Source: an optimization exercise on an open RTL-to-GDS flow (aim: small area). Production flows keep margins and buffers that such runs may drop. RTL that was checked went through simulation tests only; none was proved equivalent to the original. Some runs may be left out. An edit can pass the tests and still lose a function that they never use. Function not checked in run 6: the RTL went through the layout flow alone.

--- flow/design.v: outline only ---
// module dct_1d: 2726 lines
// module fa_cell: 4 lines
// module maj_cell: 3 lines
// module ha_cell: 4 lines
module dct_1d(
    input clk,
    input rst_n,
    input enable,
    input signed [9:0] x0, input signed [9:0] x1, input signed [9:0] x2, input signed [9:0] x3,
    input signed [9:0] x4, input signed [9:0] x5, input signed [9:0] x6, input signed [9:0] x7,
    output reg signed [10:0] y0, output reg signed [10:0] y1, output reg signed [10:0] y2, output reg signed [10:0] y3,
    output reg signed [10:0] y4, output reg signed [10:0] y5, output reg signed [10:0] y6, output reg signed [10:0] y7,
    output valid
);
  // ...
==> flow/run.sh <==
#!/bin/bash
# synth_recipe.tcl (not shown) runs the flow's synth.tcl, then flattens the netlist and writes it again
# the make line also repeats each setting of config.mk as NAME=value (left out here)
make -C /OpenROAD-flow-scripts/flow DESIGN_CONFIG=/design/flow/config.mk WORK_HOME=/design/flow/orfs CLKGATE_MAP_FILE= SYNTH_SCRIPT=/design/flow/synth_recipe.tcl finish
==> flow/config.mk <==
export PLATFORM = sky130hd
export DESIGN_NAME = dct_1d
export DESIGN_NICKNAME = dct_1d
export VERILOG_FILES = /design/flow/design.v
export SDC_FILE = /design/flow/constraint.sdc
export NUM_CORES = 4
export LEC_CHECK = 0
export ABC_AREA = 1
export CAP_MARGIN = 20
export CORE_MARGIN = 2
export CORE_UTILIZATION = 40
export SLEW_MARGIN = 20
export SYNTH_HIERARCHICAL = 1
==> flow/constraint.sdc <==
create_clock -name core_clock -period 6.0 [get_ports {clk}]
set_input_delay 1.2000 -clock core_clock [delete_from_list [all_inputs] [get_ports {clk}]]
set_output_delay 1.2000 -clock core_clock [all_outputs]
set_load 0.01 [all_outputs]
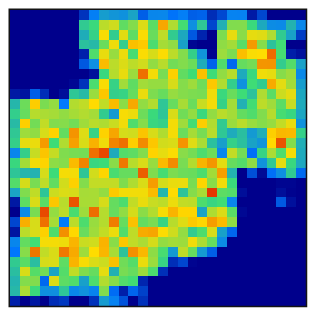
(run_1/density.png)
Drawn at 1 px/um. 30 x 30 tiles, from dark blue (low) to red (high), 0 to 100% covered.
mean over tiles: 43%
nearly empty tiles: 23%
tiles over 75% full: 10%

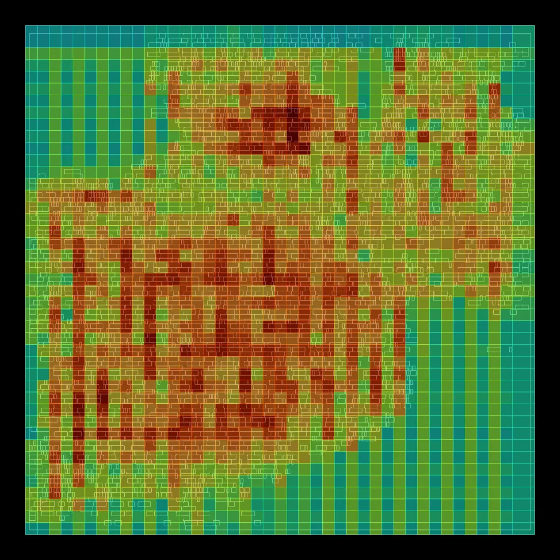
(run_1/final_congestion.png)
Core Util, Final: 46.8%
GR Util met2: 34.9%

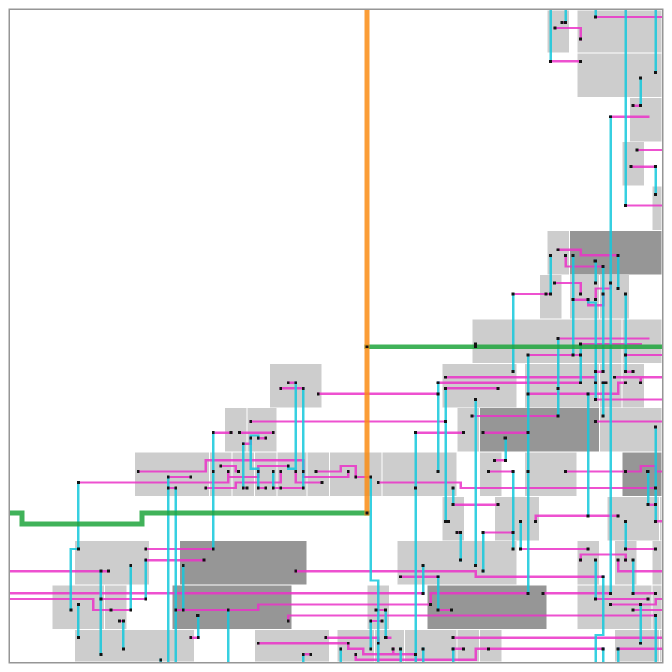
(run_1/zoom.png)
Region (54, 202) to (94, 242) um. Cells in gray, sequential cells in the stronger gray; small squares are vias.
| layer | color |
|---|---|
| met2 | cyan |
| met1 | magenta |
| met3 | green |
| met4 | orange |
cells with their middle in the window: 52
most frequent: inv_1 (14), ha_1 (7), fa_1 (5)
sequential cells in the window: 5

==> results.cfg, run 1 <==
[detailed_routing]
top_layer = met5
viasPerCell = 4.77
drc = 0
vias = 21148
drt-met1-wl_um = 37400
wl_met2_um = 41800
wire_per_inst_um = 20.2
met3_wirelength_um = 7540
routed_wl_um = 89500
ant_nets = 0
first_iter_violations = 1208
first_pass_iters = 5

[clocking]
cts_buffers = 17
postCtsSetupRepairBufs = 0
cts_sinks = 182
cts_tree = built
cts_resized = 2
cts_hold_buf = 0
root_buffer = clkbuf_16
clk_latency_ps = 520
cts_max_level = 4
cts.path.max_buffers = 2
clkSlewWorstSetupHoldPaths_ps = 70

[synthesis]
synth_top_area_share_pct = 62.7
synth_edf_count = 0
synthArstFlopShare_pct = 0
ys_warn_count = 7
synth.distinct_cells = 42
synthTopCellsByArea = fa_1, dfxtp_1, inv_1
synth_area_leader_cell = fa_1
syn-num-nets = 4282
avgSynthCellArea_sq_um = 11.6
yosys-top-cells-count = fa_1, inv_1, nand2_1, ha_1, dfxtp_1
syn_area_sq_um = 34000
synth_seq_cells = 182
synth_cells = 2931
post-synth-top-count-cell = fa_1
synth-seq-area-share_pct = 10.7
synth_ff_type = dfxtp_1

[floorplanning]
die_x_um = 296
start_util_pct = 40.5
chipHeight_um = 296
dieArea_sq_um = 87400
rows = 106
io_pins = 172
core_area_sq_um = 84000

[critical_path]
critical_path_required_ps = 6450
cpMostUsedCell = fa_1
crit_chain = clkdlybuf4s50_1 > ha_1 > fa_1 > buf_4 > fa_1 > fa_1 > fa_1 > fa_1 > fa_1 > fa_1 > fa_1 > nor2_1 > nor2_1 > o21bai_1 > fa_1 > inv_1
max_stage_delay_ps = 520
worst_r2r_path_depth = 18
ff2ff_setup_slack_ps = 240
crit_path_max_fanout = 2
critPathLaunchType = primary input
worstPathArrival_ps = 6210
crit_family = adder cells
crit_cells = 16
slowest_stage = fa_1
criticalPathCategory = primary input to flop
critPathBufInv = 3
end_kind = flop

[sta]
rsz0062_at_grt = no
slew_headroom_pct = 50.7
finalCritPeriodShare_pct = 96.0
worstMarginPinSlew_ps = 739
skew_ps = 19.0
fin_crit_ps = 5760
hold_violations = 0
max_freq_ghz = 0.174
report.final.slew_viol_count = 0
finalSetupViolCount = 0

[placed_design]
portBuffers = 171
gp_congestion = 0.930
hpwl_um = 77200

[grt]
grt_usage_pct = 22.4
grt_max_degree = 20
antenna_found_initial = 8
gr-total-overflow = 0
grt_pass1_wl_um = 141000
first_global_vias = 23987

[status]
status = complete, no violations

[finish]
nFillCells = 7627
seq_area_sq_um = 3700
multi_input_area_sq_um = 27800
drive_gt1_share_pct = 9.58
area_growth_pct = 15.5
layout.nets = 4638

[run]
max-cap-violations = 0

[hold_path]
hp-class = flop to flop
whs_path_depth = 2
-- run 1: final cells by class --
cell class	count	area share, %
Inverter	696	6.65
Tap cell	1134	3.61
Sequential cell	182	9.41
Antenna cell	1	0.00636
Clock buffer	17	1.08
Clock inverter	15	0.407
Multi-Input combinational cell	2050	70.8
Timing Repair Buffer	340	8.05
-- run 1: metal layers --
layer / up-vias / track usage, %
met5: - / 0.776
met4: 8 / 7.14
met3: 124 / 7.32
met2: 621 / 34.9
met1: 11101 / 29.5
li1: 9294 / -
-- run 1: logic make-up after synthesis --
family | synth area share (%)
adder cells (fa/ha/maj) | 70.1
buffers and inverters | 7.72
AND/OR/NAND/NOR | 7.69
flip-flops | 10.7
AO/OA/AOI/OAI | 2.10
XOR/XNOR | 1.60
multiplexers | 0.0331
-- run 1: stage by stage --
| step | instance area (sq um) | setup slack (ps) | setup TNS (ps) | hold WS (ps) | instances |
|---|---|---|---|---|---|
| 6_report | 39300 | 241 | 0 | 419 | 4435 |
| 5_1_grt | 39300 | 6.81 | 0 | 440 | 4434 |
| 4_1_cts | 39200 | 11.3 | 0 | 418 | 4433 |
| 3_5_place_dp | 38600 | -321 | -1780 | 401 | 4401 |
| 3_3_place_gp | 38600 | -284 | -1480 | 394 | 4401 |
| 2_1_floorplan | 34000 | -34.7 | -34.7 | 390 | 2931 |
-- run 1: worst reg2reg max path, cell delays in order, from the launching register on --
cell and delay, ps:
dfxtp_2 460, buf_12 240, fa_1 470, fa_1 450, fa_1 600, fa_1 450, fa_1 400, fa_1 420
fa_1 430, fa_1 370, inv_1 60, ha_1 250, inv_1 60, nor2_1 50, a21o_1 200, nand2_1 110
o21bai_2 100, fa_1 380, xor2_1 170
-- run 1: layout by cell type, fill, tap and decap left out, drive strengths merged, types with 41 or more instances in the layout --
| master | netlist | routed |
|---|---|---|
| a21oi | 60 | 60 |
| buf | 2 | 169 |
| clkdlybuf4s50 | 0 | 171 |
| dfxtp | 182 | 182 |
| fa | 1066 | 1066 |
| ha | 202 | 202 |
| inv | 696 | 703 |
| nand2 | 361 | 361 |
| nand3 | 99 | 99 |
| nor2 | 96 | 96 |
| xor2 | 41 | 41 |
==> run_1/port_nets.png <==
Drawn at 2 px/um.
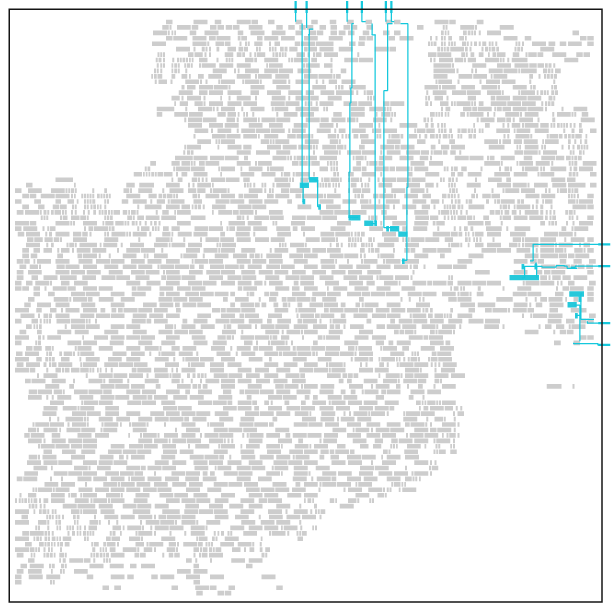

--- run 2: outline of the changes from run 1 ---
flow/design.v: 2737 -> 2859 lines; modules unchanged: 3
  dct_1d: edited, 2726 -> 2848 lines
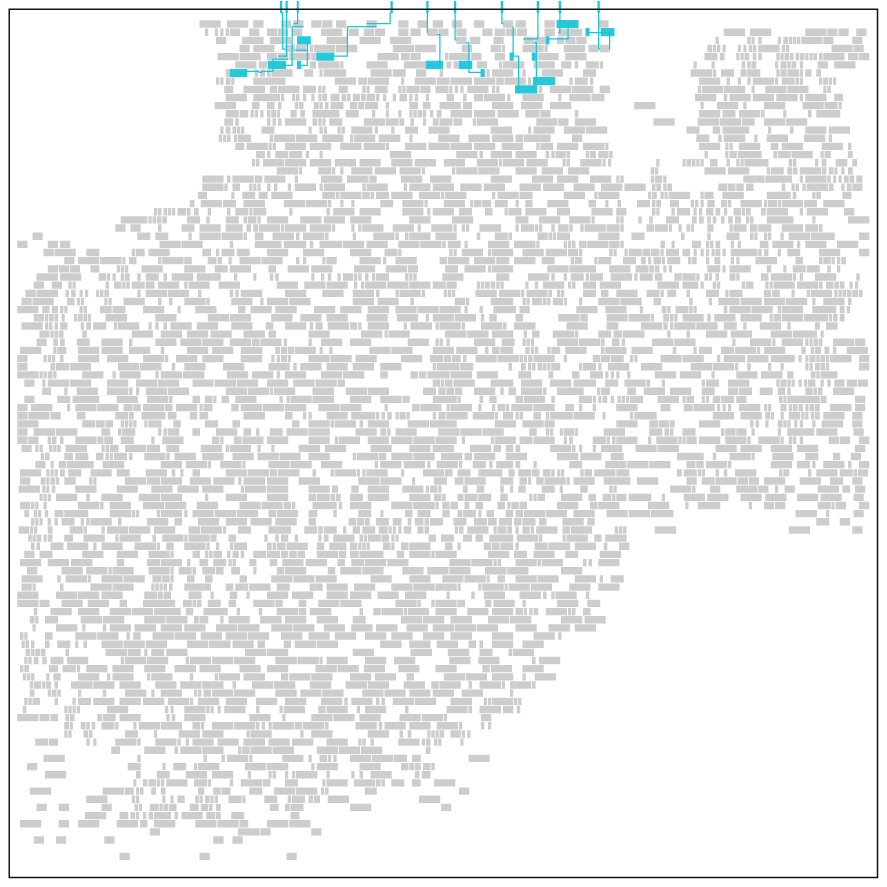
(run_2/port_nets.png)
Drawn at 3 px/um.
| port | color | bits | direction | edge | end cells | buffers | wire |
|---|---|---|---|---|---|---|---|
| x1 | cyan | 10 | input | top | 20 | 10 | 288 um |

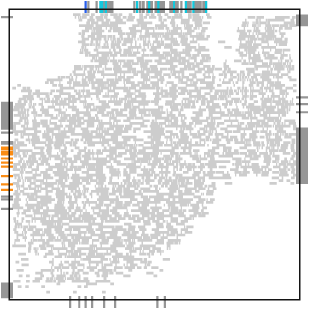
(run_2/pins.png)
Drawn at 1 px/um. Pins as bars across the die edge, other pins in gray.
| port | color | pins | direction | edge |
|---|---|---|---|---|
| enable | blue | 1 | input | top |
| x1 | cyan | 10 | input | top |
| y1 | orange | 11 | output | left |

==> run 2 against run 1 <==
Hold slack worse by 8.2 ps. Utilization up 0.26 points. Highest routed layer is now met4. Sequential share of layout area up 0.26 points. Flip-flop and latch count unchanged. Clock-buffer cell count up 1. Worst setup slack worse by 60 ps. Clock skew up 8.8 ps. First-iteration DRC count up 5.3%.
==> results.cfg, run 2 <==
[finish]
layout_commonest_cell = fa_1
final_cell_mix = fa_1, inv_1, nand2_1
num_antenna_cells = 0
seq_area_sq_um = 3660
layout.nets = 4571
design_area_sq_um = 37900
multi_input_area_sq_um = 26300
nFillCells = 7529
finish.utilization_pct = 47.1
area_growth_pct = 16.6
drive_gt1_share_pct = 10.5

[placed_design]
hpwl_um = 79500
gp_congestion = 0.975
place_area_sq_um = 36900
portBuffers = 171

[critical_path]
slowest_stage = fa_1
critical_path_required_ps = 6380
worstPathArrival_ps = 6200
worst_r2r_path_depth = 25
end_kind = flop
critPathLaunchType = flop
criticalPathCategory = flop to flop
max_stage_delay_ps = 510
cpMostUsedCell = fa_1
crit_path_max_fanout = 3
ff2ff_setup_slack_ps = 180

[clocking]
cts.path.max_buffers = 2
cts_tree = built
cts_buffers = 17
cts_max_level = 4
clkSlewWorstSetupHoldPaths_ps = 80
clk_latency_ps = 510
root_buffer = clkbuf_16
cts_hold_buf = 0
cts_sinks = 182

[synthesis]
synth-seq-area-share_pct = 11.2
yosys-top-cells-count = fa_1, inv_1, nand2_1, ha_1, dfxtp_1
ys_warn_count = 7
synth_area_leader_cell = fa_1
avgSynthCellArea_sq_um = 11.1
synthTopCellsByArea = fa_1, dfxtp_1, ha_1
synth_cells = 2917
syn_area_sq_um = 32500
synth.distinct_cells = 40
synth_ff_type = dfxtp_1
synth_seq_cells = 182
synth_top_area_share_pct = 58.3
syn-num-nets = 4184
post-synth-top-count-cell = fa_1
synth_edf_count = 0
synthArstFlopShare_pct = 0

[detailed_routing]
ant_nets = 0
viasPerCell = 4.84
first_iter_violations = 1272
vias = 21197
first_pass_iters = 5
wire_per_inst_um = 20.8
drc = 0
routed_wl_um = 91100

[sta]
hold_violations = 0
report.final.slew_viol_count = 0
finalSetupViolCount = 0
skew_ps = 27.8
whs_ps = 410
slew_headroom_pct = 49.5
rsz0062_at_grt = yes
worstMarginPinSlew_ps = 756
finalCritPeriodShare_pct = 97.0
fin_crit_ps = 5820
max_freq_ghz = 0.172

[hold_path]
whs_path_depth = 2
hp-class = flop to flop

[floorplanning]
chipHeight_um = 289
io_pins = 172
dieArea_sq_um = 83500
die_x_um = 289
core_area_sq_um = 80400
start_util_pct = 40.4
rows = 104

[run]
max-cap-violations = 0

[grt]
gr-total-overflow = 0
antenna_found_initial = 1
grt_pass1_wl_um = 141000
grt_max_degree = 17
grt_usage_pct = 23.5
first_global_vias = 23322

[status]
status = complete, no violations
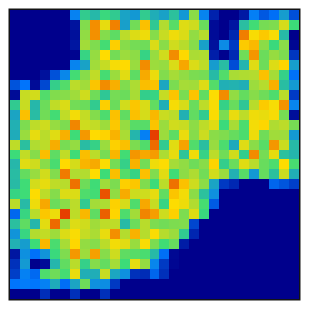
(run_2/density.png)
Drawn at 1 px/um. 29 x 29 tiles, from dark blue (low) to red (high), 0 to 100% covered.
nearly empty tiles: 23%
tiles over 75% full: 11%
mean over tiles: 44%
fullest tile: 93%
emptiest ninth of the die: bottom right

==> run 2: cell types whose count changed after synthesis, moves of 5 or more <==
cell     change
inv_1       +35
xor2_1      +20
a21oi_1     +10
nor2_1       -7
ha_1        +37
fa_1       -121
nand3_1      +6
nand2_1      +5
nand2_2      -6
==> run 2: cell families (layout without fill, tap and decap cells) <==
logic type / count (synthesis) / count (layout) / synth area share, %
adder cells (fa/ha/maj): 1184 / 1184 / 67.5
buffers and inverters: 733 / 1132 / 8.48
AND/OR/NAND/NOR: 593 / 593 / 7.98
flip-flops: 182 / 182 / 11.2
AO/OA/AOI/OAI: 139 / 139 / 2.52
XOR/XNOR: 85 / 85 / 2.29
multiplexers: 1 / 1 / 0.0347
==> run 2: stage by stage <==
stage          TNS (ps)  std cells  worst slack, ps
2_1_floorplan         0       2917             53.7
3_3_place_gp       -814       4329             -222
3_5_place_dp      -1280       4329             -266
4_1_cts               0       4360             2.19
5_1_grt            -106       4376            -30.1
6_report              0       4376              180
==> run 2: layer usage <==
metal,up-vias,GRT usage (%),wire (um)
met5,-,0,0
met4,0,7.65,3180
met3,163,6.39,7590
met2,712,37.7,43300
met1,10973,30.8,37000
li1,9349,-,-
==> run 2: area by class of cell <==
type,count,area share [%]
Sequential cell,182,9.67
Multi-Input combinational cell,2002,69.4
Timing Repair Buffer,370,8.54
Clock buffer,18,1.16
Tap cell,1060,3.50
Clock inverter,13,0.446
Inverter,731,7.28
==> run 2: timing repair <==
action	in CTS	in global routing
setup buffers	0	16
endpoints found under the setup margin	1	43
resized for setup	1	67
pin swaps	0	28
==> run 2: worst max-delay path, delay by kind of cell, from the launching register on <==
kind / cells / cell delay [ps]
buffers and inverters: 5 / 350
AO/OA/AOI/OAI: 2 / 310
adder cells (fa/ha/maj): 10 / 3820
flip-flops: 1 / 330
XOR/XNOR: 1 / 160
AND/OR/NAND/NOR: 7 / 740
==> run 2 -> run 3 <==
--- a/flow/config.mk
+++ b/flow/config.mk
@@ -11,2 +11,3 @@
 export CORE_UTILIZATION = 40
+export GPL_TIMING_DRIVEN = 0
 export SLEW_MARGIN = 20
==> run 3 against run 2 <==
Fmax decreased by 2.0%. Synthesized cell count unchanged. Utilization about the same. Still clean on timing, DRC and antenna. Global-route usage decreased by 0.31 points. Worst setup slack got worse by 120 ps. Via count decreased by 0.36%. Clock-buffer cell count decreased by 1. Sequential share of layout area increased by 0.36 points. Design area about the same. Critical endpoint is now y1[4]$_DFF_P_. Highest routed layer is now met5.
==> results.cfg, run 3 <==
[critical_path]
end_kind = flop
criticalPathCategory = flop to flop
critPathLaunchType = flop
critical_path_required_ps = 6390
worst_r2r_path_depth = 23
worstPathArrival_ps = 6320
crit_path_max_fanout = 4
ff2ff_setup_slack_ps = 60

[clocking]
clk_latency_ps = 520
root_buffer = clkbuf_16
cts_tree = built
cts_buffers = 17
cts_sinks = 182
cts_hold_buf = 0
clkSlewWorstSetupHoldPaths_ps = 80
cts_max_level = 4
cts.path.max_buffers = 2

[detailed_routing]
first_pass_iters = 5
vias = 21120
viasPerCell = 4.91
wire_per_inst_um = 21.0
first_iter_violations = 1184
ant_nets = 0
routed_wl_um = 90400
drc = 0

[synthesis]
yosys-top-cells-count = fa_1, inv_1, nand2_1, ha_1, dfxtp_1
synth_cells = 2917
synthArstFlopShare_pct = 0
post-synth-top-count-cell = fa_1
syn_area_sq_um = 32500
synth_area_leader_cell = fa_1
syn-num-nets = 4184
synth_ff_type = dfxtp_1
synth_top_area_share_pct = 58.3
synth.distinct_cells = 40
ys_warn_count = 7
synth_edf_count = 0
synth_seq_cells = 182
avgSynthCellArea_sq_um = 11.1
synth-seq-area-share_pct = 11.2
synthTopCellsByArea = fa_1, dfxtp_1, ha_1

[floorplanning]
start_util_pct = 40.4
die_x_um = 289
io_pins = 172
core_area_sq_um = 80400
dieArea_sq_um = 83500
chipHeight_um = 289
rows = 104

[run]
max-cap-violations = 0

[placed_design]
hpwl_um = 72500
gp_congestion = 0.921
pre_cts_slack_ps = -1520
portBuffers = 171

[grt]
gr-total-overflow = 0
grt_pass1_wl_um = 139000
grt_max_degree = 20
first_global_vias = 23241
antenna_found_initial = 3
grt_usage_pct = 23.1

[sta]
hold_violations = 0
report.final.slew_viol_count = 0
rsz0062_at_grt = yes
max_freq_ghz = 0.168
slew_headroom_pct = 30.4
fin_crit_ps = 5940
worstMarginPinSlew_ps = 1040
finalCritPeriodShare_pct = 98.9
finalSetupViolCount = 0
worst_slack_ps = 64.5
skew_ps = 17.0

[finish]
drive_gt1_share_pct = 11.1
layout_commonest_cell = fa_1
final_cell_mix = fa_1, inv_1, nand2_1
layout.nets = 4496
nFillCells = 7404
area_growth_pct = 16.6

[hold_path]
hp-class = flop to flop
whs_path_depth = 2

[status]
status = complete, no violations
## run 3: critical path, cell delays in order, from the launching register on
cell and delay [ps]:
dfxtp_4 430, clkinvlp_4 230, ha_4 370, nand3_4 80, nand2_4 100, a31oi_4 90
nor2_1 140, nor2_2 50, o21bai_1 190, inv_1 90, fa_2 620, inv_4 60
fa_1 480, fa_1 520, inv_1 50, fa_1 380, fa_1 420, fa_2 370
ha_4 290, nand2_2 50, inv_2 50, nand4_1 90, nand3b_1 180, fa_2 470
## run 3: kinds of logic after synthesis
kind of cell / after synthesis / synth area share (%)
AOI/OAI and AO/OA: 139 / 2.52
xor gates and xnor gates: 85 / 2.29
adders and majority gates: 1184 / 67.5
buffers and inverters: 733 / 8.48
DFF: 182 / 11.2
muxes: 1 / 0.0347
and+or+nand+nor: 593 / 7.98
## run 3: per-layer routing
metal | GRT usage (%) | share of wire [%] | up-vias
li1 | - | - | 9200
met1 | 31.1 | 40 | 10973
met2 | 36.7 | 47 | 769
met3 | 5.87 | 9.1 | 176
met4 | 7.99 | 3.6 | 2
met5 | 0 | 0.011 | -
## run 3: final cells by class
class                           count  area [sq um]  area share [%]
Clock buffer                       17           425            1.12
Inverter                          731          2790            7.36
Buffer                              2          10.0          0.0264
Tap cell                         1060          1330            3.50
Clock inverter                     15           163           0.430
Sequential cell                   182          3800            10.0
Antenna cell                        2          5.00          0.0132
Multi-Input combinational cell   2002         26600            70.3
Timing Repair Buffer              293          2720            7.18
## run 3: timing repair
action / CTS / global route
setup endpoints to repair: 59 / 50
pin swaps: 9 / 41
gates resized for setup: 96 / 79
setup buffers: 40 / 76
endpoints found under the hold margin: 0 / 0
## run 3: metrics by stage
stage / cell area (sq um) / util, % / setup TNS (ps) / hold slack (ps) / cells
finish: 37900 / 47.1 / 0 / 408 / 4304
global placement: 35500 / 44.2 / -60840 / 395 / 4148
floorplan: 32500 / - / 0 / 386 / 2917
detailed placement: 35700 / 44.4 / -48760 / 396 / 4154
global route: 37900 / 47.1 / -656 / 451 / 4302
CTS: 36900 / 45.9 / 0 / 411 / 4226
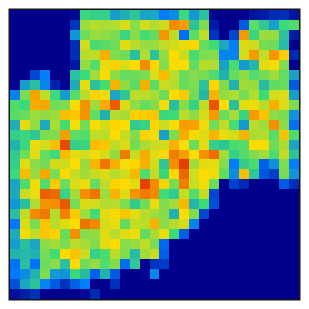
(run_3/density.png)
Drawn at 1 px/um. 29 x 29 tiles, from dark blue (low) to red (high), 0 to 100% covered.
mean over tiles: 44%
emptiest ninth of the die: bottom right
densest ninth of the die: middle

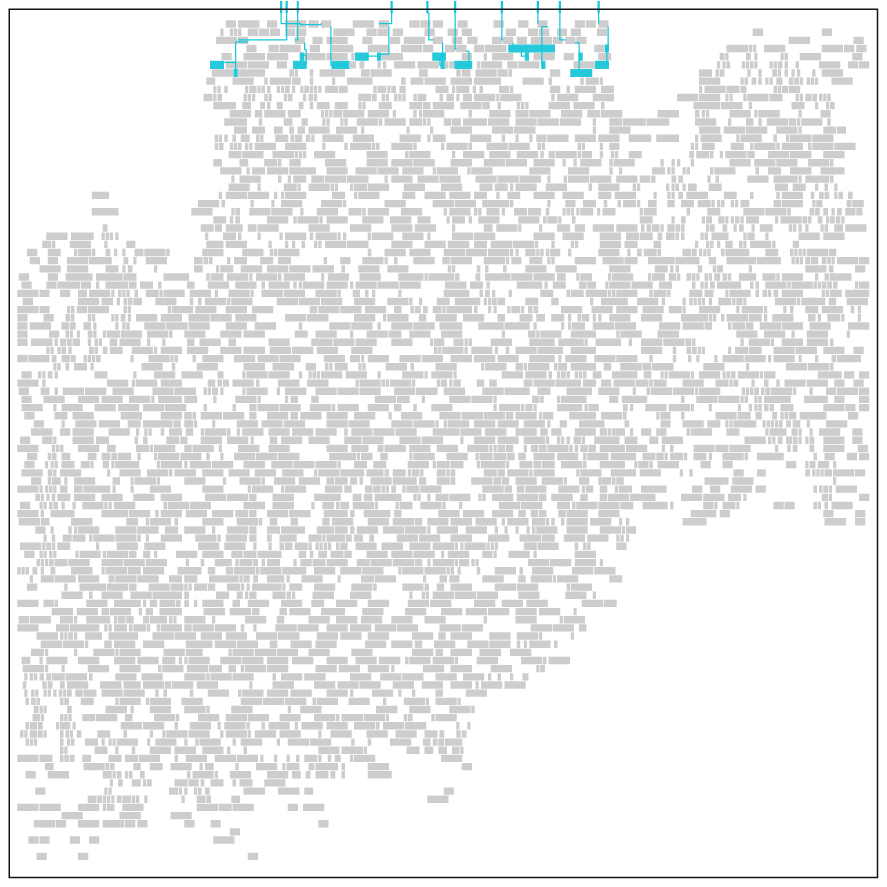
(run_3/port_nets.png)
Drawn at 3 px/um.
| port | color | bits | direction | edge | end cells | buffers | wire |
|---|---|---|---|---|---|---|---|
| x1 | cyan | 10 | input | top | 20 | 10 | 247 um |

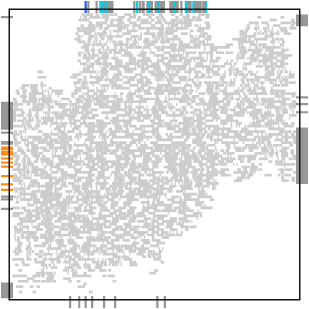
(run_3/pins.png)
Drawn at 1 px/um. Pins as bars across the die edge, other pins in gray.
| port | color | pins | direction | edge |
|---|---|---|---|---|
| enable | blue | 1 | input | top |
| x1 | cyan | 10 | input | top |
| y1 | orange | 11 | output | left |

==> run 3 -> run 4 <==
--- a/flow/config.mk
+++ b/flow/config.mk
@@ -8,7 +8,7 @@
 export ABC_AREA = 1
-export CAP_MARGIN = 20
+export CAP_MARGIN = 0
 export CORE_MARGIN = 2
 export CORE_UTILIZATION = 40
-export GPL_TIMING_DRIVEN = 0
-export SLEW_MARGIN = 20
+export PLACE_DENSITY = 0.8
+export SLEW_MARGIN = 0
 export SYNTH_HIERARCHICAL = 1
==> run 4 against run 3 <==
Clock-buffer cell count rose by 1. Highest routed layer unchanged. Critical path type unchanged. Area after synthesis stayed put. Critical endpoint is now y7[3]$_DFF_P_. First-iteration DRC count rose by 42%. Die area did not move.
==> results.cfg, run 4 <==
[grt]
grt_usage_pct = 23.6
grt_max_degree = 19
first_global_vias = 24499
antenna_found_initial = 5
gr-total-overflow = 0
grt_pass1_wl_um = 144000

[synthesis]
ys_warn_count = 7
synth.distinct_cells = 40
synth_ff_type = dfxtp_1
synthArstFlopShare_pct = 0
syn_area_sq_um = 32500
avgSynthCellArea_sq_um = 11.1
synth_top_area_share_pct = 58.3
yosys-top-cells-count = fa_1, inv_1, nand2_1, ha_1, dfxtp_1
syn-num-nets = 4184
synth-seq-area-share_pct = 11.2
synth_cells = 2917
synthTopCellsByArea = fa_1, dfxtp_1, ha_1
synth_seq_cells = 182
synth_area_leader_cell = fa_1
synth_edf_count = 0
post-synth-top-count-cell = fa_1

[clocking]
cts.path.max_buffers = 2
clk_latency_ps = 520
cts_max_level = 4
cts_buffers = 17
cts_tree = built
cts_sinks = 182
root_buffer = clkbuf_16
clkSlewWorstSetupHoldPaths_ps = 80

[detailed_routing]
ant_nets = 0
wire_per_inst_um = 21.1
vias = 21899
first_iter_violations = 1686
drc = 0
viasPerCell = 5.02
first_pass_iters = 5
routed_wl_um = 92000

[critical_path]
worst_r2r_path_depth = 19
critPathLaunchType = flop
slowest_stage = xor2_1
crit_chain = inv_1 > ha_1 > a21oi_1 > nand2_1 > fa_1 > xor2_1 > fa_1 > fa_1 > inv_1 > fa_1 > fa_1 > fa_1 > inv_1 > nor3_1 > a211oi_1 > o31ai_2 > buf_4 > ha_1 > xor2_1
critical_path_required_ps = 6410
end_kind = flop
max_stage_delay_ps = 580
criticalPathCategory = flop to flop
worstPathArrival_ps = 6240
ff2ff_setup_slack_ps = 170
crit_path_max_fanout = 8
cpMostUsedCell = fa_1

[sta]
max_freq_ghz = 0.172
finalCritPeriodShare_pct = 97.2
finalSetupViolCount = 0
worstMarginPinSlew_ps = 685
hold_violations = 0
fin_crit_ps = 5830
skew_ps = 15.0
slew_headroom_pct = 54.2
report.final.slew_viol_count = 0
whs_ps = 412

[floorplanning]
rows = 104
io_pins = 172
start_util_pct = 40.4
chipHeight_um = 289
dieArea_sq_um = 83500
die_x_um = 289
core_area_sq_um = 80400

[finish]
layout.nets = 4556
area_growth_pct = 16.0
drive_gt1_share_pct = 9.66
final_cell_mix = fa_1, inv_1, nand2_1
nFillCells = 7153
finish.utilization_pct = 46.8
layout_commonest_cell = fa_1

[hold_path]
hp-class = flop to flop
whs_path_depth = 2

[status]
status = complete, no violations

[placed_design]
hpwl_um = 79600
gp_congestion = 0.999
portBuffers = 171

[run]
max-cap-violations = 0
[run 4: cell counts after synthesis]
Identical to the previous run, type by type.
[run 4: per-stage QoR]
stage / setup TNS, ps / setup slack [ps] / cell area (sq um) / std cells
floorplan: 0 / 53.7 / 32500 / 2917
CTS: 0 / 1.52 / 37500 / 4357
global route: -29.4 / -16.8 / 37700 / 4363
finish: 0 / 170 / 37700 / 4365
global placement: -629 / -199 / 36800 / 4322
detailed placement: -1440 / -338 / 36800 / 4322
[run 4: area by class of cell]
type	instances	area, sq um	area share [%]
Sequential cell	182	3660	9.71
Inverter	731	2750	7.29
Clock buffer	18	429	1.14
Multi-Input combinational cell	2002	26300	69.7
Timing Repair Buffer	355	3110	8.26
Tap cell	1060	1330	3.52
Antenna cell	3	7.51	0.0199
Clock inverter	14	140	0.372
[run 4: cells by family after synthesis]
group / Yosys count / synth area share, %
adder cells (fa/ha/maj): 1184 / 67.5
buffers and inverters: 733 / 8.48
AND/OR/NAND/NOR: 593 / 7.98
flip-flops: 182 / 11.2
AO/OA/AOI/OAI: 139 / 2.52
XOR/XNOR: 85 / 2.29
multiplexers: 1 / 0.0347
[run 4: what timing repair did]
action / CTS / global route
buffers inserted: 3 / 5
resized for setup: 11 / 44
pin swaps: 12 / 23
endpoints found under the setup margin: 7 / 44
hold buffers: 0 / 0
[run 4: worst max-delay path, delay by kind of cell, from the launching register on]
family	cells	cell delay (ps)
XOR/XNOR	2	710
adder cells (fa/ha/maj)	8	3280
AO/OA/AOI/OAI	3	550
flip-flops	1	460
buffers and inverters	4	520
AND/OR/NAND/NOR	2	200
[run 4: per-layer routing]
| layer | global-route usage, % | routed length [um] |
|---|---|---|
| met3 | 7.10 | 9360 |
| met1 | 29.7 | 34700 |
| met5 | 0 | 46 |
| met4 | 10.9 | 5080 |
| met2 | 37.7 | 42800 |
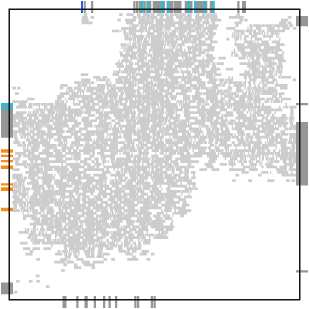
(run_4/pins.png)
Drawn at 1 px/um. Pins as bars across the die edge, other pins in gray.
| port | color | pins | direction | edge |
|---|---|---|---|---|
| enable | blue | 1 | input | top |
| y1 | orange | 11 | output | left |
| x1 | cyan | 10 | input | 8 top, 2 left |
all pins by edge: 59 top, 55 right, 44 left, 14 bottom

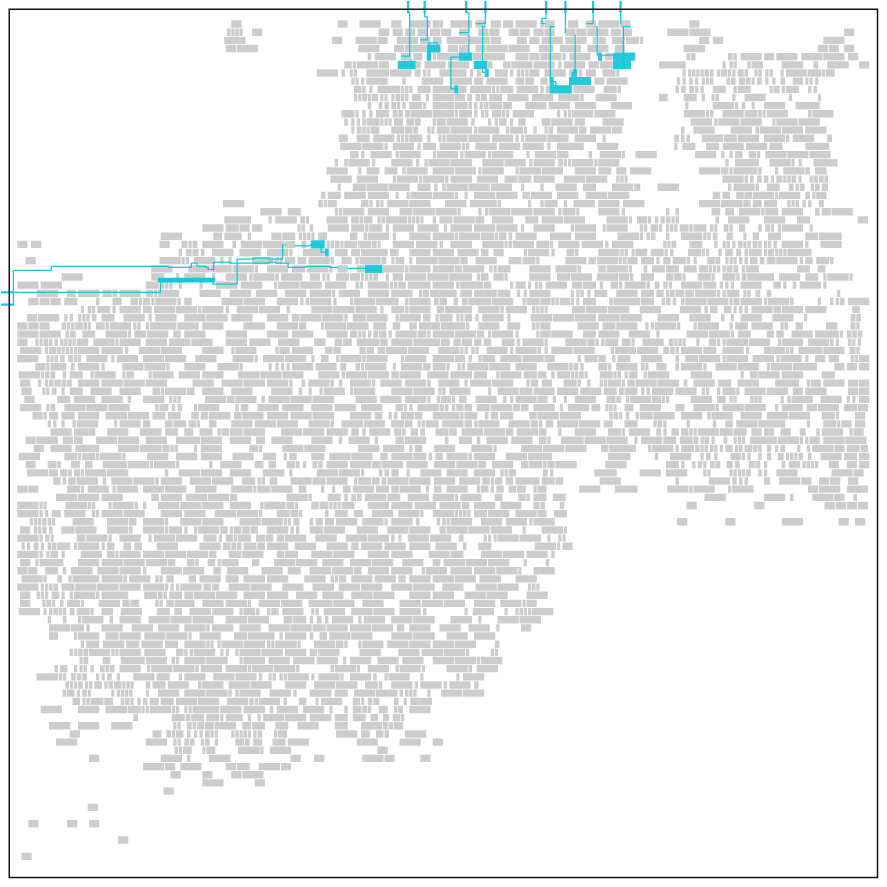
(run_4/port_nets.png)
Drawn at 3 px/um.
| port | color | bits | direction | edge | end cells | buffers | wire |
|---|---|---|---|---|---|---|---|
| x1 | cyan | 10 | input | 8 top, 2 left | 20 | 10 | 474 um |

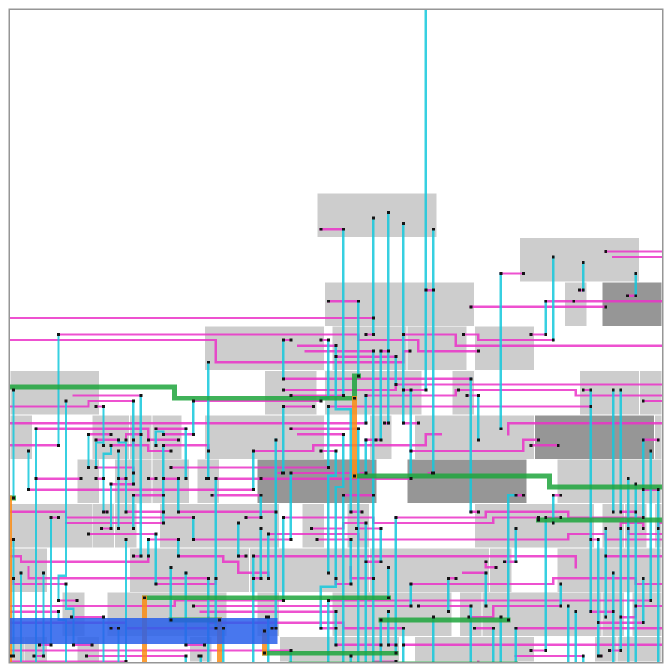
(run_4/zoom.png)
Region (52, 197) to (92, 237) um. Cells in gray, sequential cells in the stronger gray; small squares are vias.
| layer | color |
|---|---|
| met1 | magenta |
| met4 | orange |
| met2 | cyan |
| met5 | blue |
| met3 | green |
sequential cells in the window: 3
cells with their middle in the window: 55
most frequent: fa_1 (19), inv_1 (16), nand2_1 (5)

==> run 4 -> run 5 <==
--- a/flow/config.mk
+++ b/flow/config.mk
@@ -11,3 +11,2 @@
 export CORE_UTILIZATION = 40
-export PLACE_DENSITY = 0.8
 export SLEW_MARGIN = 0
==> run 5 against run 4 <==
Design area increased by 0.53%. Largest cell class unchanged. Utilization grew 0.25 points. Still clean on timing, DRC and antenna. Die area unchanged. First-iteration DRC count shrank 25%. Sequential share of layout area about the same. Worst setup slack improved by 10 ps. Wire length shrank 1.0%. Fmax rose by 0.17%.
==> results.cfg, run 5 <==
[status]
status = complete, no violations

[critical_path]
crit_cells = 25
crit_family = adder cells
ff2ff_setup_slack_ps = 180
critPathBufInv = 5
slowest_stage = fa_1
max_stage_delay_ps = 510
cpMostUsedCell = fa_1
crit_path_max_fanout = 3
worstPathArrival_ps = 6200
worst_r2r_path_depth = 25
critical_path_required_ps = 6380
end_kind = flop
critPathLaunchType = flop
criticalPathCategory = flop to flop

[finish]
area_growth_pct = 16.6
instances_no_fill = 4376
drive_gt1_share_pct = 10.5
design_area_sq_um = 37900
num_antenna_cells = 0
final_cell_mix = fa_1, inv_1, nand2_1
finish.utilization_pct = 47.1
layout.nets = 4571
layout_commonest_cell = fa_1

[floorplanning]
dieArea_sq_um = 83500
rows = 104
chipHeight_um = 289
start_util_pct = 40.4
io_pins = 172
die_x_um = 289
core_area_sq_um = 80400

[detailed_routing]
first_pass_iters = 5
ant_nets = 0
viasPerCell = 4.84
vias = 21197
routed_wl_um = 91100
first_iter_violations = 1272
drc = 0

[synthesis]
post-synth-top-count-cell = fa_1
synthArstFlopShare_pct = 0
synth_cells = 2917
synthTopCellsByArea = fa_1, dfxtp_1, ha_1
synth_area_leader_cell = fa_1
synth_ff_type = dfxtp_1
avgSynthCellArea_sq_um = 11.1
synth-seq-area-share_pct = 11.2
synth_seq_cells = 182
syn-num-nets = 4184
synth_edf_count = 0
ys_warn_count = 7
syn_area_sq_um = 32500
synth_top_area_share_pct = 58.3
yosys-top-cells-count = fa_1, inv_1, nand2_1, ha_1, dfxtp_1
synth.distinct_cells = 40

[sta]
fin_crit_ps = 5820
max_freq_ghz = 0.172
fin_setup_tns_ps = 0
slew_headroom_pct = 49.5
hold_violations = 0
finalCritPeriodShare_pct = 97.0
skew_ps = 27.8
worst_slack_ps = 180
rsz0062_at_grt = yes
worstMarginPinSlew_ps = 756
report.final.slew_viol_count = 0
finalSetupViolCount = 0
whs_ps = 410

[clocking]
cts.path.max_buffers = 2
clkSlewWorstSetupHoldPaths_ps = 80
cts_hold_buf = 0
root_buffer = clkbuf_16
cts_tree = built
cts_max_level = 4
cts_sinks = 182
clk_latency_ps = 510
cts_buffers = 17

[placed_design]
portBuffers = 171
dp_cells = 4329
hpwl_um = 79500
gp_congestion = 0.975
pre_cts_slack_ps = -266
place_area_sq_um = 36900

[grt]
gr-total-overflow = 0
grt_pass1_wl_um = 141000
antenna_found_initial = 1
first_global_vias = 23322
grt_max_degree = 17

[run]
max-cap-violations = 0

[hold_path]
hp-class = flop to flop
whs_path_depth = 2
-- run 5: changes by cell type in the layout (fill, tap and decap cells not counted), moves of 3 or more --
| cell | previous run | this run |
|---|---|---|
| inv_1 | 724 | 721 |
| nor2_2 | 3 | 6 |
| inv_8 | 4 | 1 |
| clkinvlp_4 | 3 | 6 |
| buf_4 | 181 | 196 |
| diode_2 | 3 | 0 |
| bufinv_16 | 0 | 3 |
| nor2_1 | 86 | 83 |
-- run 5: kinds of logic (layout without fill, tap and decap cells) --
family	count (synthesis)	count (layout)	synth area share, %
AOI/OAI and AO/OA	139	139	2.52
xor gates and xnor gates	85	85	2.29
adders and majority gates	1184	1184	67.5
buffers and inverters	733	1132	8.48
DFF	182	182	11.2
muxes	1	1	0.0347
and+or+nand+nor	593	593	7.98
-- run 5: worst register-to-register path, cell delays in order (launching register included) --
cell and delay, ps:
dfxtp_2 330, inv_1 70, ha_1 200, fa_2 370, nand3_1 100, nand2_2 110
a31oi_4 210, nor2_1 70, nor2_2 170, o21bai_2 100, inv_1 70, fa_1 440
inv_2 110, fa_1 440, fa_1 510, inv_1 50, fa_1 380, fa_1 420
fa_1 380, ha_1 310, nand2_1 60, inv_1 50, nand4_1 80, nand3b_1 150
fa_2 370, xor2_1 160
-- run 5: repair_timing --
item / in CTS / in global routing
endpoints found under the hold margin: 0 / 0
resized for setup: 1 / 67
endpoints found under the setup margin: 1 / 43
pin swaps: 0 / 28
buffers inserted: 0 / 16
-- run 5: routing by layer --
metal  vias to the layer above  global-route usage (%)  routed length, um  part of all wire, %
met3                       163                    6.39               7590                  8.3
li1                       9349                       -                  -                    -
met1                     10973                    30.8              37000                   41
met2                       712                    37.7              43300                   48
met4                         0                    7.65               3180                  3.5
met5                         -                       0                  0                    0
-- run 5: cell type report --
class | instances | area [sq um]
clock inverter | 13 | 169
timing repair buffer | 370 | 3230
fill | 7529 | 42500
sequential | 182 | 3660
tap | 1060 | 1330
clock buffer | 18 | 439
multi-input combinational | 2002 | 26300
inverter | 731 | 2760
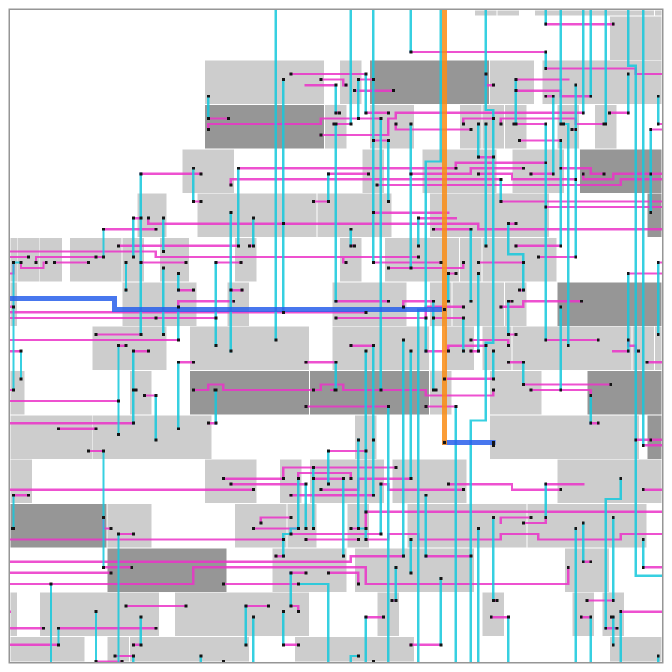
(run_5/zoom.png)
Region (52, 197) to (92, 237) um. Cells in gray, sequential cells in the stronger gray; small squares are vias.
| layer | color |
|---|---|
| met1 | magenta |
| met4 | orange |
| met3 | blue |
| met2 | cyan |
sequential cells in the window: 9
cells with their middle in the window: 82
most frequent: inv_1 (19), fa_1 (16)

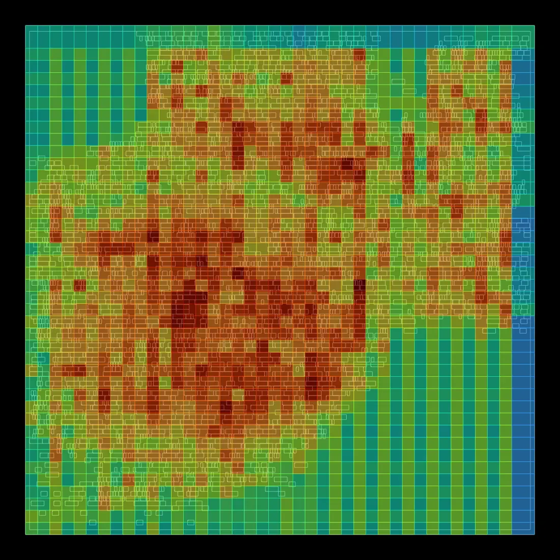
(run_5/final_congestion.png)
WL per Instance: 20.8 um
total track usage: 23.5%
met3 usage: 6.39%
GR Util met2: 37.7%

==> run 5 -> run 6 <==
--- a/flow/design.v
+++ b/flow/design.v
@@ -2853,3 +2853,3 @@
 module maj_cell(input a, input b, input c, output co);
-assign co = (a & b) | (a & c) | (b & c);
+assign co = (a & b) | (c & (a | b));
 endmodule
--- a/flow/config.mk
+++ b/flow/config.mk
@@ -8,6 +8,7 @@
 export ABC_AREA = 1
-export CAP_MARGIN = 0
+export CAP_MARGIN = 20
 export CORE_MARGIN = 2
 export CORE_UTILIZATION = 40
-export SLEW_MARGIN = 0
+export PLACE_DENSITY = 0.8
+export SLEW_MARGIN = 20
 export SYNTH_HIERARCHICAL = 1
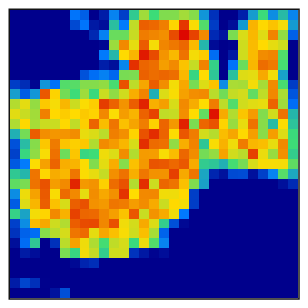
(run_6/density.png)
Drawn at 1 px/um. 29 x 29 tiles, from dark blue (low) to red (high), 0 to 100% covered.
fullest tile: 99%
mean over tiles: 44%
emptiest ninth of the die: bottom right
nearly empty tiles: 32%
densest ninth of the die: middle

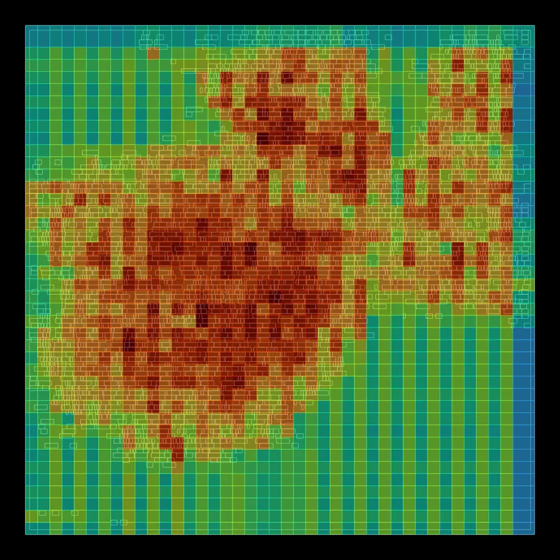
(run_6/final_congestion.png)
GR Util met2: 36.1%
gr busiest metal: met2
total track usage: 23.3%

==> run 6 against run 5 <==
Hold slack gained 7.2 ps. Global-route usage shrank 0.11 points. Design area shrank 0.45%. Clock skew shrank 17 ps. Clock-buffer cell count is the same. Area after synthesis shrank 0.45%. Worst setup slack lost 56 ps. Cell count shrank 0.50%. Via count grew 3.1%. Synthesized cell count shrank 0.89%.
==> results.cfg, run 6 <==
[synthesis]
avgSynthCellArea_sq_um = 11.2
synth_seq_cells = 182
post-synth-top-count-cell = fa_1
synth.distinct_cells = 43
synth-seq-area-share_pct = 11.3
yosys-top-cells-count = fa_1, inv_1, nand2_1, ha_1, dfxtp_1
synthTopCellsByArea = fa_1, dfxtp_1, ha_1
ys_warn_count = 7
synth_top_area_share_pct = 58.5
synth_area_leader_cell = fa_1
syn-num-nets = 4158
synth_edf_count = 0
syn_area_sq_um = 32300
synth_cells = 2891
synthArstFlopShare_pct = 0
synth_ff_type = dfxtp_1

[critical_path]
end_kind = flop
worstPathArrival_ps = 6280
critPathLaunchType = flop
critical_path_required_ps = 6400
criticalPathCategory = flop to flop
crit_path_max_fanout = 5
worst_r2r_path_depth = 22
ff2ff_setup_slack_ps = 120
crit_chain = inv_1 > ha_1 > nand2_1 > nand2_1 > nand2_1 > nand2_2 > fa_2 > buf_6 > fa_1 > fa_1 > fa_1 > inv_1 > fa_1 > inv_1 > ha_1 > a21oi_2 > nor2_1 > nor2_1 > inv_1 > a21oi_1 > nand2_1 > xnor2_1
max_stage_delay_ps = 740
slowest_stage = fa_2

[placed_design]
dp_cells = 4311
portBuffers = 171
gp_congestion = 1.03
hpwl_um = 79300
pre_cts_slack_ps = -239

[clocking]
cts_sinks = 182
cts_hold_buf = 0
clkSlewWorstSetupHoldPaths_ps = 80
cts_buffers = 17
cts_tree = built
root_buffer = clkbuf_16
clk_latency_ps = 510
cts.path.max_buffers = 2
cts_max_level = 4

[sta]
worstMarginPinSlew_ps = 1070
finalCritPeriodShare_pct = 97.9
slew_headroom_pct = 27.8
report.final.slew_viol_count = 0
fin_crit_ps = 5880
skew_ps = 11.0
hold_violations = 0
max_freq_ghz = 0.170
worst_slack_ps = 125
finalSetupViolCount = 0

[detailed_routing]
first_pass_iters = 6
viasPerCell = 5.02
vias = 21845
routed_wl_um = 91200
first_iter_violations = 1494
wire_per_inst_um = 20.9
ant_nets = 0
drc = 0

[finish]
drive_gt1_share_pct = 10.2
layout_commonest_cell = fa_1
final_cell_mix = fa_1, inv_1, nand2_1
instances_no_fill = 4354
finish.utilization_pct = 47.0
area_growth_pct = 16.6
layout.nets = 4547
nFillCells = 7022

[floorplanning]
io_pins = 172
die_x_um = 288
core_area_sq_um = 80300
rows = 104
dieArea_sq_um = 83100
start_util_pct = 40.3
chipHeight_um = 288

[grt]
grt_max_degree = 20
first_global_vias = 24629
grt_pass1_wl_um = 142000
gr-total-overflow = 0
antenna_found_initial = 6

[run]
max-cap-violations = 0

[hold_path]
whs_path_depth = 2
hp-class = flop to flop

[status]
status = complete, no violations
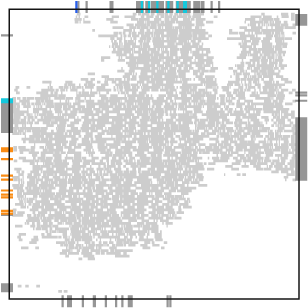
(run_6/pins.png)
Drawn at 1 px/um. Pins as bars across the die edge, other pins in gray.
| port | color | pins | direction | edge |
|---|---|---|---|---|
| y1 | orange | 11 | output | left |
| x1 | cyan | 10 | input | 7 top, 3 left |
| enable | blue | 1 | input | top |
all pins by edge: 57 right, 56 top, 44 left, 15 bottom

-- run 6: worst max-delay path: cells and delay by family, from the launching register on --
kind	cells	cell delay, ps
AOI/OAI and AO/OA	2	330
DFF	1	690
adders and majority gates	7	3360
buffers and inverters	5	660
xor gates and xnor gates	1	130
and+or+nand+nor	7	600
-- run 6: cells by family (layout without fill, tap and decap cells) --
logic type / count (synthesis) / count (layout) / synth area share, %
compound gates: 162 / 162 / 2.96
xor+xnor: 86 / 86 / 2.33
fa+ha+maj: 1184 / 1184 / 67.8
buf+inv: 741 / 1143 / 8.62
flops: 182 / 182 / 11.3
mux: 1 / 1 / 0.0348
other cells: 0 / 1 / 0
simple gates: 535 / 535 / 7.02
-- run 6: stage by stage --
step	cell area [sq um]	TNS, ps	hold slack, ps
2_1_floorplan	32300	0	386
3_3_place_gp	36800	-514	389
3_5_place_dp	36800	-1110	406
4_1_cts	37400	0	422
5_1_grt	37700	-139	451
6_report	37700	0	418
-- run 6: routing by layer --
metal  share of wire [%]  track usage (%)  wire length [um]  vias to the layer above
li1                    -                -                 -                     9277
met1                  37             28.8             33700                    11140
met2                  46             36.1             41800                     1076
met3                  11             8.55             10500                      344
met4                 5.7             11.8              5170                        8
met5               0.075                0                68                        -
-- run 6: repair_timing --
| item | CTS | global route |
|---|---|---|
| setup endpoints to repair | 6 | 50 |
| buffers inserted | 0 | 10 |
| pin swaps | 0 | 23 |
| gates resized for setup | 4 | 58 |
-- run 6: area by class of cell --
type | instances | area (sq um) | share of cell area [%]
Tap cell | 1060 | 1330 | 3.52
Timing Repair Buffer | 373 | 3260 | 8.65
Clock inverter | 14 | 178 | 0.471
Sequential cell | 182 | 3660 | 9.71
Antenna cell | 1 | 2.50 | 0.00664
Inverter | 738 | 2770 | 7.36
Multi-Input combinational cell | 1968 | 26100 | 69.1
Clock buffer | 18 | 429 | 1.14
==> run 6 -> run 7 <==
--- a/flow/design.v
+++ b/flow/design.v
@@ -2853,3 +2853,3 @@
 module maj_cell(input a, input b, input c, output co);
-assign co = (a & b) | (c & (a | b));
+assign co = (a & b) | (a & c) | (b & c);
 endmodule
--- a/flow/config.mk
+++ b/flow/config.mk
@@ -7,3 +7,3 @@
 export LEC_CHECK = 0
-export ABC_AREA = 1
+export ABC_AREA = 0
 export CAP_MARGIN = 20
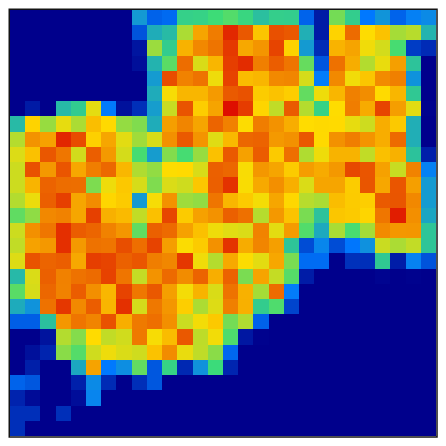
(run_7/density.png)
Drawn at 1.5 px/um. 28 x 28 tiles, from dark blue (low) to red (high), 0 to 100% covered.
tiles over 75% full: 37%
emptiest ninth of the die: bottom right
nearly empty tiles: 30%
fullest tile: 98%
mean over tiles: 47%

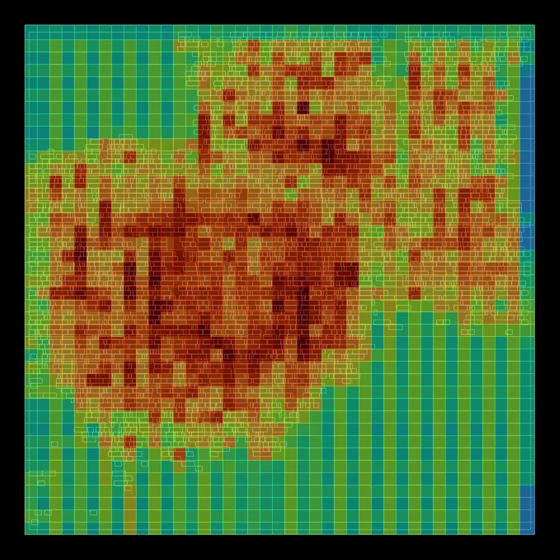
(run_7/final_congestion.png)
met3 usage: 7.68%
met1 usage: 30.1%

==> run 7 against run 6 <==
Now fails the layout checks on setup timing. Clock-buffer cell count unchanged. Wire length increased by 2.6%. Non-clock buffer count increased by 176. Die area decreased by 2.8%. Via count decreased by 4.8%. Critical path type unchanged. Largest cell class unchanged.
==> results.cfg, run 7 <==
[synthesis]
synthArstFlopShare_pct = 0
avgSynthCellArea_sq_um = 12.6
synth_area_leader_cell = fa_1
synth_seq_cells = 182
synth-seq-area-share_pct = 11.6
synth.distinct_cells = 69
synth_ff_type = dfxtp_1
yosys-top-cells-count = fa_1, inv_1, ha_1, dfxtp_1, xnor2_1
syn-num-nets = 3750
synth_edf_count = 0
post-synth-top-count-cell = fa_1
synth_top_area_share_pct = 60.3
synthTopCellsByArea = fa_1, dfxtp_1, ha_1
syn_area_sq_um = 31400
synth_cells = 2483
ys_warn_count = 7

[sta]
rsz0062_at_grt = yes
worstMarginPinSlew_ps = 971
fin_crit_ps = 6280
finalSetupViolCount = 25
finalCritPeriodShare_pct = 105
report.final.slew_viol_count = 0
skew_ps = 38.1
max_freq_ghz = 0.159
hold_violations = 0
slew_headroom_pct = 35.0
worst_slack_ps = -281

[finish]
final_cell_mix = fa_1, inv_1, buf_4
drive_gt1_share_pct = 22.1
area_growth_pct = 24.7
finish.utilization_pct = 50.5
layout_commonest_cell = fa_1
layout.nets = 4315

[clocking]
cts.path.max_buffers = 2
cts_tree = built
cts_max_level = 4
clk_latency_ps = 520
root_buffer = clkbuf_16
cts_buffers = 17
cts_sinks = 182
clkSlewWorstSetupHoldPaths_ps = 90

[critical_path]
crit_path_max_fanout = 4
ff2ff_setup_slack_ps = -280
criticalPathCategory = flop to flop
critPathLaunchType = flop
cpMostUsedCell = fa_2
max_stage_delay_ps = 600
worst_r2r_path_depth = 29
slowest_stage = fa_2
worstPathArrival_ps = 6730
end_kind = flop
critical_path_required_ps = 6450

[grt]
antenna_found_initial = 1
gr-total-overflow = 0
first_global_vias = 24550
grt_pass1_wl_um = 146000
grt_max_degree = 19
grt_usage_pct = 24.6

[detailed_routing]
routed_wl_um = 93600
drc = 0
drt-met1-wl_um = 33500
wl_met2_um = 43700
vias = 20795
ant_nets = 0
first_iter_violations = 1420
top_layer = met4
wire_per_inst_um = 22.8
met3_wirelength_um = 9960
viasPerCell = 5.07
first_pass_iters = 7

[floorplanning]
chipHeight_um = 284
rows = 102
start_util_pct = 40.5
dieArea_sq_um = 80700
io_pins = 172
die_x_um = 284
core_area_sq_um = 77600

[placed_design]
portBuffers = 171
gp_congestion = 1.05
hpwl_um = 79500

[run]
max-cap-violations = 0

[status]
violatedChecks = setup timing
status = failed layout checks

[hold_path]
hp-class = flop to flop
whs_path_depth = 1
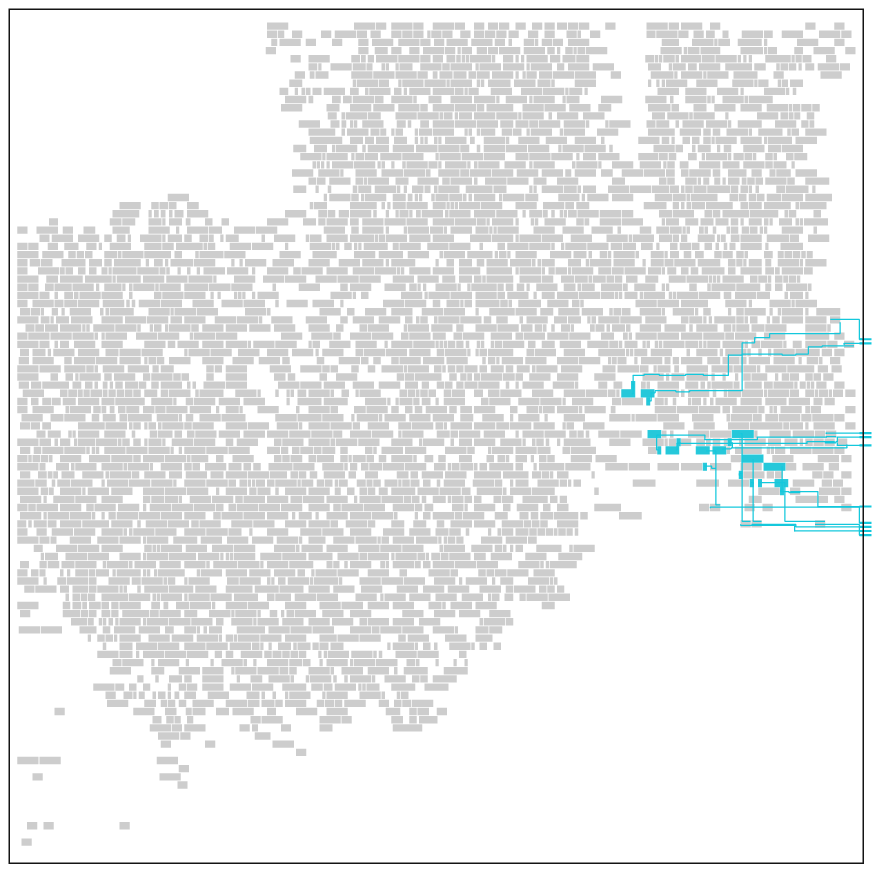
(run_7/port_nets.png)
Drawn at 3 px/um.
| port | color | bits | direction | edge | end cells | buffers | wire |
|---|---|---|---|---|---|---|---|
| x1 | cyan | 10 | input | right | 20 | 10 | 731 um |

-- run 7: cell types whose count changed after synthesis, sizes merged, moves of 25 or more --
cell / before / now
nand3: 75 / 12
nor2: 107 / 64
maj3: 0 / 25
a21oi: 93 / 42
xnor2: 25 / 69
inv: 738 / 612
nand2: 308 / 27
-- run 7: area by class of cell --
cell class,instances,area (sq um)
sequential,182,3710
inverter,612,2320
antenna,2,5.00
timing repair buffer,549,4810
clock inverter,14,188
tap,1040,1300
multi-input combinational,1686,26400
clock buffer,18,439
fill,6584,38400
-- run 7: kinds of logic after synthesis --
kind of cell    Yosys count  synth area share, %
compound gates          171                 3.93
xor+xnor                125                 3.51
fa+ha+maj              1209                 70.7
buf+inv                 615                 7.38
flops                   182                 11.6
mux                       2               0.0677
simple gates            179                 2.85
-- run 7: repair_timing --
action	4_1_cts	5_1_grt
buffers inserted	43	21
setup endpoints to repair	40	50
hold buffers	0	0
resized for setup	111	108
pin swaps	70	92
-- run 7: routing by layer --
| layer | vias to the layer above | GRT usage, % |
|---|---|---|
| li1 | 8544 | - |
| met1 | 10804 | 30.1 |
| met2 | 1089 | 38.7 |
| met3 | 358 | 7.68 |
| met4 | 0 | 13.5 |
| met5 | - | 0 |
-- run 7: worst max-delay path, delay by kind of cell (launching register included) --
family / cells / cell delay (ps)
simple gates: 6 / 670
fa+ha+maj: 8 / 3160
buf+inv: 4 / 270
compound gates: 10 / 1660
flops: 1 / 350
xor+xnor: 1 / 110
-- run 7: metrics by stage --
step,TNS [ps],instances,setup slack [ps],area [sq um],hold slack [ps]
after floorplan,-272,2483,-141,31600,406
after global routing,-11630,4101,-534,39200,471
final,-4090,4103,-281,39200,434
after CTS,-2380,4088,-236,38600,439
after detailed placement,-8810,4014,-419,37200,420
after global placement,-4100,4014,-256,37200,411
==> run 7 -> run 8 <==
--- a/flow/config.mk
+++ b/flow/config.mk
@@ -7,3 +7,3 @@
 export LEC_CHECK = 0
-export ABC_AREA = 0
+export ABC_AREA = 1
 export CAP_MARGIN = 20
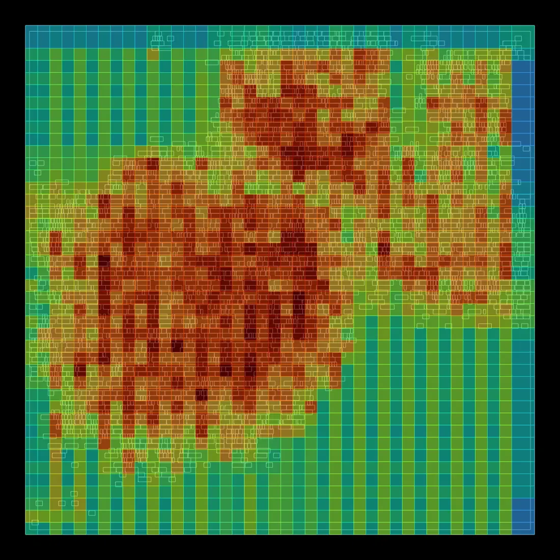
(run_8/final_congestion.png)
Core Util, Final: 46.8%
total track usage: 23.6%
WL per Instance: 21.1 um
met3 usage: 7.10%

==> run 8 against run 7 <==
Now clean on timing, DRC and antenna. Area after synthesis rose by 3.4%. Clock skew fell by 23 ps. Synthesized cell count rose by 17%. Sequential share of layout area rose by 0.24 points. Cell count rose by 6.4%. Non-clock buffer count fell by 194. Utilization fell by 3.6 points. First-iteration DRC count rose by 19%. Wire length fell by 1.7%. Fmax rose by 7.7%. Hold slack got worse by 22 ps. Critical endpoint is now y7[3]$_DFF_P_. Largest cell class unchanged.
==> results.cfg, run 8 <==
[synthesis]
ys_warn_count = 7
synth_edf_count = 0
synthArstFlopShare_pct = 0
synth_cells = 2917
synthTopCellsByArea = fa_1, dfxtp_1, ha_1
synth-compound-area-share_pct = 2.52
synth_top_area_share_pct = 58.3
synthSimpleGateAreaFrac_pct = 7.98
syn-num-nets = 4184
synth_seq_cells = 182
synth_area_leader_cell = fa_1
synthXorXnorAreaFrac_pct = 2.29
synth-seq-area-share_pct = 11.2
yosys-top-cells-count = fa_1, inv_1, nand2_1, ha_1, dfxtp_1
synth_ff_type = dfxtp_1
synth_fa_ha_area_share_pct = 67.5
synth_top_family_by_area = adder cells
avgSynthCellArea_sq_um = 11.1
synthMuxAreaShare_pct = 0.0347
post-synth-top-count-cell = fa_1
syn_area_sq_um = 32500
synth.distinct_cells = 40

[clocking]
root_buffer = clkbuf_16
clkSlewWorstSetupHoldPaths_ps = 80
cts.path.max_buffers = 2
cts_buffers = 17
cts_sinks = 182
cts_tree = built
clk_latency_ps = 520
cts_max_level = 4

[detailed_routing]
vias = 21899
routed_wl_um = 92000
first_pass_iters = 5
viasPerCell = 5.02
drc = 0
ant_nets = 0
first_iter_violations = 1686

[floorplanning]
start_util_pct = 40.4
rows = 104
die_x_um = 289
core_area_sq_um = 80400
chipHeight_um = 289
io_pins = 172
dieArea_sq_um = 83500

[critical_path]
worst_r2r_path_depth = 19
critPathBufInv = 4
crit_cells = 19
ff2ff_setup_slack_ps = 170
critical_path_required_ps = 6410
criticalPathCategory = flop to flop
worstPathArrival_ps = 6240
end_kind = flop
slowest_stage = xor2_1
crit_path_max_fanout = 8
cpMostUsedCell = fa_1
max_stage_delay_ps = 580
crit_chain = inv_1 > ha_1 > a21oi_1 > nand2_1 > fa_1 > xor2_1 > fa_1 > fa_1 > inv_1 > fa_1 > fa_1 > fa_1 > inv_1 > nor3_1 > a211oi_1 > o31ai_2 > buf_4 > ha_1 > xor2_1
crit_family = adder cells
critPathLaunchType = flop

[grt]
first_global_vias = 24499
grt_pass1_wl_um = 144000
gr-total-overflow = 0
grt_max_degree = 19
antenna_found_initial = 5

[sta]
max_freq_ghz = 0.172
slew_headroom_pct = 54.2
skew_ps = 15.0
whs_ps = 412
hold_violations = 0
worstMarginPinSlew_ps = 685
finalSetupViolCount = 0
fin_crit_ps = 5830
report.final.slew_viol_count = 0
finalCritPeriodShare_pct = 97.2

[placed_design]
gp_congestion = 0.999
place_area_sq_um = 36800
hpwl_um = 79600
portBuffers = 171

[status]
status = complete, no violations

[finish]
drive_gt1_share_pct = 9.66
area_growth_pct = 16.0
nFillCells = 7153
layout_commonest_cell = fa_1
final_cell_mix = fa_1, inv_1, nand2_1
layout.nets = 4556
design_area_sq_um = 37700

[run]
max-cap-violations = 0

[hold_path]
hp-class = flop to flop
whs_path_depth = 2
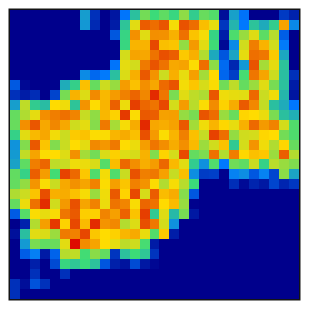
(run_8/density.png)
Drawn at 1 px/um. 29 x 29 tiles, from dark blue (low) to red (high), 0 to 100% covered.
tiles over 75% full: 28%
nearly empty tiles: 32%
mean over tiles: 44%

==> run 8: cell count changes after synthesis, sizes merged, moves of 9 or more <==
cell | previous run | this run
a21o | 23 | 7
a21oi | 42 | 70
inv | 612 | 731
maj3 | 25 | 0
nand2 | 27 | 360
nand2b | 14 | 0
nand3 | 12 | 102
nor2 | 64 | 89
nor2b | 15 | 1
o21a | 12 | 3
or2 | 1 | 11
xnor2 | 69 | 24
==> run 8: metrics by stage <==
stage                     util (%)  instances  setup slack, ps  setup TNS [ps]
final                         46.8       4365              170               0
after global routing          46.8       4363            -16.8           -29.4
after CTS                     46.6       4357             1.52               0
after detailed placement      45.8       4322             -338           -1440
after global placement        45.8       4322             -199            -629
after floorplan                  -       2917             53.7               0
==> run 8: kinds of logic after synthesis <==
group,Yosys count
compound gates,139
xor+xnor,85
buf+inv,733
simple gates,593
fa+ha+maj,1184
mux,1
flops,182
==> run 8: repair_timing <==
item,CTS,global route
hold buffers,0,0
pin swaps,12,23
endpoints found under the setup margin,7,44
buffers inserted,3,5
resized for setup,11,44
==> run 8: layout make-up <==
cell class	instances	area, sq um	area share, %
flip-flops and latches	182	3660	9.71
inverters	731	2750	7.29
clock buffers	18	429	1.14
multi-input cells	2002	26300	69.7
repair buffers	355	3110	8.26
well taps	1060	1330	3.52
diodes	3	7.51	0.0199
clock inverters	14	140	0.372
==> run 8: tightest hold or removal path, delay by kind of cell (launching register included) <==
kind          cells  cell delay, ps
buf+inv           1              30
simple gates      1              40
flops             1             300
==> run 8: layer usage <==
| metal | global-route usage (%) | part of all wire (%) | vias up |
|---|---|---|---|
| met5 | 0 | 0.050 | - |
| li1 | - | - | 9324 |
| met3 | 7.10 | 10 | 275 |
| met1 | 29.7 | 38 | 11261 |
| met2 | 37.7 | 47 | 1033 |
| met4 | 10.9 | 5.5 | 6 |
==> run 8 -> run 9 <==
--- a/flow/config.mk
+++ b/flow/config.mk
@@ -11,3 +11,3 @@
 export CORE_UTILIZATION = 40
-export PLACE_DENSITY = 0.8
+export PLACE_DENSITY = 0.9
 export SLEW_MARGIN = 20
==> run 9 against run 8 <==
Flip-flop and latch count unchanged. Worst setup slack worse by 79 ps. Die area stayed put. Via count increased by 1.2%. First-iteration DRC count shrank 1.8%. Wire length grew 2.9%. Critical endpoint is now y1[5]$_DFF_P_. Utilization rose by 0.25 points.
==> results.cfg, run 9 <==
[synthesis]
synthTopCellsByArea = fa_1, dfxtp_1, ha_1
synth_top_area_share_pct = 58.3
synth_area_leader_cell = fa_1
synth_ff_type = dfxtp_1
synth-seq-area-share_pct = 11.2
yosys-top-cells-count = fa_1, inv_1, nand2_1, ha_1, dfxtp_1
syn-num-nets = 4184
post-synth-top-count-cell = fa_1
synth_edf_count = 0
syn_area_sq_um = 32500
synthArstFlopShare_pct = 0
synth_seq_cells = 182
avgSynthCellArea_sq_um = 11.1
synth.distinct_cells = 40
ys_warn_count = 7
synth_cells = 2917

[clocking]
cts_buffers = 17
clkSlewWorstSetupHoldPaths_ps = 80
cts_sinks = 182
cts_tree = built
clk_latency_ps = 500
cts_hold_buf = 0
root_buffer = clkbuf_16
cts_max_level = 4
cts.path.max_buffers = 2

[floorplanning]
start_util_pct = 40.4
io_pins = 172
die_x_um = 289
core_area_sq_um = 80400
chipHeight_um = 289
rows = 104
dieArea_sq_um = 83500

[placed_design]
portBuffers = 171
gp_congestion = 1.05
place_area_sq_um = 37000
pre_cts_slack_ps = -280
hpwl_um = 82100

[sta]
worst_slack_ps = 91.4
hold_violations = 0
finalCritPeriodShare_pct = 98.5
report.final.slew_viol_count = 0
finalSetupViolCount = 0
worstMarginPinSlew_ps = 805
fin_crit_ps = 5910
max_freq_ghz = 0.169
skew_ps = 19.0
slew_headroom_pct = 46.3

[hold_path]
hp-class = flop to flop
whs_path_depth = 2

[grt]
antenna_found_initial = 8
grt_pass1_wl_um = 145000
first_global_vias = 24918
gr-total-overflow = 0
grt_usage_pct = 24.0
grt_max_degree = 19

[critical_path]
critPathLaunchType = flop
crit_chain = inv_2 > ha_2 > fa_2 > inv_1 > fa_1 > inv_1 > fa_1 > fa_1 > fa_1 > inv_1 > fa_1 > fa_1 > fa_1 > inv_1 > ha_1 > nand4_1 > nand3b_1 > fa_2 > xor2_1
slowest_stage = fa_1
worst_r2r_path_depth = 19
ff2ff_setup_slack_ps = 90
cpMostUsedCell = fa_1
critical_path_required_ps = 6390
crit_path_max_fanout = 3
criticalPathCategory = flop to flop
max_stage_delay_ps = 770
end_kind = flop
worstPathArrival_ps = 6300

[detailed_routing]
routed_wl_um = 94700
ant_nets = 0
viasPerCell = 5.06
drc = 0
first_iter_violations = 1655
wire_per_inst_um = 21.6
vias = 22166
first_pass_iters = 6

[run]
max-cap-violations = 0

[finish]
area_growth_pct = 16.6
final_cell_mix = fa_1, inv_1, nand2_1
design_area_sq_um = 37900
layout_commonest_cell = fa_1
drive_gt1_share_pct = 10.7
finish.utilization_pct = 47.1
layout.nets = 4577

[status]
status = complete, no violations
==> run 9: cell counts after synthesis <==
Identical to the previous run, type by type.
==> run 9: kinds of logic after synthesis <==
| group | Yosys count | share of synthesized area [%] |
|---|---|---|
| DFF | 182 | 11.2 |
| xor gates and xnor gates | 85 | 2.29 |
| adders and majority gates | 1184 | 67.5 |
| and+or+nand+nor | 593 | 7.98 |
| buffers and inverters | 733 | 8.48 |
| muxes | 1 | 0.0347 |
| AOI/OAI and AO/OA | 139 | 2.52 |
==> run 9: metal layers <==
metal  vias to the layer above  global-route usage, %  wire length, um
met4                        14                   12.0             5490
li1                       9371                      -                -
met2                      1086                   37.8            43900
met3                       316                   8.37            10800
met1                     11379                   29.3            34400
met5                         -                      0               92
==> run 9: area by class of cell <==
cell class                 instances  area, sq um
clock inverter                    14          139
sequential                       182         3670
antenna                            2         5.00
timing repair buffer             376         3260
fill                            6954        42500
clock buffer                      17          425
inverter                         731         2740
multi-input combinational       2002        26300
tap                             1060         1330
==> run 9: through the flow <==
stage / std cells / hold slack, ps / setup TNS (ps)
after detailed placement: 4343 / 415 / -1410
after global routing: 4382 / 469 / -278
after global placement: 4343 / 392 / -608
after CTS: 4375 / 428 / 0
after floorplan: 2917 / 386 / 0
final: 4384 / 423 / 0
==> run 9: worst max-delay path: cells and delay by family, from the launching register on <==
| family | cells | cell delay (ps) |
|---|---|---|
| DFF | 1 | 340 |
| xor gates and xnor gates | 1 | 160 |
| and+or+nand+nor | 2 | 270 |
| adders and majority gates | 11 | 4510 |
| buffers and inverters | 5 | 510 |
==> run 9: timing repair <==
item | in CTS | in global routing
pin swaps | 4 | 35
setup buffers | 1 | 7
resized for setup | 11 | 64
hold endpoints to repair | 0 | 0
setup endpoints to repair | 29 | 46
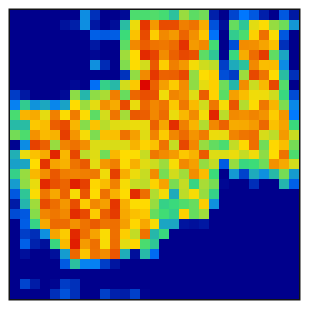
(run_9/density.png)
Drawn at 1 px/um. 29 x 29 tiles, from dark blue (low) to red (high), 0 to 100% covered.
fullest tile: 99%
nearly empty tiles: 32%
mean over tiles: 44%
emptiest ninth of the die: bottom right
tiles over 75% full: 32%

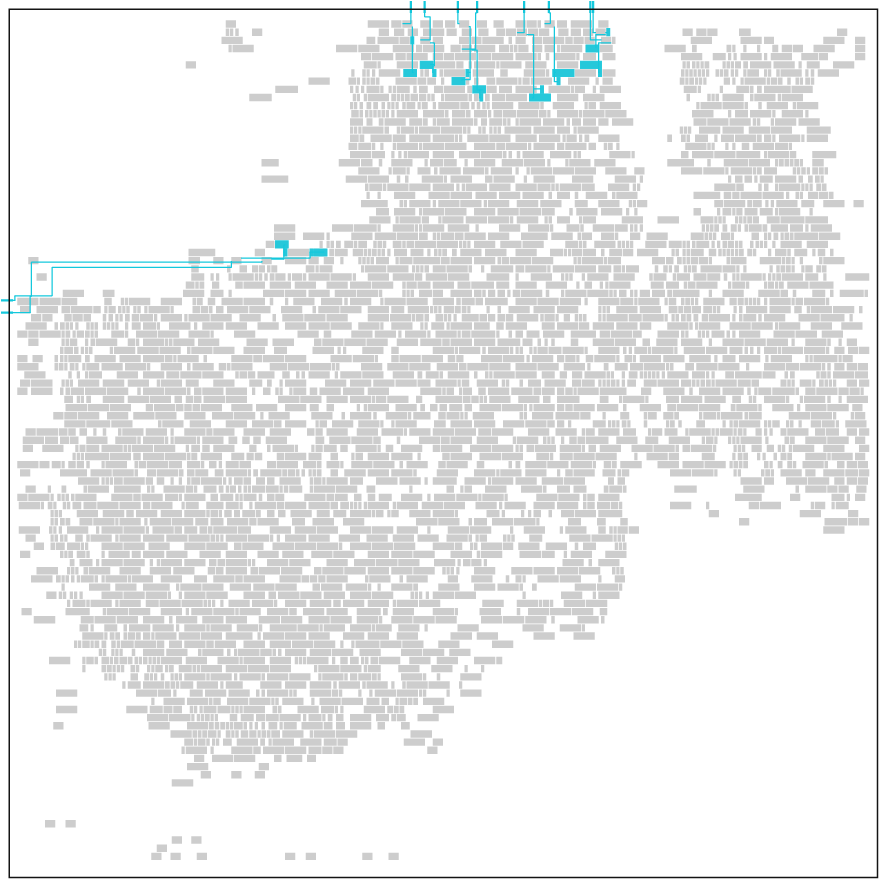
(run_9/port_nets.png)
Drawn at 3 px/um.
| port | color | bits | direction | edge | end cells | buffers | wire |
|---|---|---|---|---|---|---|---|
| x1 | cyan | 10 | input | 8 top, 2 left | 20 | 10 | 448 um |

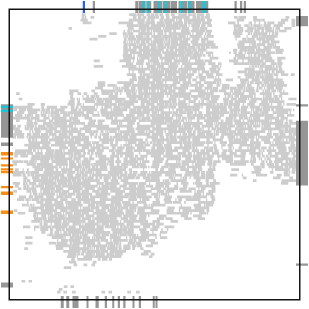
(run_9/pins.png)
Drawn at 1 px/um. Pins as bars across the die edge, other pins in gray.
| port | color | pins | direction | edge |
|---|---|---|---|---|
| y1 | orange | 11 | output | left |
| enable | blue | 1 | input | top |
| x1 | cyan | 10 | input | 8 top, 2 left |
all pins by edge: 57 top, 56 right, 40 left, 19 bottom

==> run 9 -> run 10 <==
--- a/flow/config.mk
+++ b/flow/config.mk
@@ -10,4 +10,4 @@
 export CORE_MARGIN = 2
-export CORE_UTILIZATION = 40
-export PLACE_DENSITY = 0.9
+export CORE_UTILIZATION = 60
+export PLACE_DENSITY = 0.8
 export SLEW_MARGIN = 20
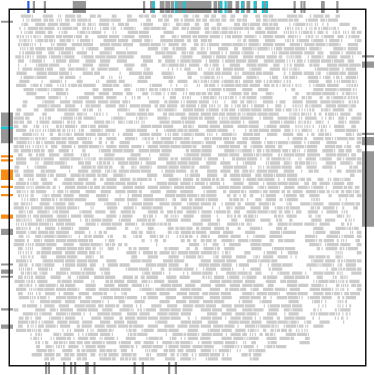
(run_10/pins.png)
Drawn at 1.5 px/um. Pins as bars across the die edge, other pins in gray.
| port | color | pins | direction | edge |
|---|---|---|---|---|
| enable | blue | 1 | input | top |
| y1 | orange | 11 | output | left |
| x1 | cyan | 10 | input | 9 top, 1 left |

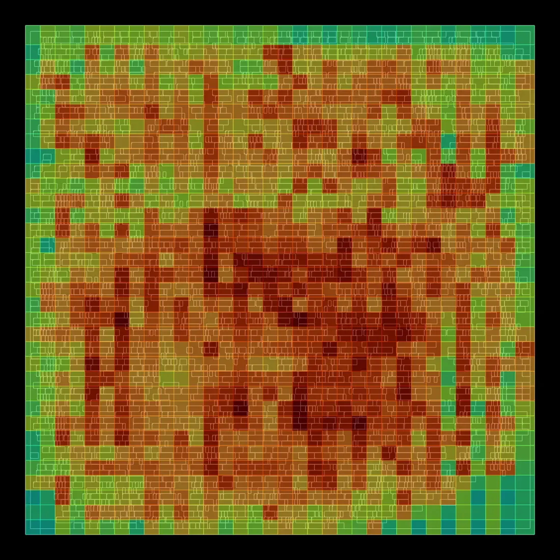
(run_10/final_congestion.png)
GR Util met2: 59.5%
WL per Instance: 23.7 um
met3 usage: 9.37%
Core Util, Final: 69.8%

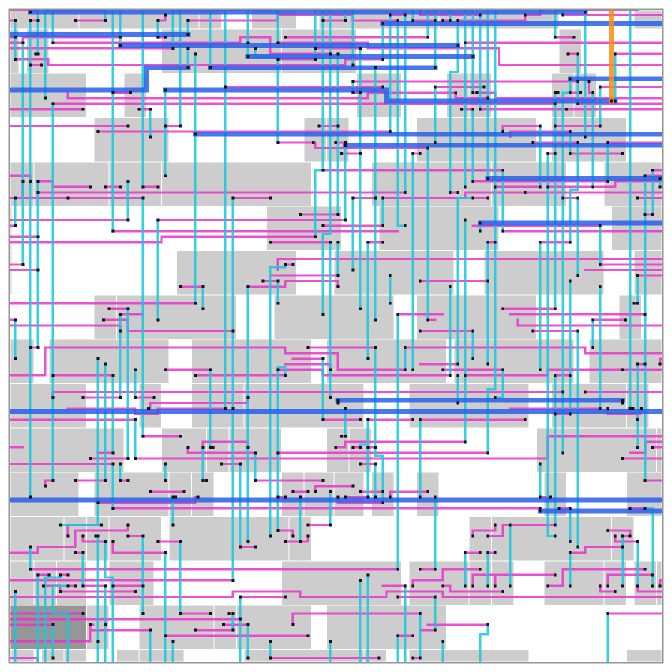
(run_10/zoom.png)
Region (39, 157) to (79, 197) um. Cells in gray, sequential cells in the stronger gray; small squares are vias.
| layer | color |
|---|---|
| met3 | blue |
| met1 | magenta |
| met4 | orange |
| met2 | cyan |
cells with their middle in the window: 88
most frequent: fa_1 (25), inv_1 (21), ha_1 (13)
sequential cells in the window: 1

==> run 10 against run 9 <==
Flip-flop and latch count is the same. Worst setup slack improved by 67 ps. Fmax rose by 1.2%. Critical path type unchanged. Critical endpoint is now y7[3]$_DFF_P_. Highest routed layer is now met4.
==> results.cfg, run 10 <==
[critical_path]
worst_r2r_path_depth = 19
critical_path_required_ps = 6390
crit_chain = buf_4 > buf_4 > fa_1 > fa_1 > fa_1 > fa_1 > fa_1 > inv_1 > fa_1 > fa_1 > inv_1 > ha_1 > nand2_1 > nor3_1 > a211oi_2 > o31ai_4 > buf_4 > ha_1 > xor2_1
critPathBufInv = 5
crit_cells = 19
crit_family = adder cells
ff2ff_setup_slack_ps = 160
max_stage_delay_ps = 580
critPathLaunchType = flop
crit_path_max_fanout = 8
criticalPathCategory = flop to flop
worstPathArrival_ps = 6230

[synthesis]
synth_top_family_by_area = adder cells
synth_seq_cells = 182
synthSimpleGateAreaFrac_pct = 7.98
synth_cells = 2917
synth_fa_ha_area_share_pct = 67.5
ys_warn_count = 7
syn-num-nets = 4184
synth-seq-area-share_pct = 11.2
synth_top_area_share_pct = 58.3
synthMuxAreaShare_pct = 0.0347
synthXorXnorAreaFrac_pct = 2.29
avgSynthCellArea_sq_um = 11.1
syn_area_sq_um = 32500
yosys-top-cells-count = fa_1, inv_1, nand2_1, ha_1, dfxtp_1
synth_edf_count = 0
post-synth-top-count-cell = fa_1
synth-compound-area-share_pct = 2.52
synthTopCellsByArea = fa_1, dfxtp_1, ha_1

[detailed_routing]
viasPerCell = 5.49
routed_wl_um = 95600
ant_nets = 0
first_pass_iters = 8
drt-met1-wl_um = 36300
first_iter_violations = 1480
top_layer = met4
met3_wirelength_um = 8310

[placed_design]
hpwl_um = 82500
portBuffers = 171
gp_congestion = 0.980
pre_cts_slack_ps = -264

[grt]
first_global_vias = 25121
grt_max_degree = 19
grt_pass1_wl_um = 150000
antenna_found_initial = 3
grt_usage_pct = 37.2
gr-total-overflow = 0

[clocking]
cts_tree = built
clkSlewWorstSetupHoldPaths_ps = 80
cts_sinks = 182
cts_hold_buf = 0
clk_latency_ps = 510
cts_max_level = 4
root_buffer = clkbuf_16
cts.path.max_buffers = 2

[finish]
area_growth_pct = 15.5
drive_gt1_share_pct = 10.8
layout_commonest_cell = fa_1
nFillCells = 3932
layout.nets = 4585

[sta]
skew_ps = 17.9
finalSetupViolCount = 0
worst_slack_ps = 159
finalCritPeriodShare_pct = 97.4
report.final.slew_viol_count = 0
max_freq_ghz = 0.171
whs_ps = 415
hold_violations = 0

[floorplanning]
core_area_sq_um = 53700
chipHeight_um = 237
io_pins = 172
die_x_um = 237
start_util_pct = 60.5
rows = 85

[status]
status = complete, no violations

[hold_path]
hp-class = flop to flop
whs_path_depth = 2
## run 10: cell counts after synthesis
No cell type changed its count.
## run 10: cell type report
type / instances / area, sq um / area share (%)
multi-input combinational: 2002 / 26300 / 70.1
sequential: 182 / 3660 / 9.76
timing repair buffer: 384 / 3360 / 8.95
inverter: 731 / 2750 / 7.33
tap: 696 / 871 / 2.32
clock buffer: 18 / 429 / 1.14
clock inverter: 14 / 156 / 0.417
antenna: 2 / 5.00 / 0.0133
## run 10: worst min-delay path, stage by stage, from the launching register on
cell	delay, ps
dfxtp_1	300
nand2_1	50
inv_1	30
## run 10: kinds of logic (layout without fill, tap and decap cells)
family | after synthesis | after routing
AOI/OAI and AO/OA | 139 | 139
xor gates and xnor gates | 85 | 85
adders and majority gates | 1184 | 1184
buffers and inverters | 733 | 1147
DFF | 182 | 182
muxes | 1 | 1
other | 0 | 2
and+or+nand+nor | 593 | 593
## run 10: repair_timing
action	in CTS	in global routing
pin swaps	4	22
buffers inserted	2	8
resized for setup	9	59
endpoints found under the setup margin	16	46
## run 10: stage by stage
step           setup TNS (ps)  std cells  area [sq um]
2_1_floorplan               0       2917         32500
3_3_place_gp             -641       3985         36600
3_5_place_dp            -1580       3985         36600
4_1_cts                     0       4019         37200
5_1_grt                  -159       4028         37500
6_report                    0       4029         37500
## run 10: per-layer routing
layer,track usage (%),up-vias
li1,-,9386
met3,9.37,272
met2,59.5,935
met1,48.5,11508
met4,16.5,0
met5,0,-
## Run 11: large edit since run 10, in outline
flow/design.v: 2859 -> 2915 lines; modules unchanged: 2
  dct_1d: edited, 2848 -> 2904 lines
  maj_cell: edited, 3 -> 3 lines
==> module maj_cell as of run 11 <==
module maj_cell(input a, input b, input c, output co);
assign co = (a & b) | (c & (a | b));
endmodule
--- a/flow/config.mk
+++ b/flow/config.mk
@@ -9,5 +9,6 @@
 export CAP_MARGIN = 20
 export CORE_MARGIN = 2
-export CORE_UTILIZATION = 60
+export CORE_UTILIZATION = 40
+export GPL_TIMING_DRIVEN = 0
 export PLACE_DENSITY = 0.8
 export SLEW_MARGIN = 20
==> run 11 against run 10 <==
Highest routed layer is now met5. Utilization down 22 points. Area after synthesis shrank 3.8%. Clock skew decreased by 3.8 ps. Critical path type unchanged. Die area increased by 43%. Wire length decreased by 5.3%. Global-route usage decreased by 14 points. Flip-flop and latch count unchanged. Clock-buffer cell count decreased by 1. Hold slack worse by 5.2 ps. Largest cell class unchanged.
==> results.cfg, run 11 <==
[finish]
multi_input_area_sq_um = 24900
design_area_sq_um = 36600
nFillCells = 7015
drive_gt1_share_pct = 10.7
final_cell_mix = inv_1, fa_1, nand2_1
area_growth_pct = 17.3
seq_area_sq_um = 3790
finish.utilization_pct = 47.4
layout_commonest_cell = inv_1
layout.nets = 4650

[clocking]
clkSlewWorstSetupHoldPaths_ps = 90
root_buffer = clkbuf_16
cts_sinks = 182
cts.path.max_buffers = 2
cts_buffers = 17
cts_tree = built
clk_latency_ps = 510
cts_max_level = 4
cts_hold_buf = 0

[detailed_routing]
vias = 22525
first_pass_iters = 5
viasPerCell = 4.97
first_iter_violations = 1633
routed_wl_um = 90500
drc = 0
wire_per_inst_um = 20.0
ant_nets = 0

[synthesis]
synth_top_area_share_pct = 47.2
synth_edf_count = 0
synth-compound-area-share_pct = 4.16
synthMuxAreaShare_pct = 0
synth.distinct_cells = 39
post-synth-top-count-cell = inv_1
synth_fa_ha_area_share_pct = 61.5
synth_top_family_by_area = adder cells
synth_area_leader_cell = fa_1
avgSynthCellArea_sq_um = 9.91
synth_seq_cells = 182
synth-seq-area-share_pct = 11.7
synthTopCellsByArea = fa_1, ha_1, dfxtp_1
syn_area_sq_um = 31200
ys_warn_count = 7
synth_ff_type = dfxtp_1
synthSimpleGateAreaFrac_pct = 9.17
synth_cells = 3153
syn-num-nets = 4330
synthXorXnorAreaFrac_pct = 3.18
synthArstFlopShare_pct = 0
yosys-top-cells-count = inv_1, fa_1, nand2_1, ha_1, dfxtp_1

[placed_design]
place_area_sq_um = 34300
hpwl_um = 74700
portBuffers = 171
pre_cts_slack_ps = -1170
gp_congestion = 1.03

[floorplanning]
start_util_pct = 40.4
dieArea_sq_um = 80300
die_x_um = 283
core_area_sq_um = 77300
io_pins = 172
chipHeight_um = 283
rows = 102

[sta]
hold_violations = 0
skew_ps = 14.1
max_freq_ghz = 0.170
worstMarginPinSlew_ps = 1120
finalSetupViolCount = 0
report.final.slew_viol_count = 0
finalCritPeriodShare_pct = 98.1
worst_slack_ps = 116
fin_crit_ps = 5880
slew_headroom_pct = 25.1

[hold_path]
hp-class = flop to flop
whs_path_depth = 2

[grt]
gr-total-overflow = 0
grt_pass1_wl_um = 136000
first_global_vias = 23622
grt_max_degree = 20
antenna_found_initial = 7

[critical_path]
worstPathArrival_ps = 6310
worst_r2r_path_depth = 23
criticalPathCategory = flop to flop
critical_path_required_ps = 6420
critPathLaunchType = flop
crit_path_max_fanout = 4
end_kind = flop
ff2ff_setup_slack_ps = 120

[run]
max-cap-violations = 0

[status]
status = complete, no violations
[run 11: cell types whose count changed after synthesis, moves of 6 or more]
cell	before	now
fa_1	945	737
xor2_1	61	83
inv_2	1	7
a211oi_1	7	0
ha_1	239	357
nand2_2	3	20
a21o_1	7	19
o21ai_1	1	13
nand2_1	354	389
a21oi_1	70	146
inv_1	730	830
nor2_1	88	148
nand3_2	23	4
nor3_1	18	12
[run 11: cell type report]
type,count,share of cell area [%]
antenna,4,0.0273
multi-input combinational,2122,67.9
clock buffer,17,1.16
sequential,182,10.3
buffer,12,0.201
tap,1040,3.55
timing repair buffer,301,7.45
inverter,837,8.83
clock inverter,15,0.505
[run 11: logic make-up after synthesis]
logic type	after synthesis
buffers and inverters	849
xor gates and xnor gates	110
adders and majority gates	1094
DFF	182
and+or+nand+nor	685
AOI/OAI and AO/OA	233
[run 11: what timing repair did]
item,in CTS,in global routing
gates resized for setup,121,75
setup buffers,42,87
endpoints found under the setup margin,42,36
pin swaps,8,20
[run 11: metrics by stage]
step | hold slack [ps] | setup TNS (ps) | instances
global route | 437 | -346 | 4530
detailed placement | 402 | -26270 | 4365
global placement | 398 | -29370 | 4364
finish | 410 | 0 | 4530
CTS | 417 | -0.781 | 4439
floorplan | 386 | 0 | 3153
[run 11: per-layer routing]
metal / vias up / routed length [um] / GRT usage, %
met5: - / 30 / 0
met1: 11268 / 35000 / 29.0
met3: 259 / 9740 / 7.14
met4: 6 / 4990 / 11.4
li1: 9946 / - / -
met2: 1046 / 40800 / 35.9
[run 11: worst max-delay path, stage by stage (launching register included)]
cell	delay, ps
dfxtp_4	390
clkinvlp_4	160
ha_4	320
nand2_1	90
nand3_4	120
inv_1	70
fa_2	720
clkinvlp_4	220
fa_2	360
inv_1	70
fa_1	440
fa_1	490
fa_1	520
inv_1	50
fa_1	490
inv_1	60
ha_4	290
nand2_1	50
nor2_1	90
nand2_1	100
nand2_4	100
inv_1	50
fa_2	510
inv_1	30
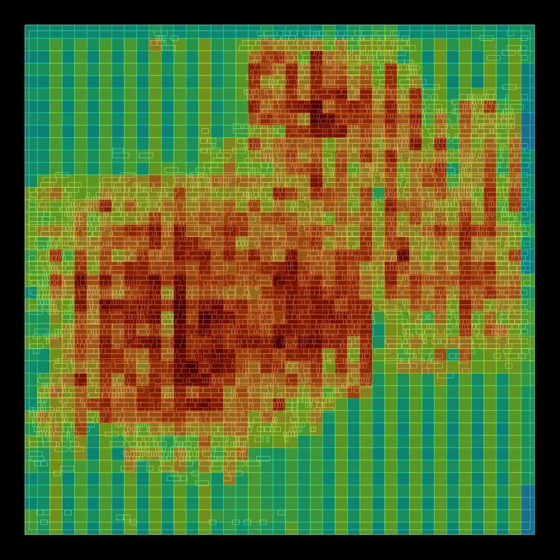
(run_11/final_congestion.png)
total track usage: 23.0%
GR Util met2: 35.9%

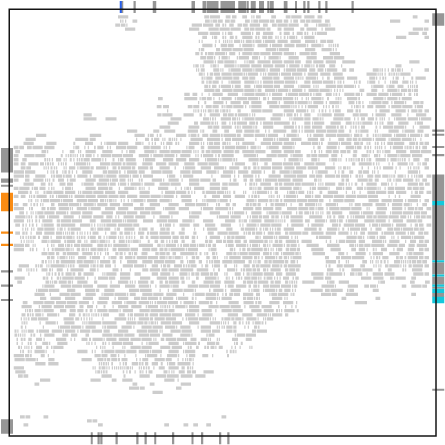
(run_11/pins.png)
Drawn at 1.5 px/um. Pins as bars across the die edge, other pins in gray.
| port | color | pins | direction | edge |
|---|---|---|---|---|
| enable | blue | 1 | input | top |
| x1 | cyan | 10 | input | right |
| y1 | orange | 11 | output | left |
all pins by edge: 74 right, 50 top, 36 left, 12 bottom

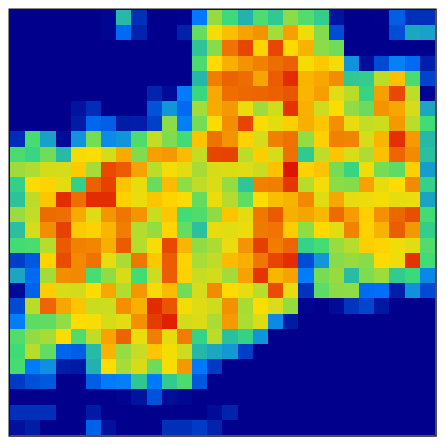
(run_11/density.png)
Drawn at 1.5 px/um. 28 x 28 tiles, from dark blue (low) to red (high), 0 to 100% covered.
mean over tiles: 44%
emptiest ninth of the die: bottom right
fullest tile: 98%

==> run_11/port_nets.png <==
Drawn at 3 px/um.
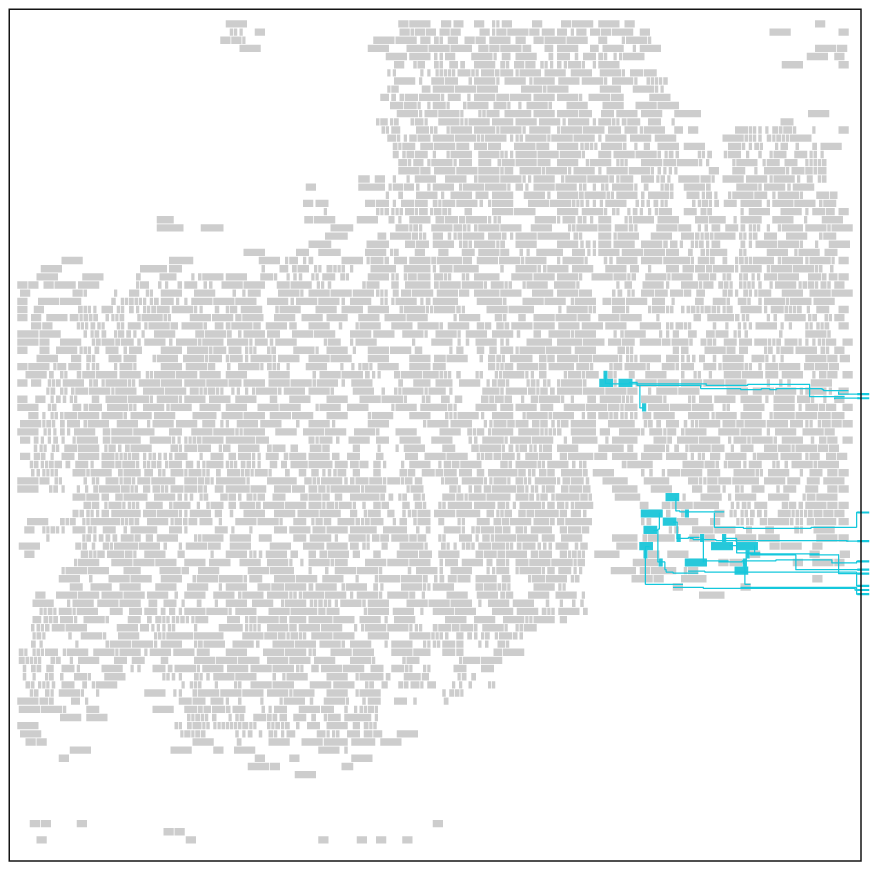

==> run 11 -> run 12 <==
--- a/flow/config.mk
+++ b/flow/config.mk
@@ -11,3 +11,2 @@
 export CORE_UTILIZATION = 40
-export GPL_TIMING_DRIVEN = 0
 export PLACE_DENSITY = 0.8
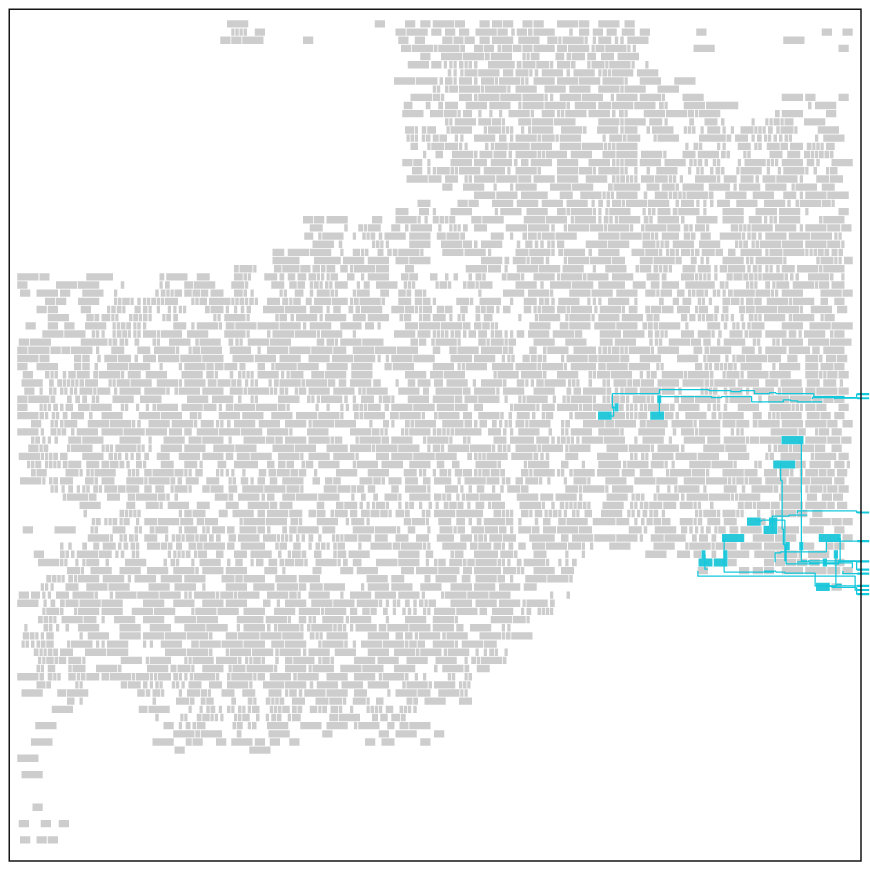
(run_12/port_nets.png)
Drawn at 3 px/um.
| port | color | bits | direction | edge | end cells | buffers | wire |
|---|---|---|---|---|---|---|---|
| x1 | cyan | 10 | input | right | 21 | 10 | 598 um |

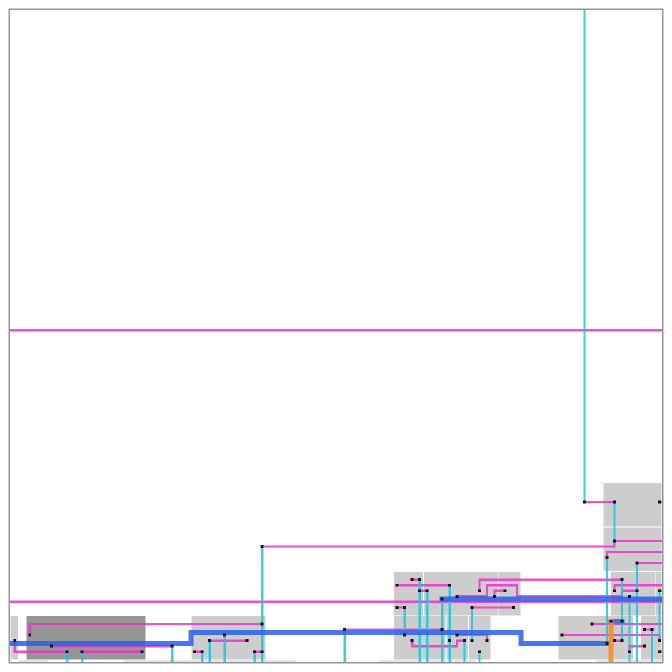
(run_12/zoom.png)
Region (51, 193) to (91, 233) um. Cells in gray, sequential cells in the stronger gray; small squares are vias.
| layer | color |
|---|---|
| met1 | magenta |
| met4 | orange |
| met2 | cyan |
| met3 | blue |
sequential cells in the window: 1
most frequent: ha_1 (3), nand2_1 (2), a21oi_1 (2)
cells with their middle in the window: 12

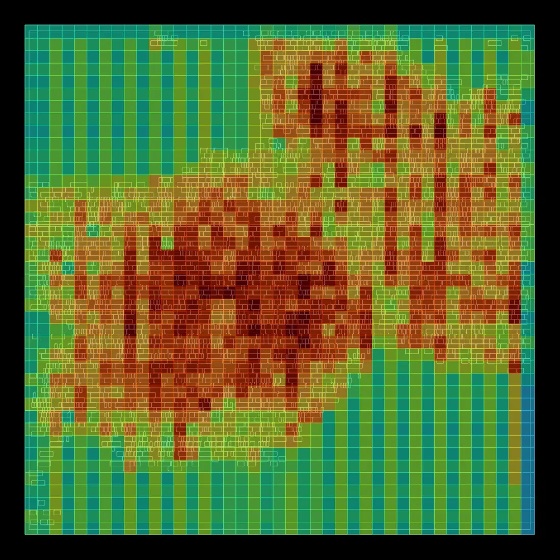
(run_12/final_congestion.png)
Core Util, Final: 47.2%
met1 usage: 29.9%
GR Util met2: 37.1%
total track usage: 23.7%
met3 usage: 6.99%

==> run 12 against run 11 <==
Wire length up 0.37%. Non-clock buffer count up 73. Area after synthesis unchanged. Critical path type unchanged. Largest cell class unchanged.
==> results.cfg, run 12 <==
[status]
status = complete, no violations

[sta]
worstMarginPinSlew_ps = 856
slew_headroom_pct = 42.5
hold_violations = 0
finalSetupViolCount = 0
worst_slack_ps = 232
finalCritPeriodShare_pct = 96.1
fin_crit_ps = 5770
skew_ps = 18.7
report.final.slew_viol_count = 0
max_freq_ghz = 0.173

[grt]
first_global_vias = 24627
antenna_found_initial = 5
grt_pass1_wl_um = 142000

[placed_design]
hpwl_um = 79700
portBuffers = 171
dp_cells = 4564
gp_congestion = 1.07
pre_cts_slack_ps = -245

[synthesis]
ys_warn_count = 7
yosys-top-cells-count = inv_1, fa_1, nand2_1, ha_1, dfxtp_1
synth.distinct_cells = 39
synth-seq-area-share_pct = 11.7
synthTopCellsByArea = fa_1, ha_1, dfxtp_1
synth_ff_type = dfxtp_1
synth_area_leader_cell = fa_1
synthArstFlopShare_pct = 0
post-synth-top-count-cell = inv_1
avgSynthCellArea_sq_um = 9.91
synth_seq_cells = 182
synth_top_area_share_pct = 47.2
synth_cells = 3153
syn-num-nets = 4330
synth_edf_count = 0
syn_area_sq_um = 31200

[finish]
area_growth_pct = 16.8
nFillCells = 7003
final_cell_mix = inv_1, fa_1, nand2_1
instances_no_fill = 4604
layout_commonest_cell = inv_1

[clocking]
clk_latency_ps = 500
root_buffer = clkbuf_16
cts.path.max_buffers = 2
cts_tree = built
cts_sinks = 182
cts_max_level = 4
cts_buffers = 17

[floorplanning]
io_pins = 172
chipHeight_um = 283
start_util_pct = 40.4
core_area_sq_um = 77300
die_x_um = 283
dieArea_sq_um = 80300
rows = 102

[hold_path]
hp-class = flop to flop

[critical_path]
end_kind = flop
worstPathArrival_ps = 6160
max_stage_delay_ps = 500
ff2ff_setup_slack_ps = 230
crit_chain = inv_1 > ha_1 > inv_1 > fa_1 > fa_1 > inv_1 > fa_1 > fa_1 > fa_1 > inv_1 > fa_1 > inv_1 > fa_1 > inv_1 > ha_1 > ha_1 > a21oi_1 > o21ai_0 > inv_1 > nand2_2 > fa_1 > xor2_1
critPathLaunchType = flop
criticalPathCategory = flop to flop
critPathBufInv = 7
crit_cells = 22
cpMostUsedCell = fa_1
crit_path_max_fanout = 4
worst_r2r_path_depth = 22

[detailed_routing]
drc = 0
first_iter_violations = 1516
viasPerCell = 4.94
routed_wl_um = 90900
vias = 22726
ant_nets = 0
first_pass_iters = 5
wire_per_inst_um = 19.7

[run]
max-cap-violations = 0
[run 12: cell counts after synthesis]
Identical to the previous run, type by type.
[run 12: per-layer routing]
layer / GRT usage, % / routed length, um / up-vias / share of wire, %
met5: 0 / 0 / - / 0
met4: 12.2 / 5430 / 0 / 6.0
met3: 6.99 / 9370 / 260 / 10
met2: 37.1 / 41200 / 991 / 45
met1: 29.9 / 34900 / 11351 / 38
li1: - / - / 10124 / -
[run 12: layout make-up]
class	instances	area [sq um]	area share, %
antenna	5	12.5	0.0343
sequential	182	3660	10.0
multi-input combinational	2122	24500	67.0
tap	1040	1300	3.57
clock buffer	20	447	1.22
timing repair buffer	386	3330	9.11
inverter	837	3150	8.62
clock inverter	12	140	0.384
[run 12: metrics by stage]
stage | instance area, sq um | TNS (ps)
final | 36500 | 0
after global routing | 36500 | -41.4
after floorplan | 31200 | 0
after global placement | 35800 | -754
after detailed placement | 35800 | -1470
after CTS | 36400 | 0
[run 12: worst reg2reg max path: stages (launching register included)]
cell and delay (ps):
dfxtp_2 350, inv_1 130, ha_1 170, inv_1 50
fa_1 400, fa_1 450, inv_1 240, fa_1 480
fa_1 390, fa_1 500, inv_1 60, fa_1 400
inv_1 70, fa_1 410, inv_1 70, ha_1 220
ha_1 320, a21oi_1 150, o21ai_0 100, inv_1 70
nand2_2 80, fa_1 380, xor2_1 170
[run 12: cells by family (layout without fill, tap and decap cells)]
family	Yosys count	count (layout)	synth area share (%)
fa+ha+maj	1094	1094	61.5
simple gates	685	685	9.17
buf+inv	849	1255	10.3
flops	182	182	11.7
compound gates	233	233	4.16
xor+xnor	110	110	3.18
other cells	0	5	0
[run 12: timing repair]
item	CTS	global route
setup buffers	0	3
endpoints found under the setup margin	5	38
resized for setup	1	28
pin swaps	0	2
hold buffers	0	0
==> run 12 -> run 13 <==
--- a/flow/config.mk
+++ b/flow/config.mk
@@ -11,3 +11,3 @@
 export CORE_UTILIZATION = 40
-export PLACE_DENSITY = 0.8
+export PLACE_DENSITY = 0.7
 export SLEW_MARGIN = 20
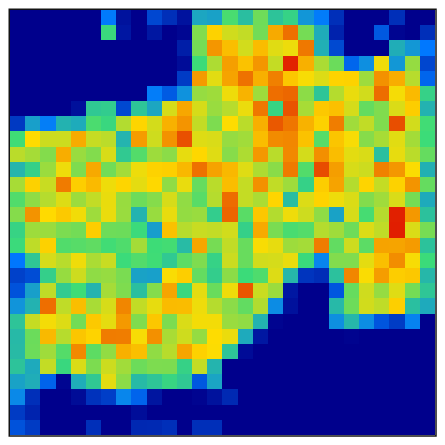
(run_13/density.png)
Drawn at 1.5 px/um. 28 x 28 tiles, from dark blue (low) to red (high), 0 to 100% covered.
nearly empty tiles: 25%
fullest tile: 97%
tiles over 75% full: 17%
emptiest ninth of the die: bottom right

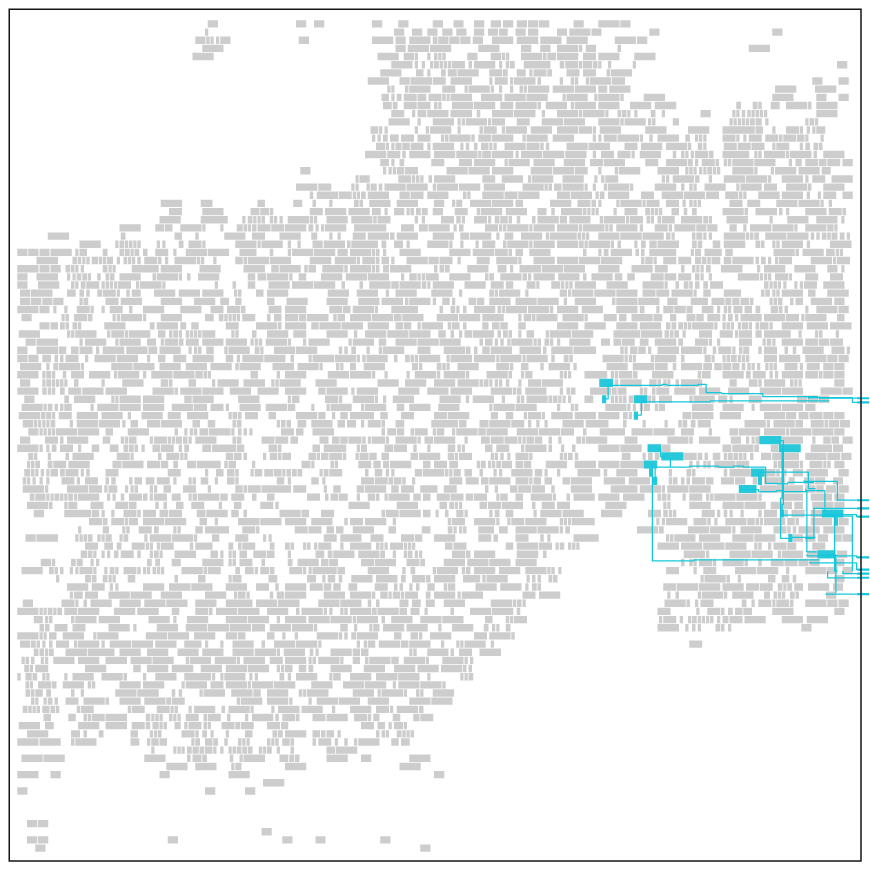
(run_13/port_nets.png)
Drawn at 3 px/um.
| port | color | bits | direction | edge | end cells | buffers | wire |
|---|---|---|---|---|---|---|---|
| x1 | cyan | 10 | input | right | 21 | 10 | 714 um |

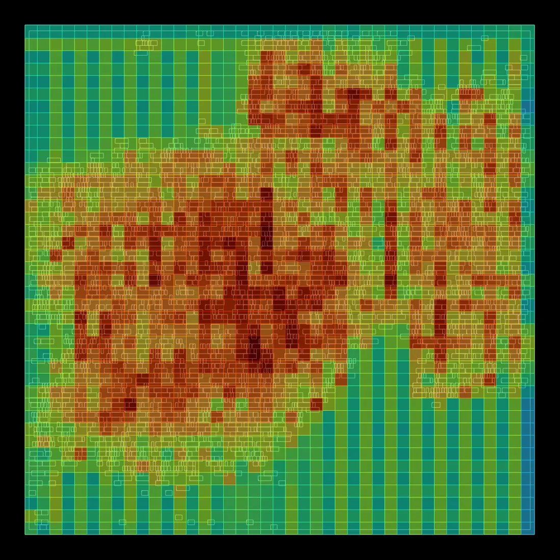
(run_13/final_congestion.png)
WL per Instance: 19.8 um
total track usage: 24.0%
Core Util, Final: 47.2%

==> run 13 against run 12 <==
Register-to-register slack got worse by 60 ps. Worst setup slack got worse by 62 ps. Clock skew decreased by 2.1 ps. Die area unchanged. Area after synthesis unchanged. Design area about the same. Non-clock buffer count increased by 4. Cell count unchanged. Via count decreased by 2.0%. Critical path depth unchanged.
==> results.cfg, run 13 <==
[detailed_routing]
routed_wl_um = 91000
drc = 0
first_iter_violations = 1429
ant_nets = 0
first_pass_iters = 5
viasPerCell = 4.84
vias = 22279

[floorplanning]
core_area_sq_um = 77300
dieArea_sq_um = 80300
start_util_pct = 40.4
rows = 102
io_pins = 172
die_x_um = 283
chipHeight_um = 283

[critical_path]
cpMostUsedCell = fa_1
ff2ff_setup_slack_ps = 170
worst_r2r_path_depth = 22
slowest_stage = fa_1
max_stage_delay_ps = 520
criticalPathCategory = flop to flop
critical_path_required_ps = 6410
end_kind = flop
crit_path_max_fanout = 5
worstPathArrival_ps = 6240
crit_chain = inv_1 > ha_1 > inv_1 > fa_1 > fa_1 > inv_1 > fa_1 > fa_1 > fa_1 > inv_1 > fa_1 > inv_1 > fa_1 > inv_1 > ha_1 > ha_1 > a21oi_1 > o21ai_0 > inv_1 > nand2_2 > fa_1 > xor2_1
critPathLaunchType = flop

[hold_path]
hp-class = flop to flop
whs_path_depth = 2

[synthesis]
synthTopCellsByArea = fa_1, ha_1, dfxtp_1
syn_area_sq_um = 31200
synthArstFlopShare_pct = 0
syn-num-nets = 4330
avgSynthCellArea_sq_um = 9.91
synth_ff_type = dfxtp_1
yosys-top-cells-count = inv_1, fa_1, nand2_1, ha_1, dfxtp_1
synth_area_leader_cell = fa_1
synth_top_area_share_pct = 47.2
ys_warn_count = 7
synth_edf_count = 0
synth.distinct_cells = 39
synth-seq-area-share_pct = 11.7
synth_cells = 3153
synth_seq_cells = 182
post-synth-top-count-cell = inv_1

[finish]
area_growth_pct = 16.9
nFillCells = 7234
drive_gt1_share_pct = 9.35
layout.nets = 4727
final_cell_mix = inv_1, fa_1, nand2_1
layout_commonest_cell = inv_1

[grt]
antenna_found_initial = 5
gr-total-overflow = 0
use_met3_pct = 7.11
busiest_layer = met2
first_global_vias = 23871
grtUsageMet2_pct = 37.4
grt_pass1_wl_um = 142000
grt_max_degree = 18
grtUsageMet1_pct = 30.6

[placed_design]
hpwl_um = 80600
gp_congestion = 1.03
portBuffers = 171

[sta]
report.final.slew_viol_count = 0
finalCritPeriodShare_pct = 97.2
worstMarginPinSlew_ps = 822
finalSetupViolCount = 0
max_freq_ghz = 0.172
rsz0062_at_grt = no
hold_violations = 0
skew_ps = 16.7
fin_crit_ps = 5830
slew_headroom_pct = 44.8

[clocking]
cts_tree = built
clkSlewWorstSetupHoldPaths_ps = 80
cts.path.max_buffers = 2
cts_buffers = 17
cts_max_level = 4
cts_sinks = 182
root_buffer = clkbuf_16
cts_hold_buf = 0
clk_latency_ps = 520

[run]
max-cap-violations = 0

[status]
status = complete, no violations
[run 13: cell count changes in the layout (fill, tap and decap cells not counted), moves of 2 or more]
cell,previous run,this run
buf_4,215,219
inv_8,4,2
diode_2,5,1
inv_2,10,13
inv_1,826,824
inv_6,1,3
[run 13: timing repair]
item	CTS	global route
setup buffers	0	3
gates resized for setup	0	31
setup endpoints to repair	0	21
[run 13: logic make-up after synthesis]
kind of cell    synth area share, %
simple gates                   9.17
compound gates                 4.16
flops                          11.7
buf+inv                        10.3
fa+ha+maj                      61.5
xor+xnor                       3.18
[run 13: final cells by class]
cell class | instances | area, sq um | area share, %
antenna | 1 | 2.50 | 0.00685
clock buffer | 19 | 433 | 1.19
clock inverter | 13 | 164 | 0.449
inverter | 837 | 3140 | 8.60
multi-input combinational | 2122 | 24500 | 67.0
sequential | 182 | 3660 | 10.0
tap | 1040 | 1300 | 3.56
timing repair buffer | 390 | 3360 | 9.19
[run 13: stage by stage]
stage	hold WS, ps	setup TNS (ps)	worst slack [ps]	cells	area, sq um
after global placement	391	-734	-148	4568	35800
after detailed placement	406	-1200	-234	4568	35800
final	416	0	171	4604	36500
after global routing	455	0	0.0751	4604	36500
after CTS	419	0	93.6	4600	36400
after floorplan	386	0	287	3153	31200
[run 13: critical path, delay by kind of cell, from the launching register on]
family | cells | cell delay (ps)
compound gates | 2 | 230
xor+xnor | 1 | 170
fa+ha+maj | 11 | 4170
buf+inv | 7 | 730
flops | 1 | 360
simple gates | 1 | 70
[run 13: metal layers]
| layer | vias to the layer above | wire length, um |
|---|---|---|
| li1 | 10114 | - |
| met1 | 11088 | 36200 |
| met2 | 868 | 41300 |
| met3 | 207 | 8590 |
| met4 | 2 | 4920 |
| met5 | - | 16 |

separate check: timing with driven ports:
In the flow no input, the clock included, has a driving cell. The finished layouts below were timed again as built, in two steps.
Step 1: set_driving_cell puts a clkbuf_16 on clk and a buf_2 on each other input, an assumption about the parent block.
Step 2, shift: input delay + t, output delay - t, t = (earliest + latest rising clock arrival at the registers) / 2. This alone moves slack from input paths to output paths.
a / b / c = no drivers / after step 1 / after step 2; a / b = the first two.
run | shift t [ns] | setup slack, ns | worst setup path after step 2 | latest minus earliest clock arrival (ns) | worst register clock-pin slew, ns
run 1 | 0.579 | 0.241 / 0.242 / -0.294 | input to register | 0.021 / 0.021 | 0.09 / 0.09
run 2 | 0.565 | 0.180 / 0.180 / -0.239 | input to register | 0.029 / 0.029 | 0.09 / 0.09
run 3 | 0.571 | 0.065 / 0.065 / -0.350 | input to register | 0.020 / 0.020 | 0.10 / 0.10
run 4 | 0.575 | 0.170 / 0.170 / -0.271 | input to register | 0.015 / 0.016 | 0.08 / 0.08
run 5 | 0.565 | 0.180 / 0.180 / -0.239 | input to register | 0.029 / 0.029 | 0.09 / 0.09
run 6 | 0.564 | 0.125 / 0.125 / -0.206 | input to register | 0.013 / 0.012 | 0.08 / 0.08
run 7 | 0.574 | -0.281 / -0.281 / -0.281 | register to register | 0.038 / 0.038 | 0.10 / 0.10
run 8 | 0.575 | 0.170 / 0.170 / -0.271 | input to register | 0.015 / 0.016 | 0.08 / 0.08
run 9 | 0.561 | 0.091 / 0.091 / -0.249 | input to register | 0.019 / 0.019 | 0.09 / 0.09
run 10 | 0.563 | 0.159 / 0.159 / -0.215 | input to register | 0.021 / 0.020 | 0.09 / 0.09
run 11 | 0.572 | 0.116 / 0.116 / -0.376 | input to register | 0.014 / 0.014 | 0.09 / 0.09
run 12 | 0.565 | 0.232 / 0.232 / -0.238 | input to register | 0.019 / 0.020 | 0.08 / 0.08
run 13 | 0.574 | 0.171 / 0.171 / -0.222 | input to register | 0.019 / 0.018 | 0.09 / 0.09
Met with ideal ports but missed after step 2: setup timing in 12 of these runs. The setup slack of run 1, which loses most, moves by +0.001 ns with the drivers and by -0.535 ns with both steps.
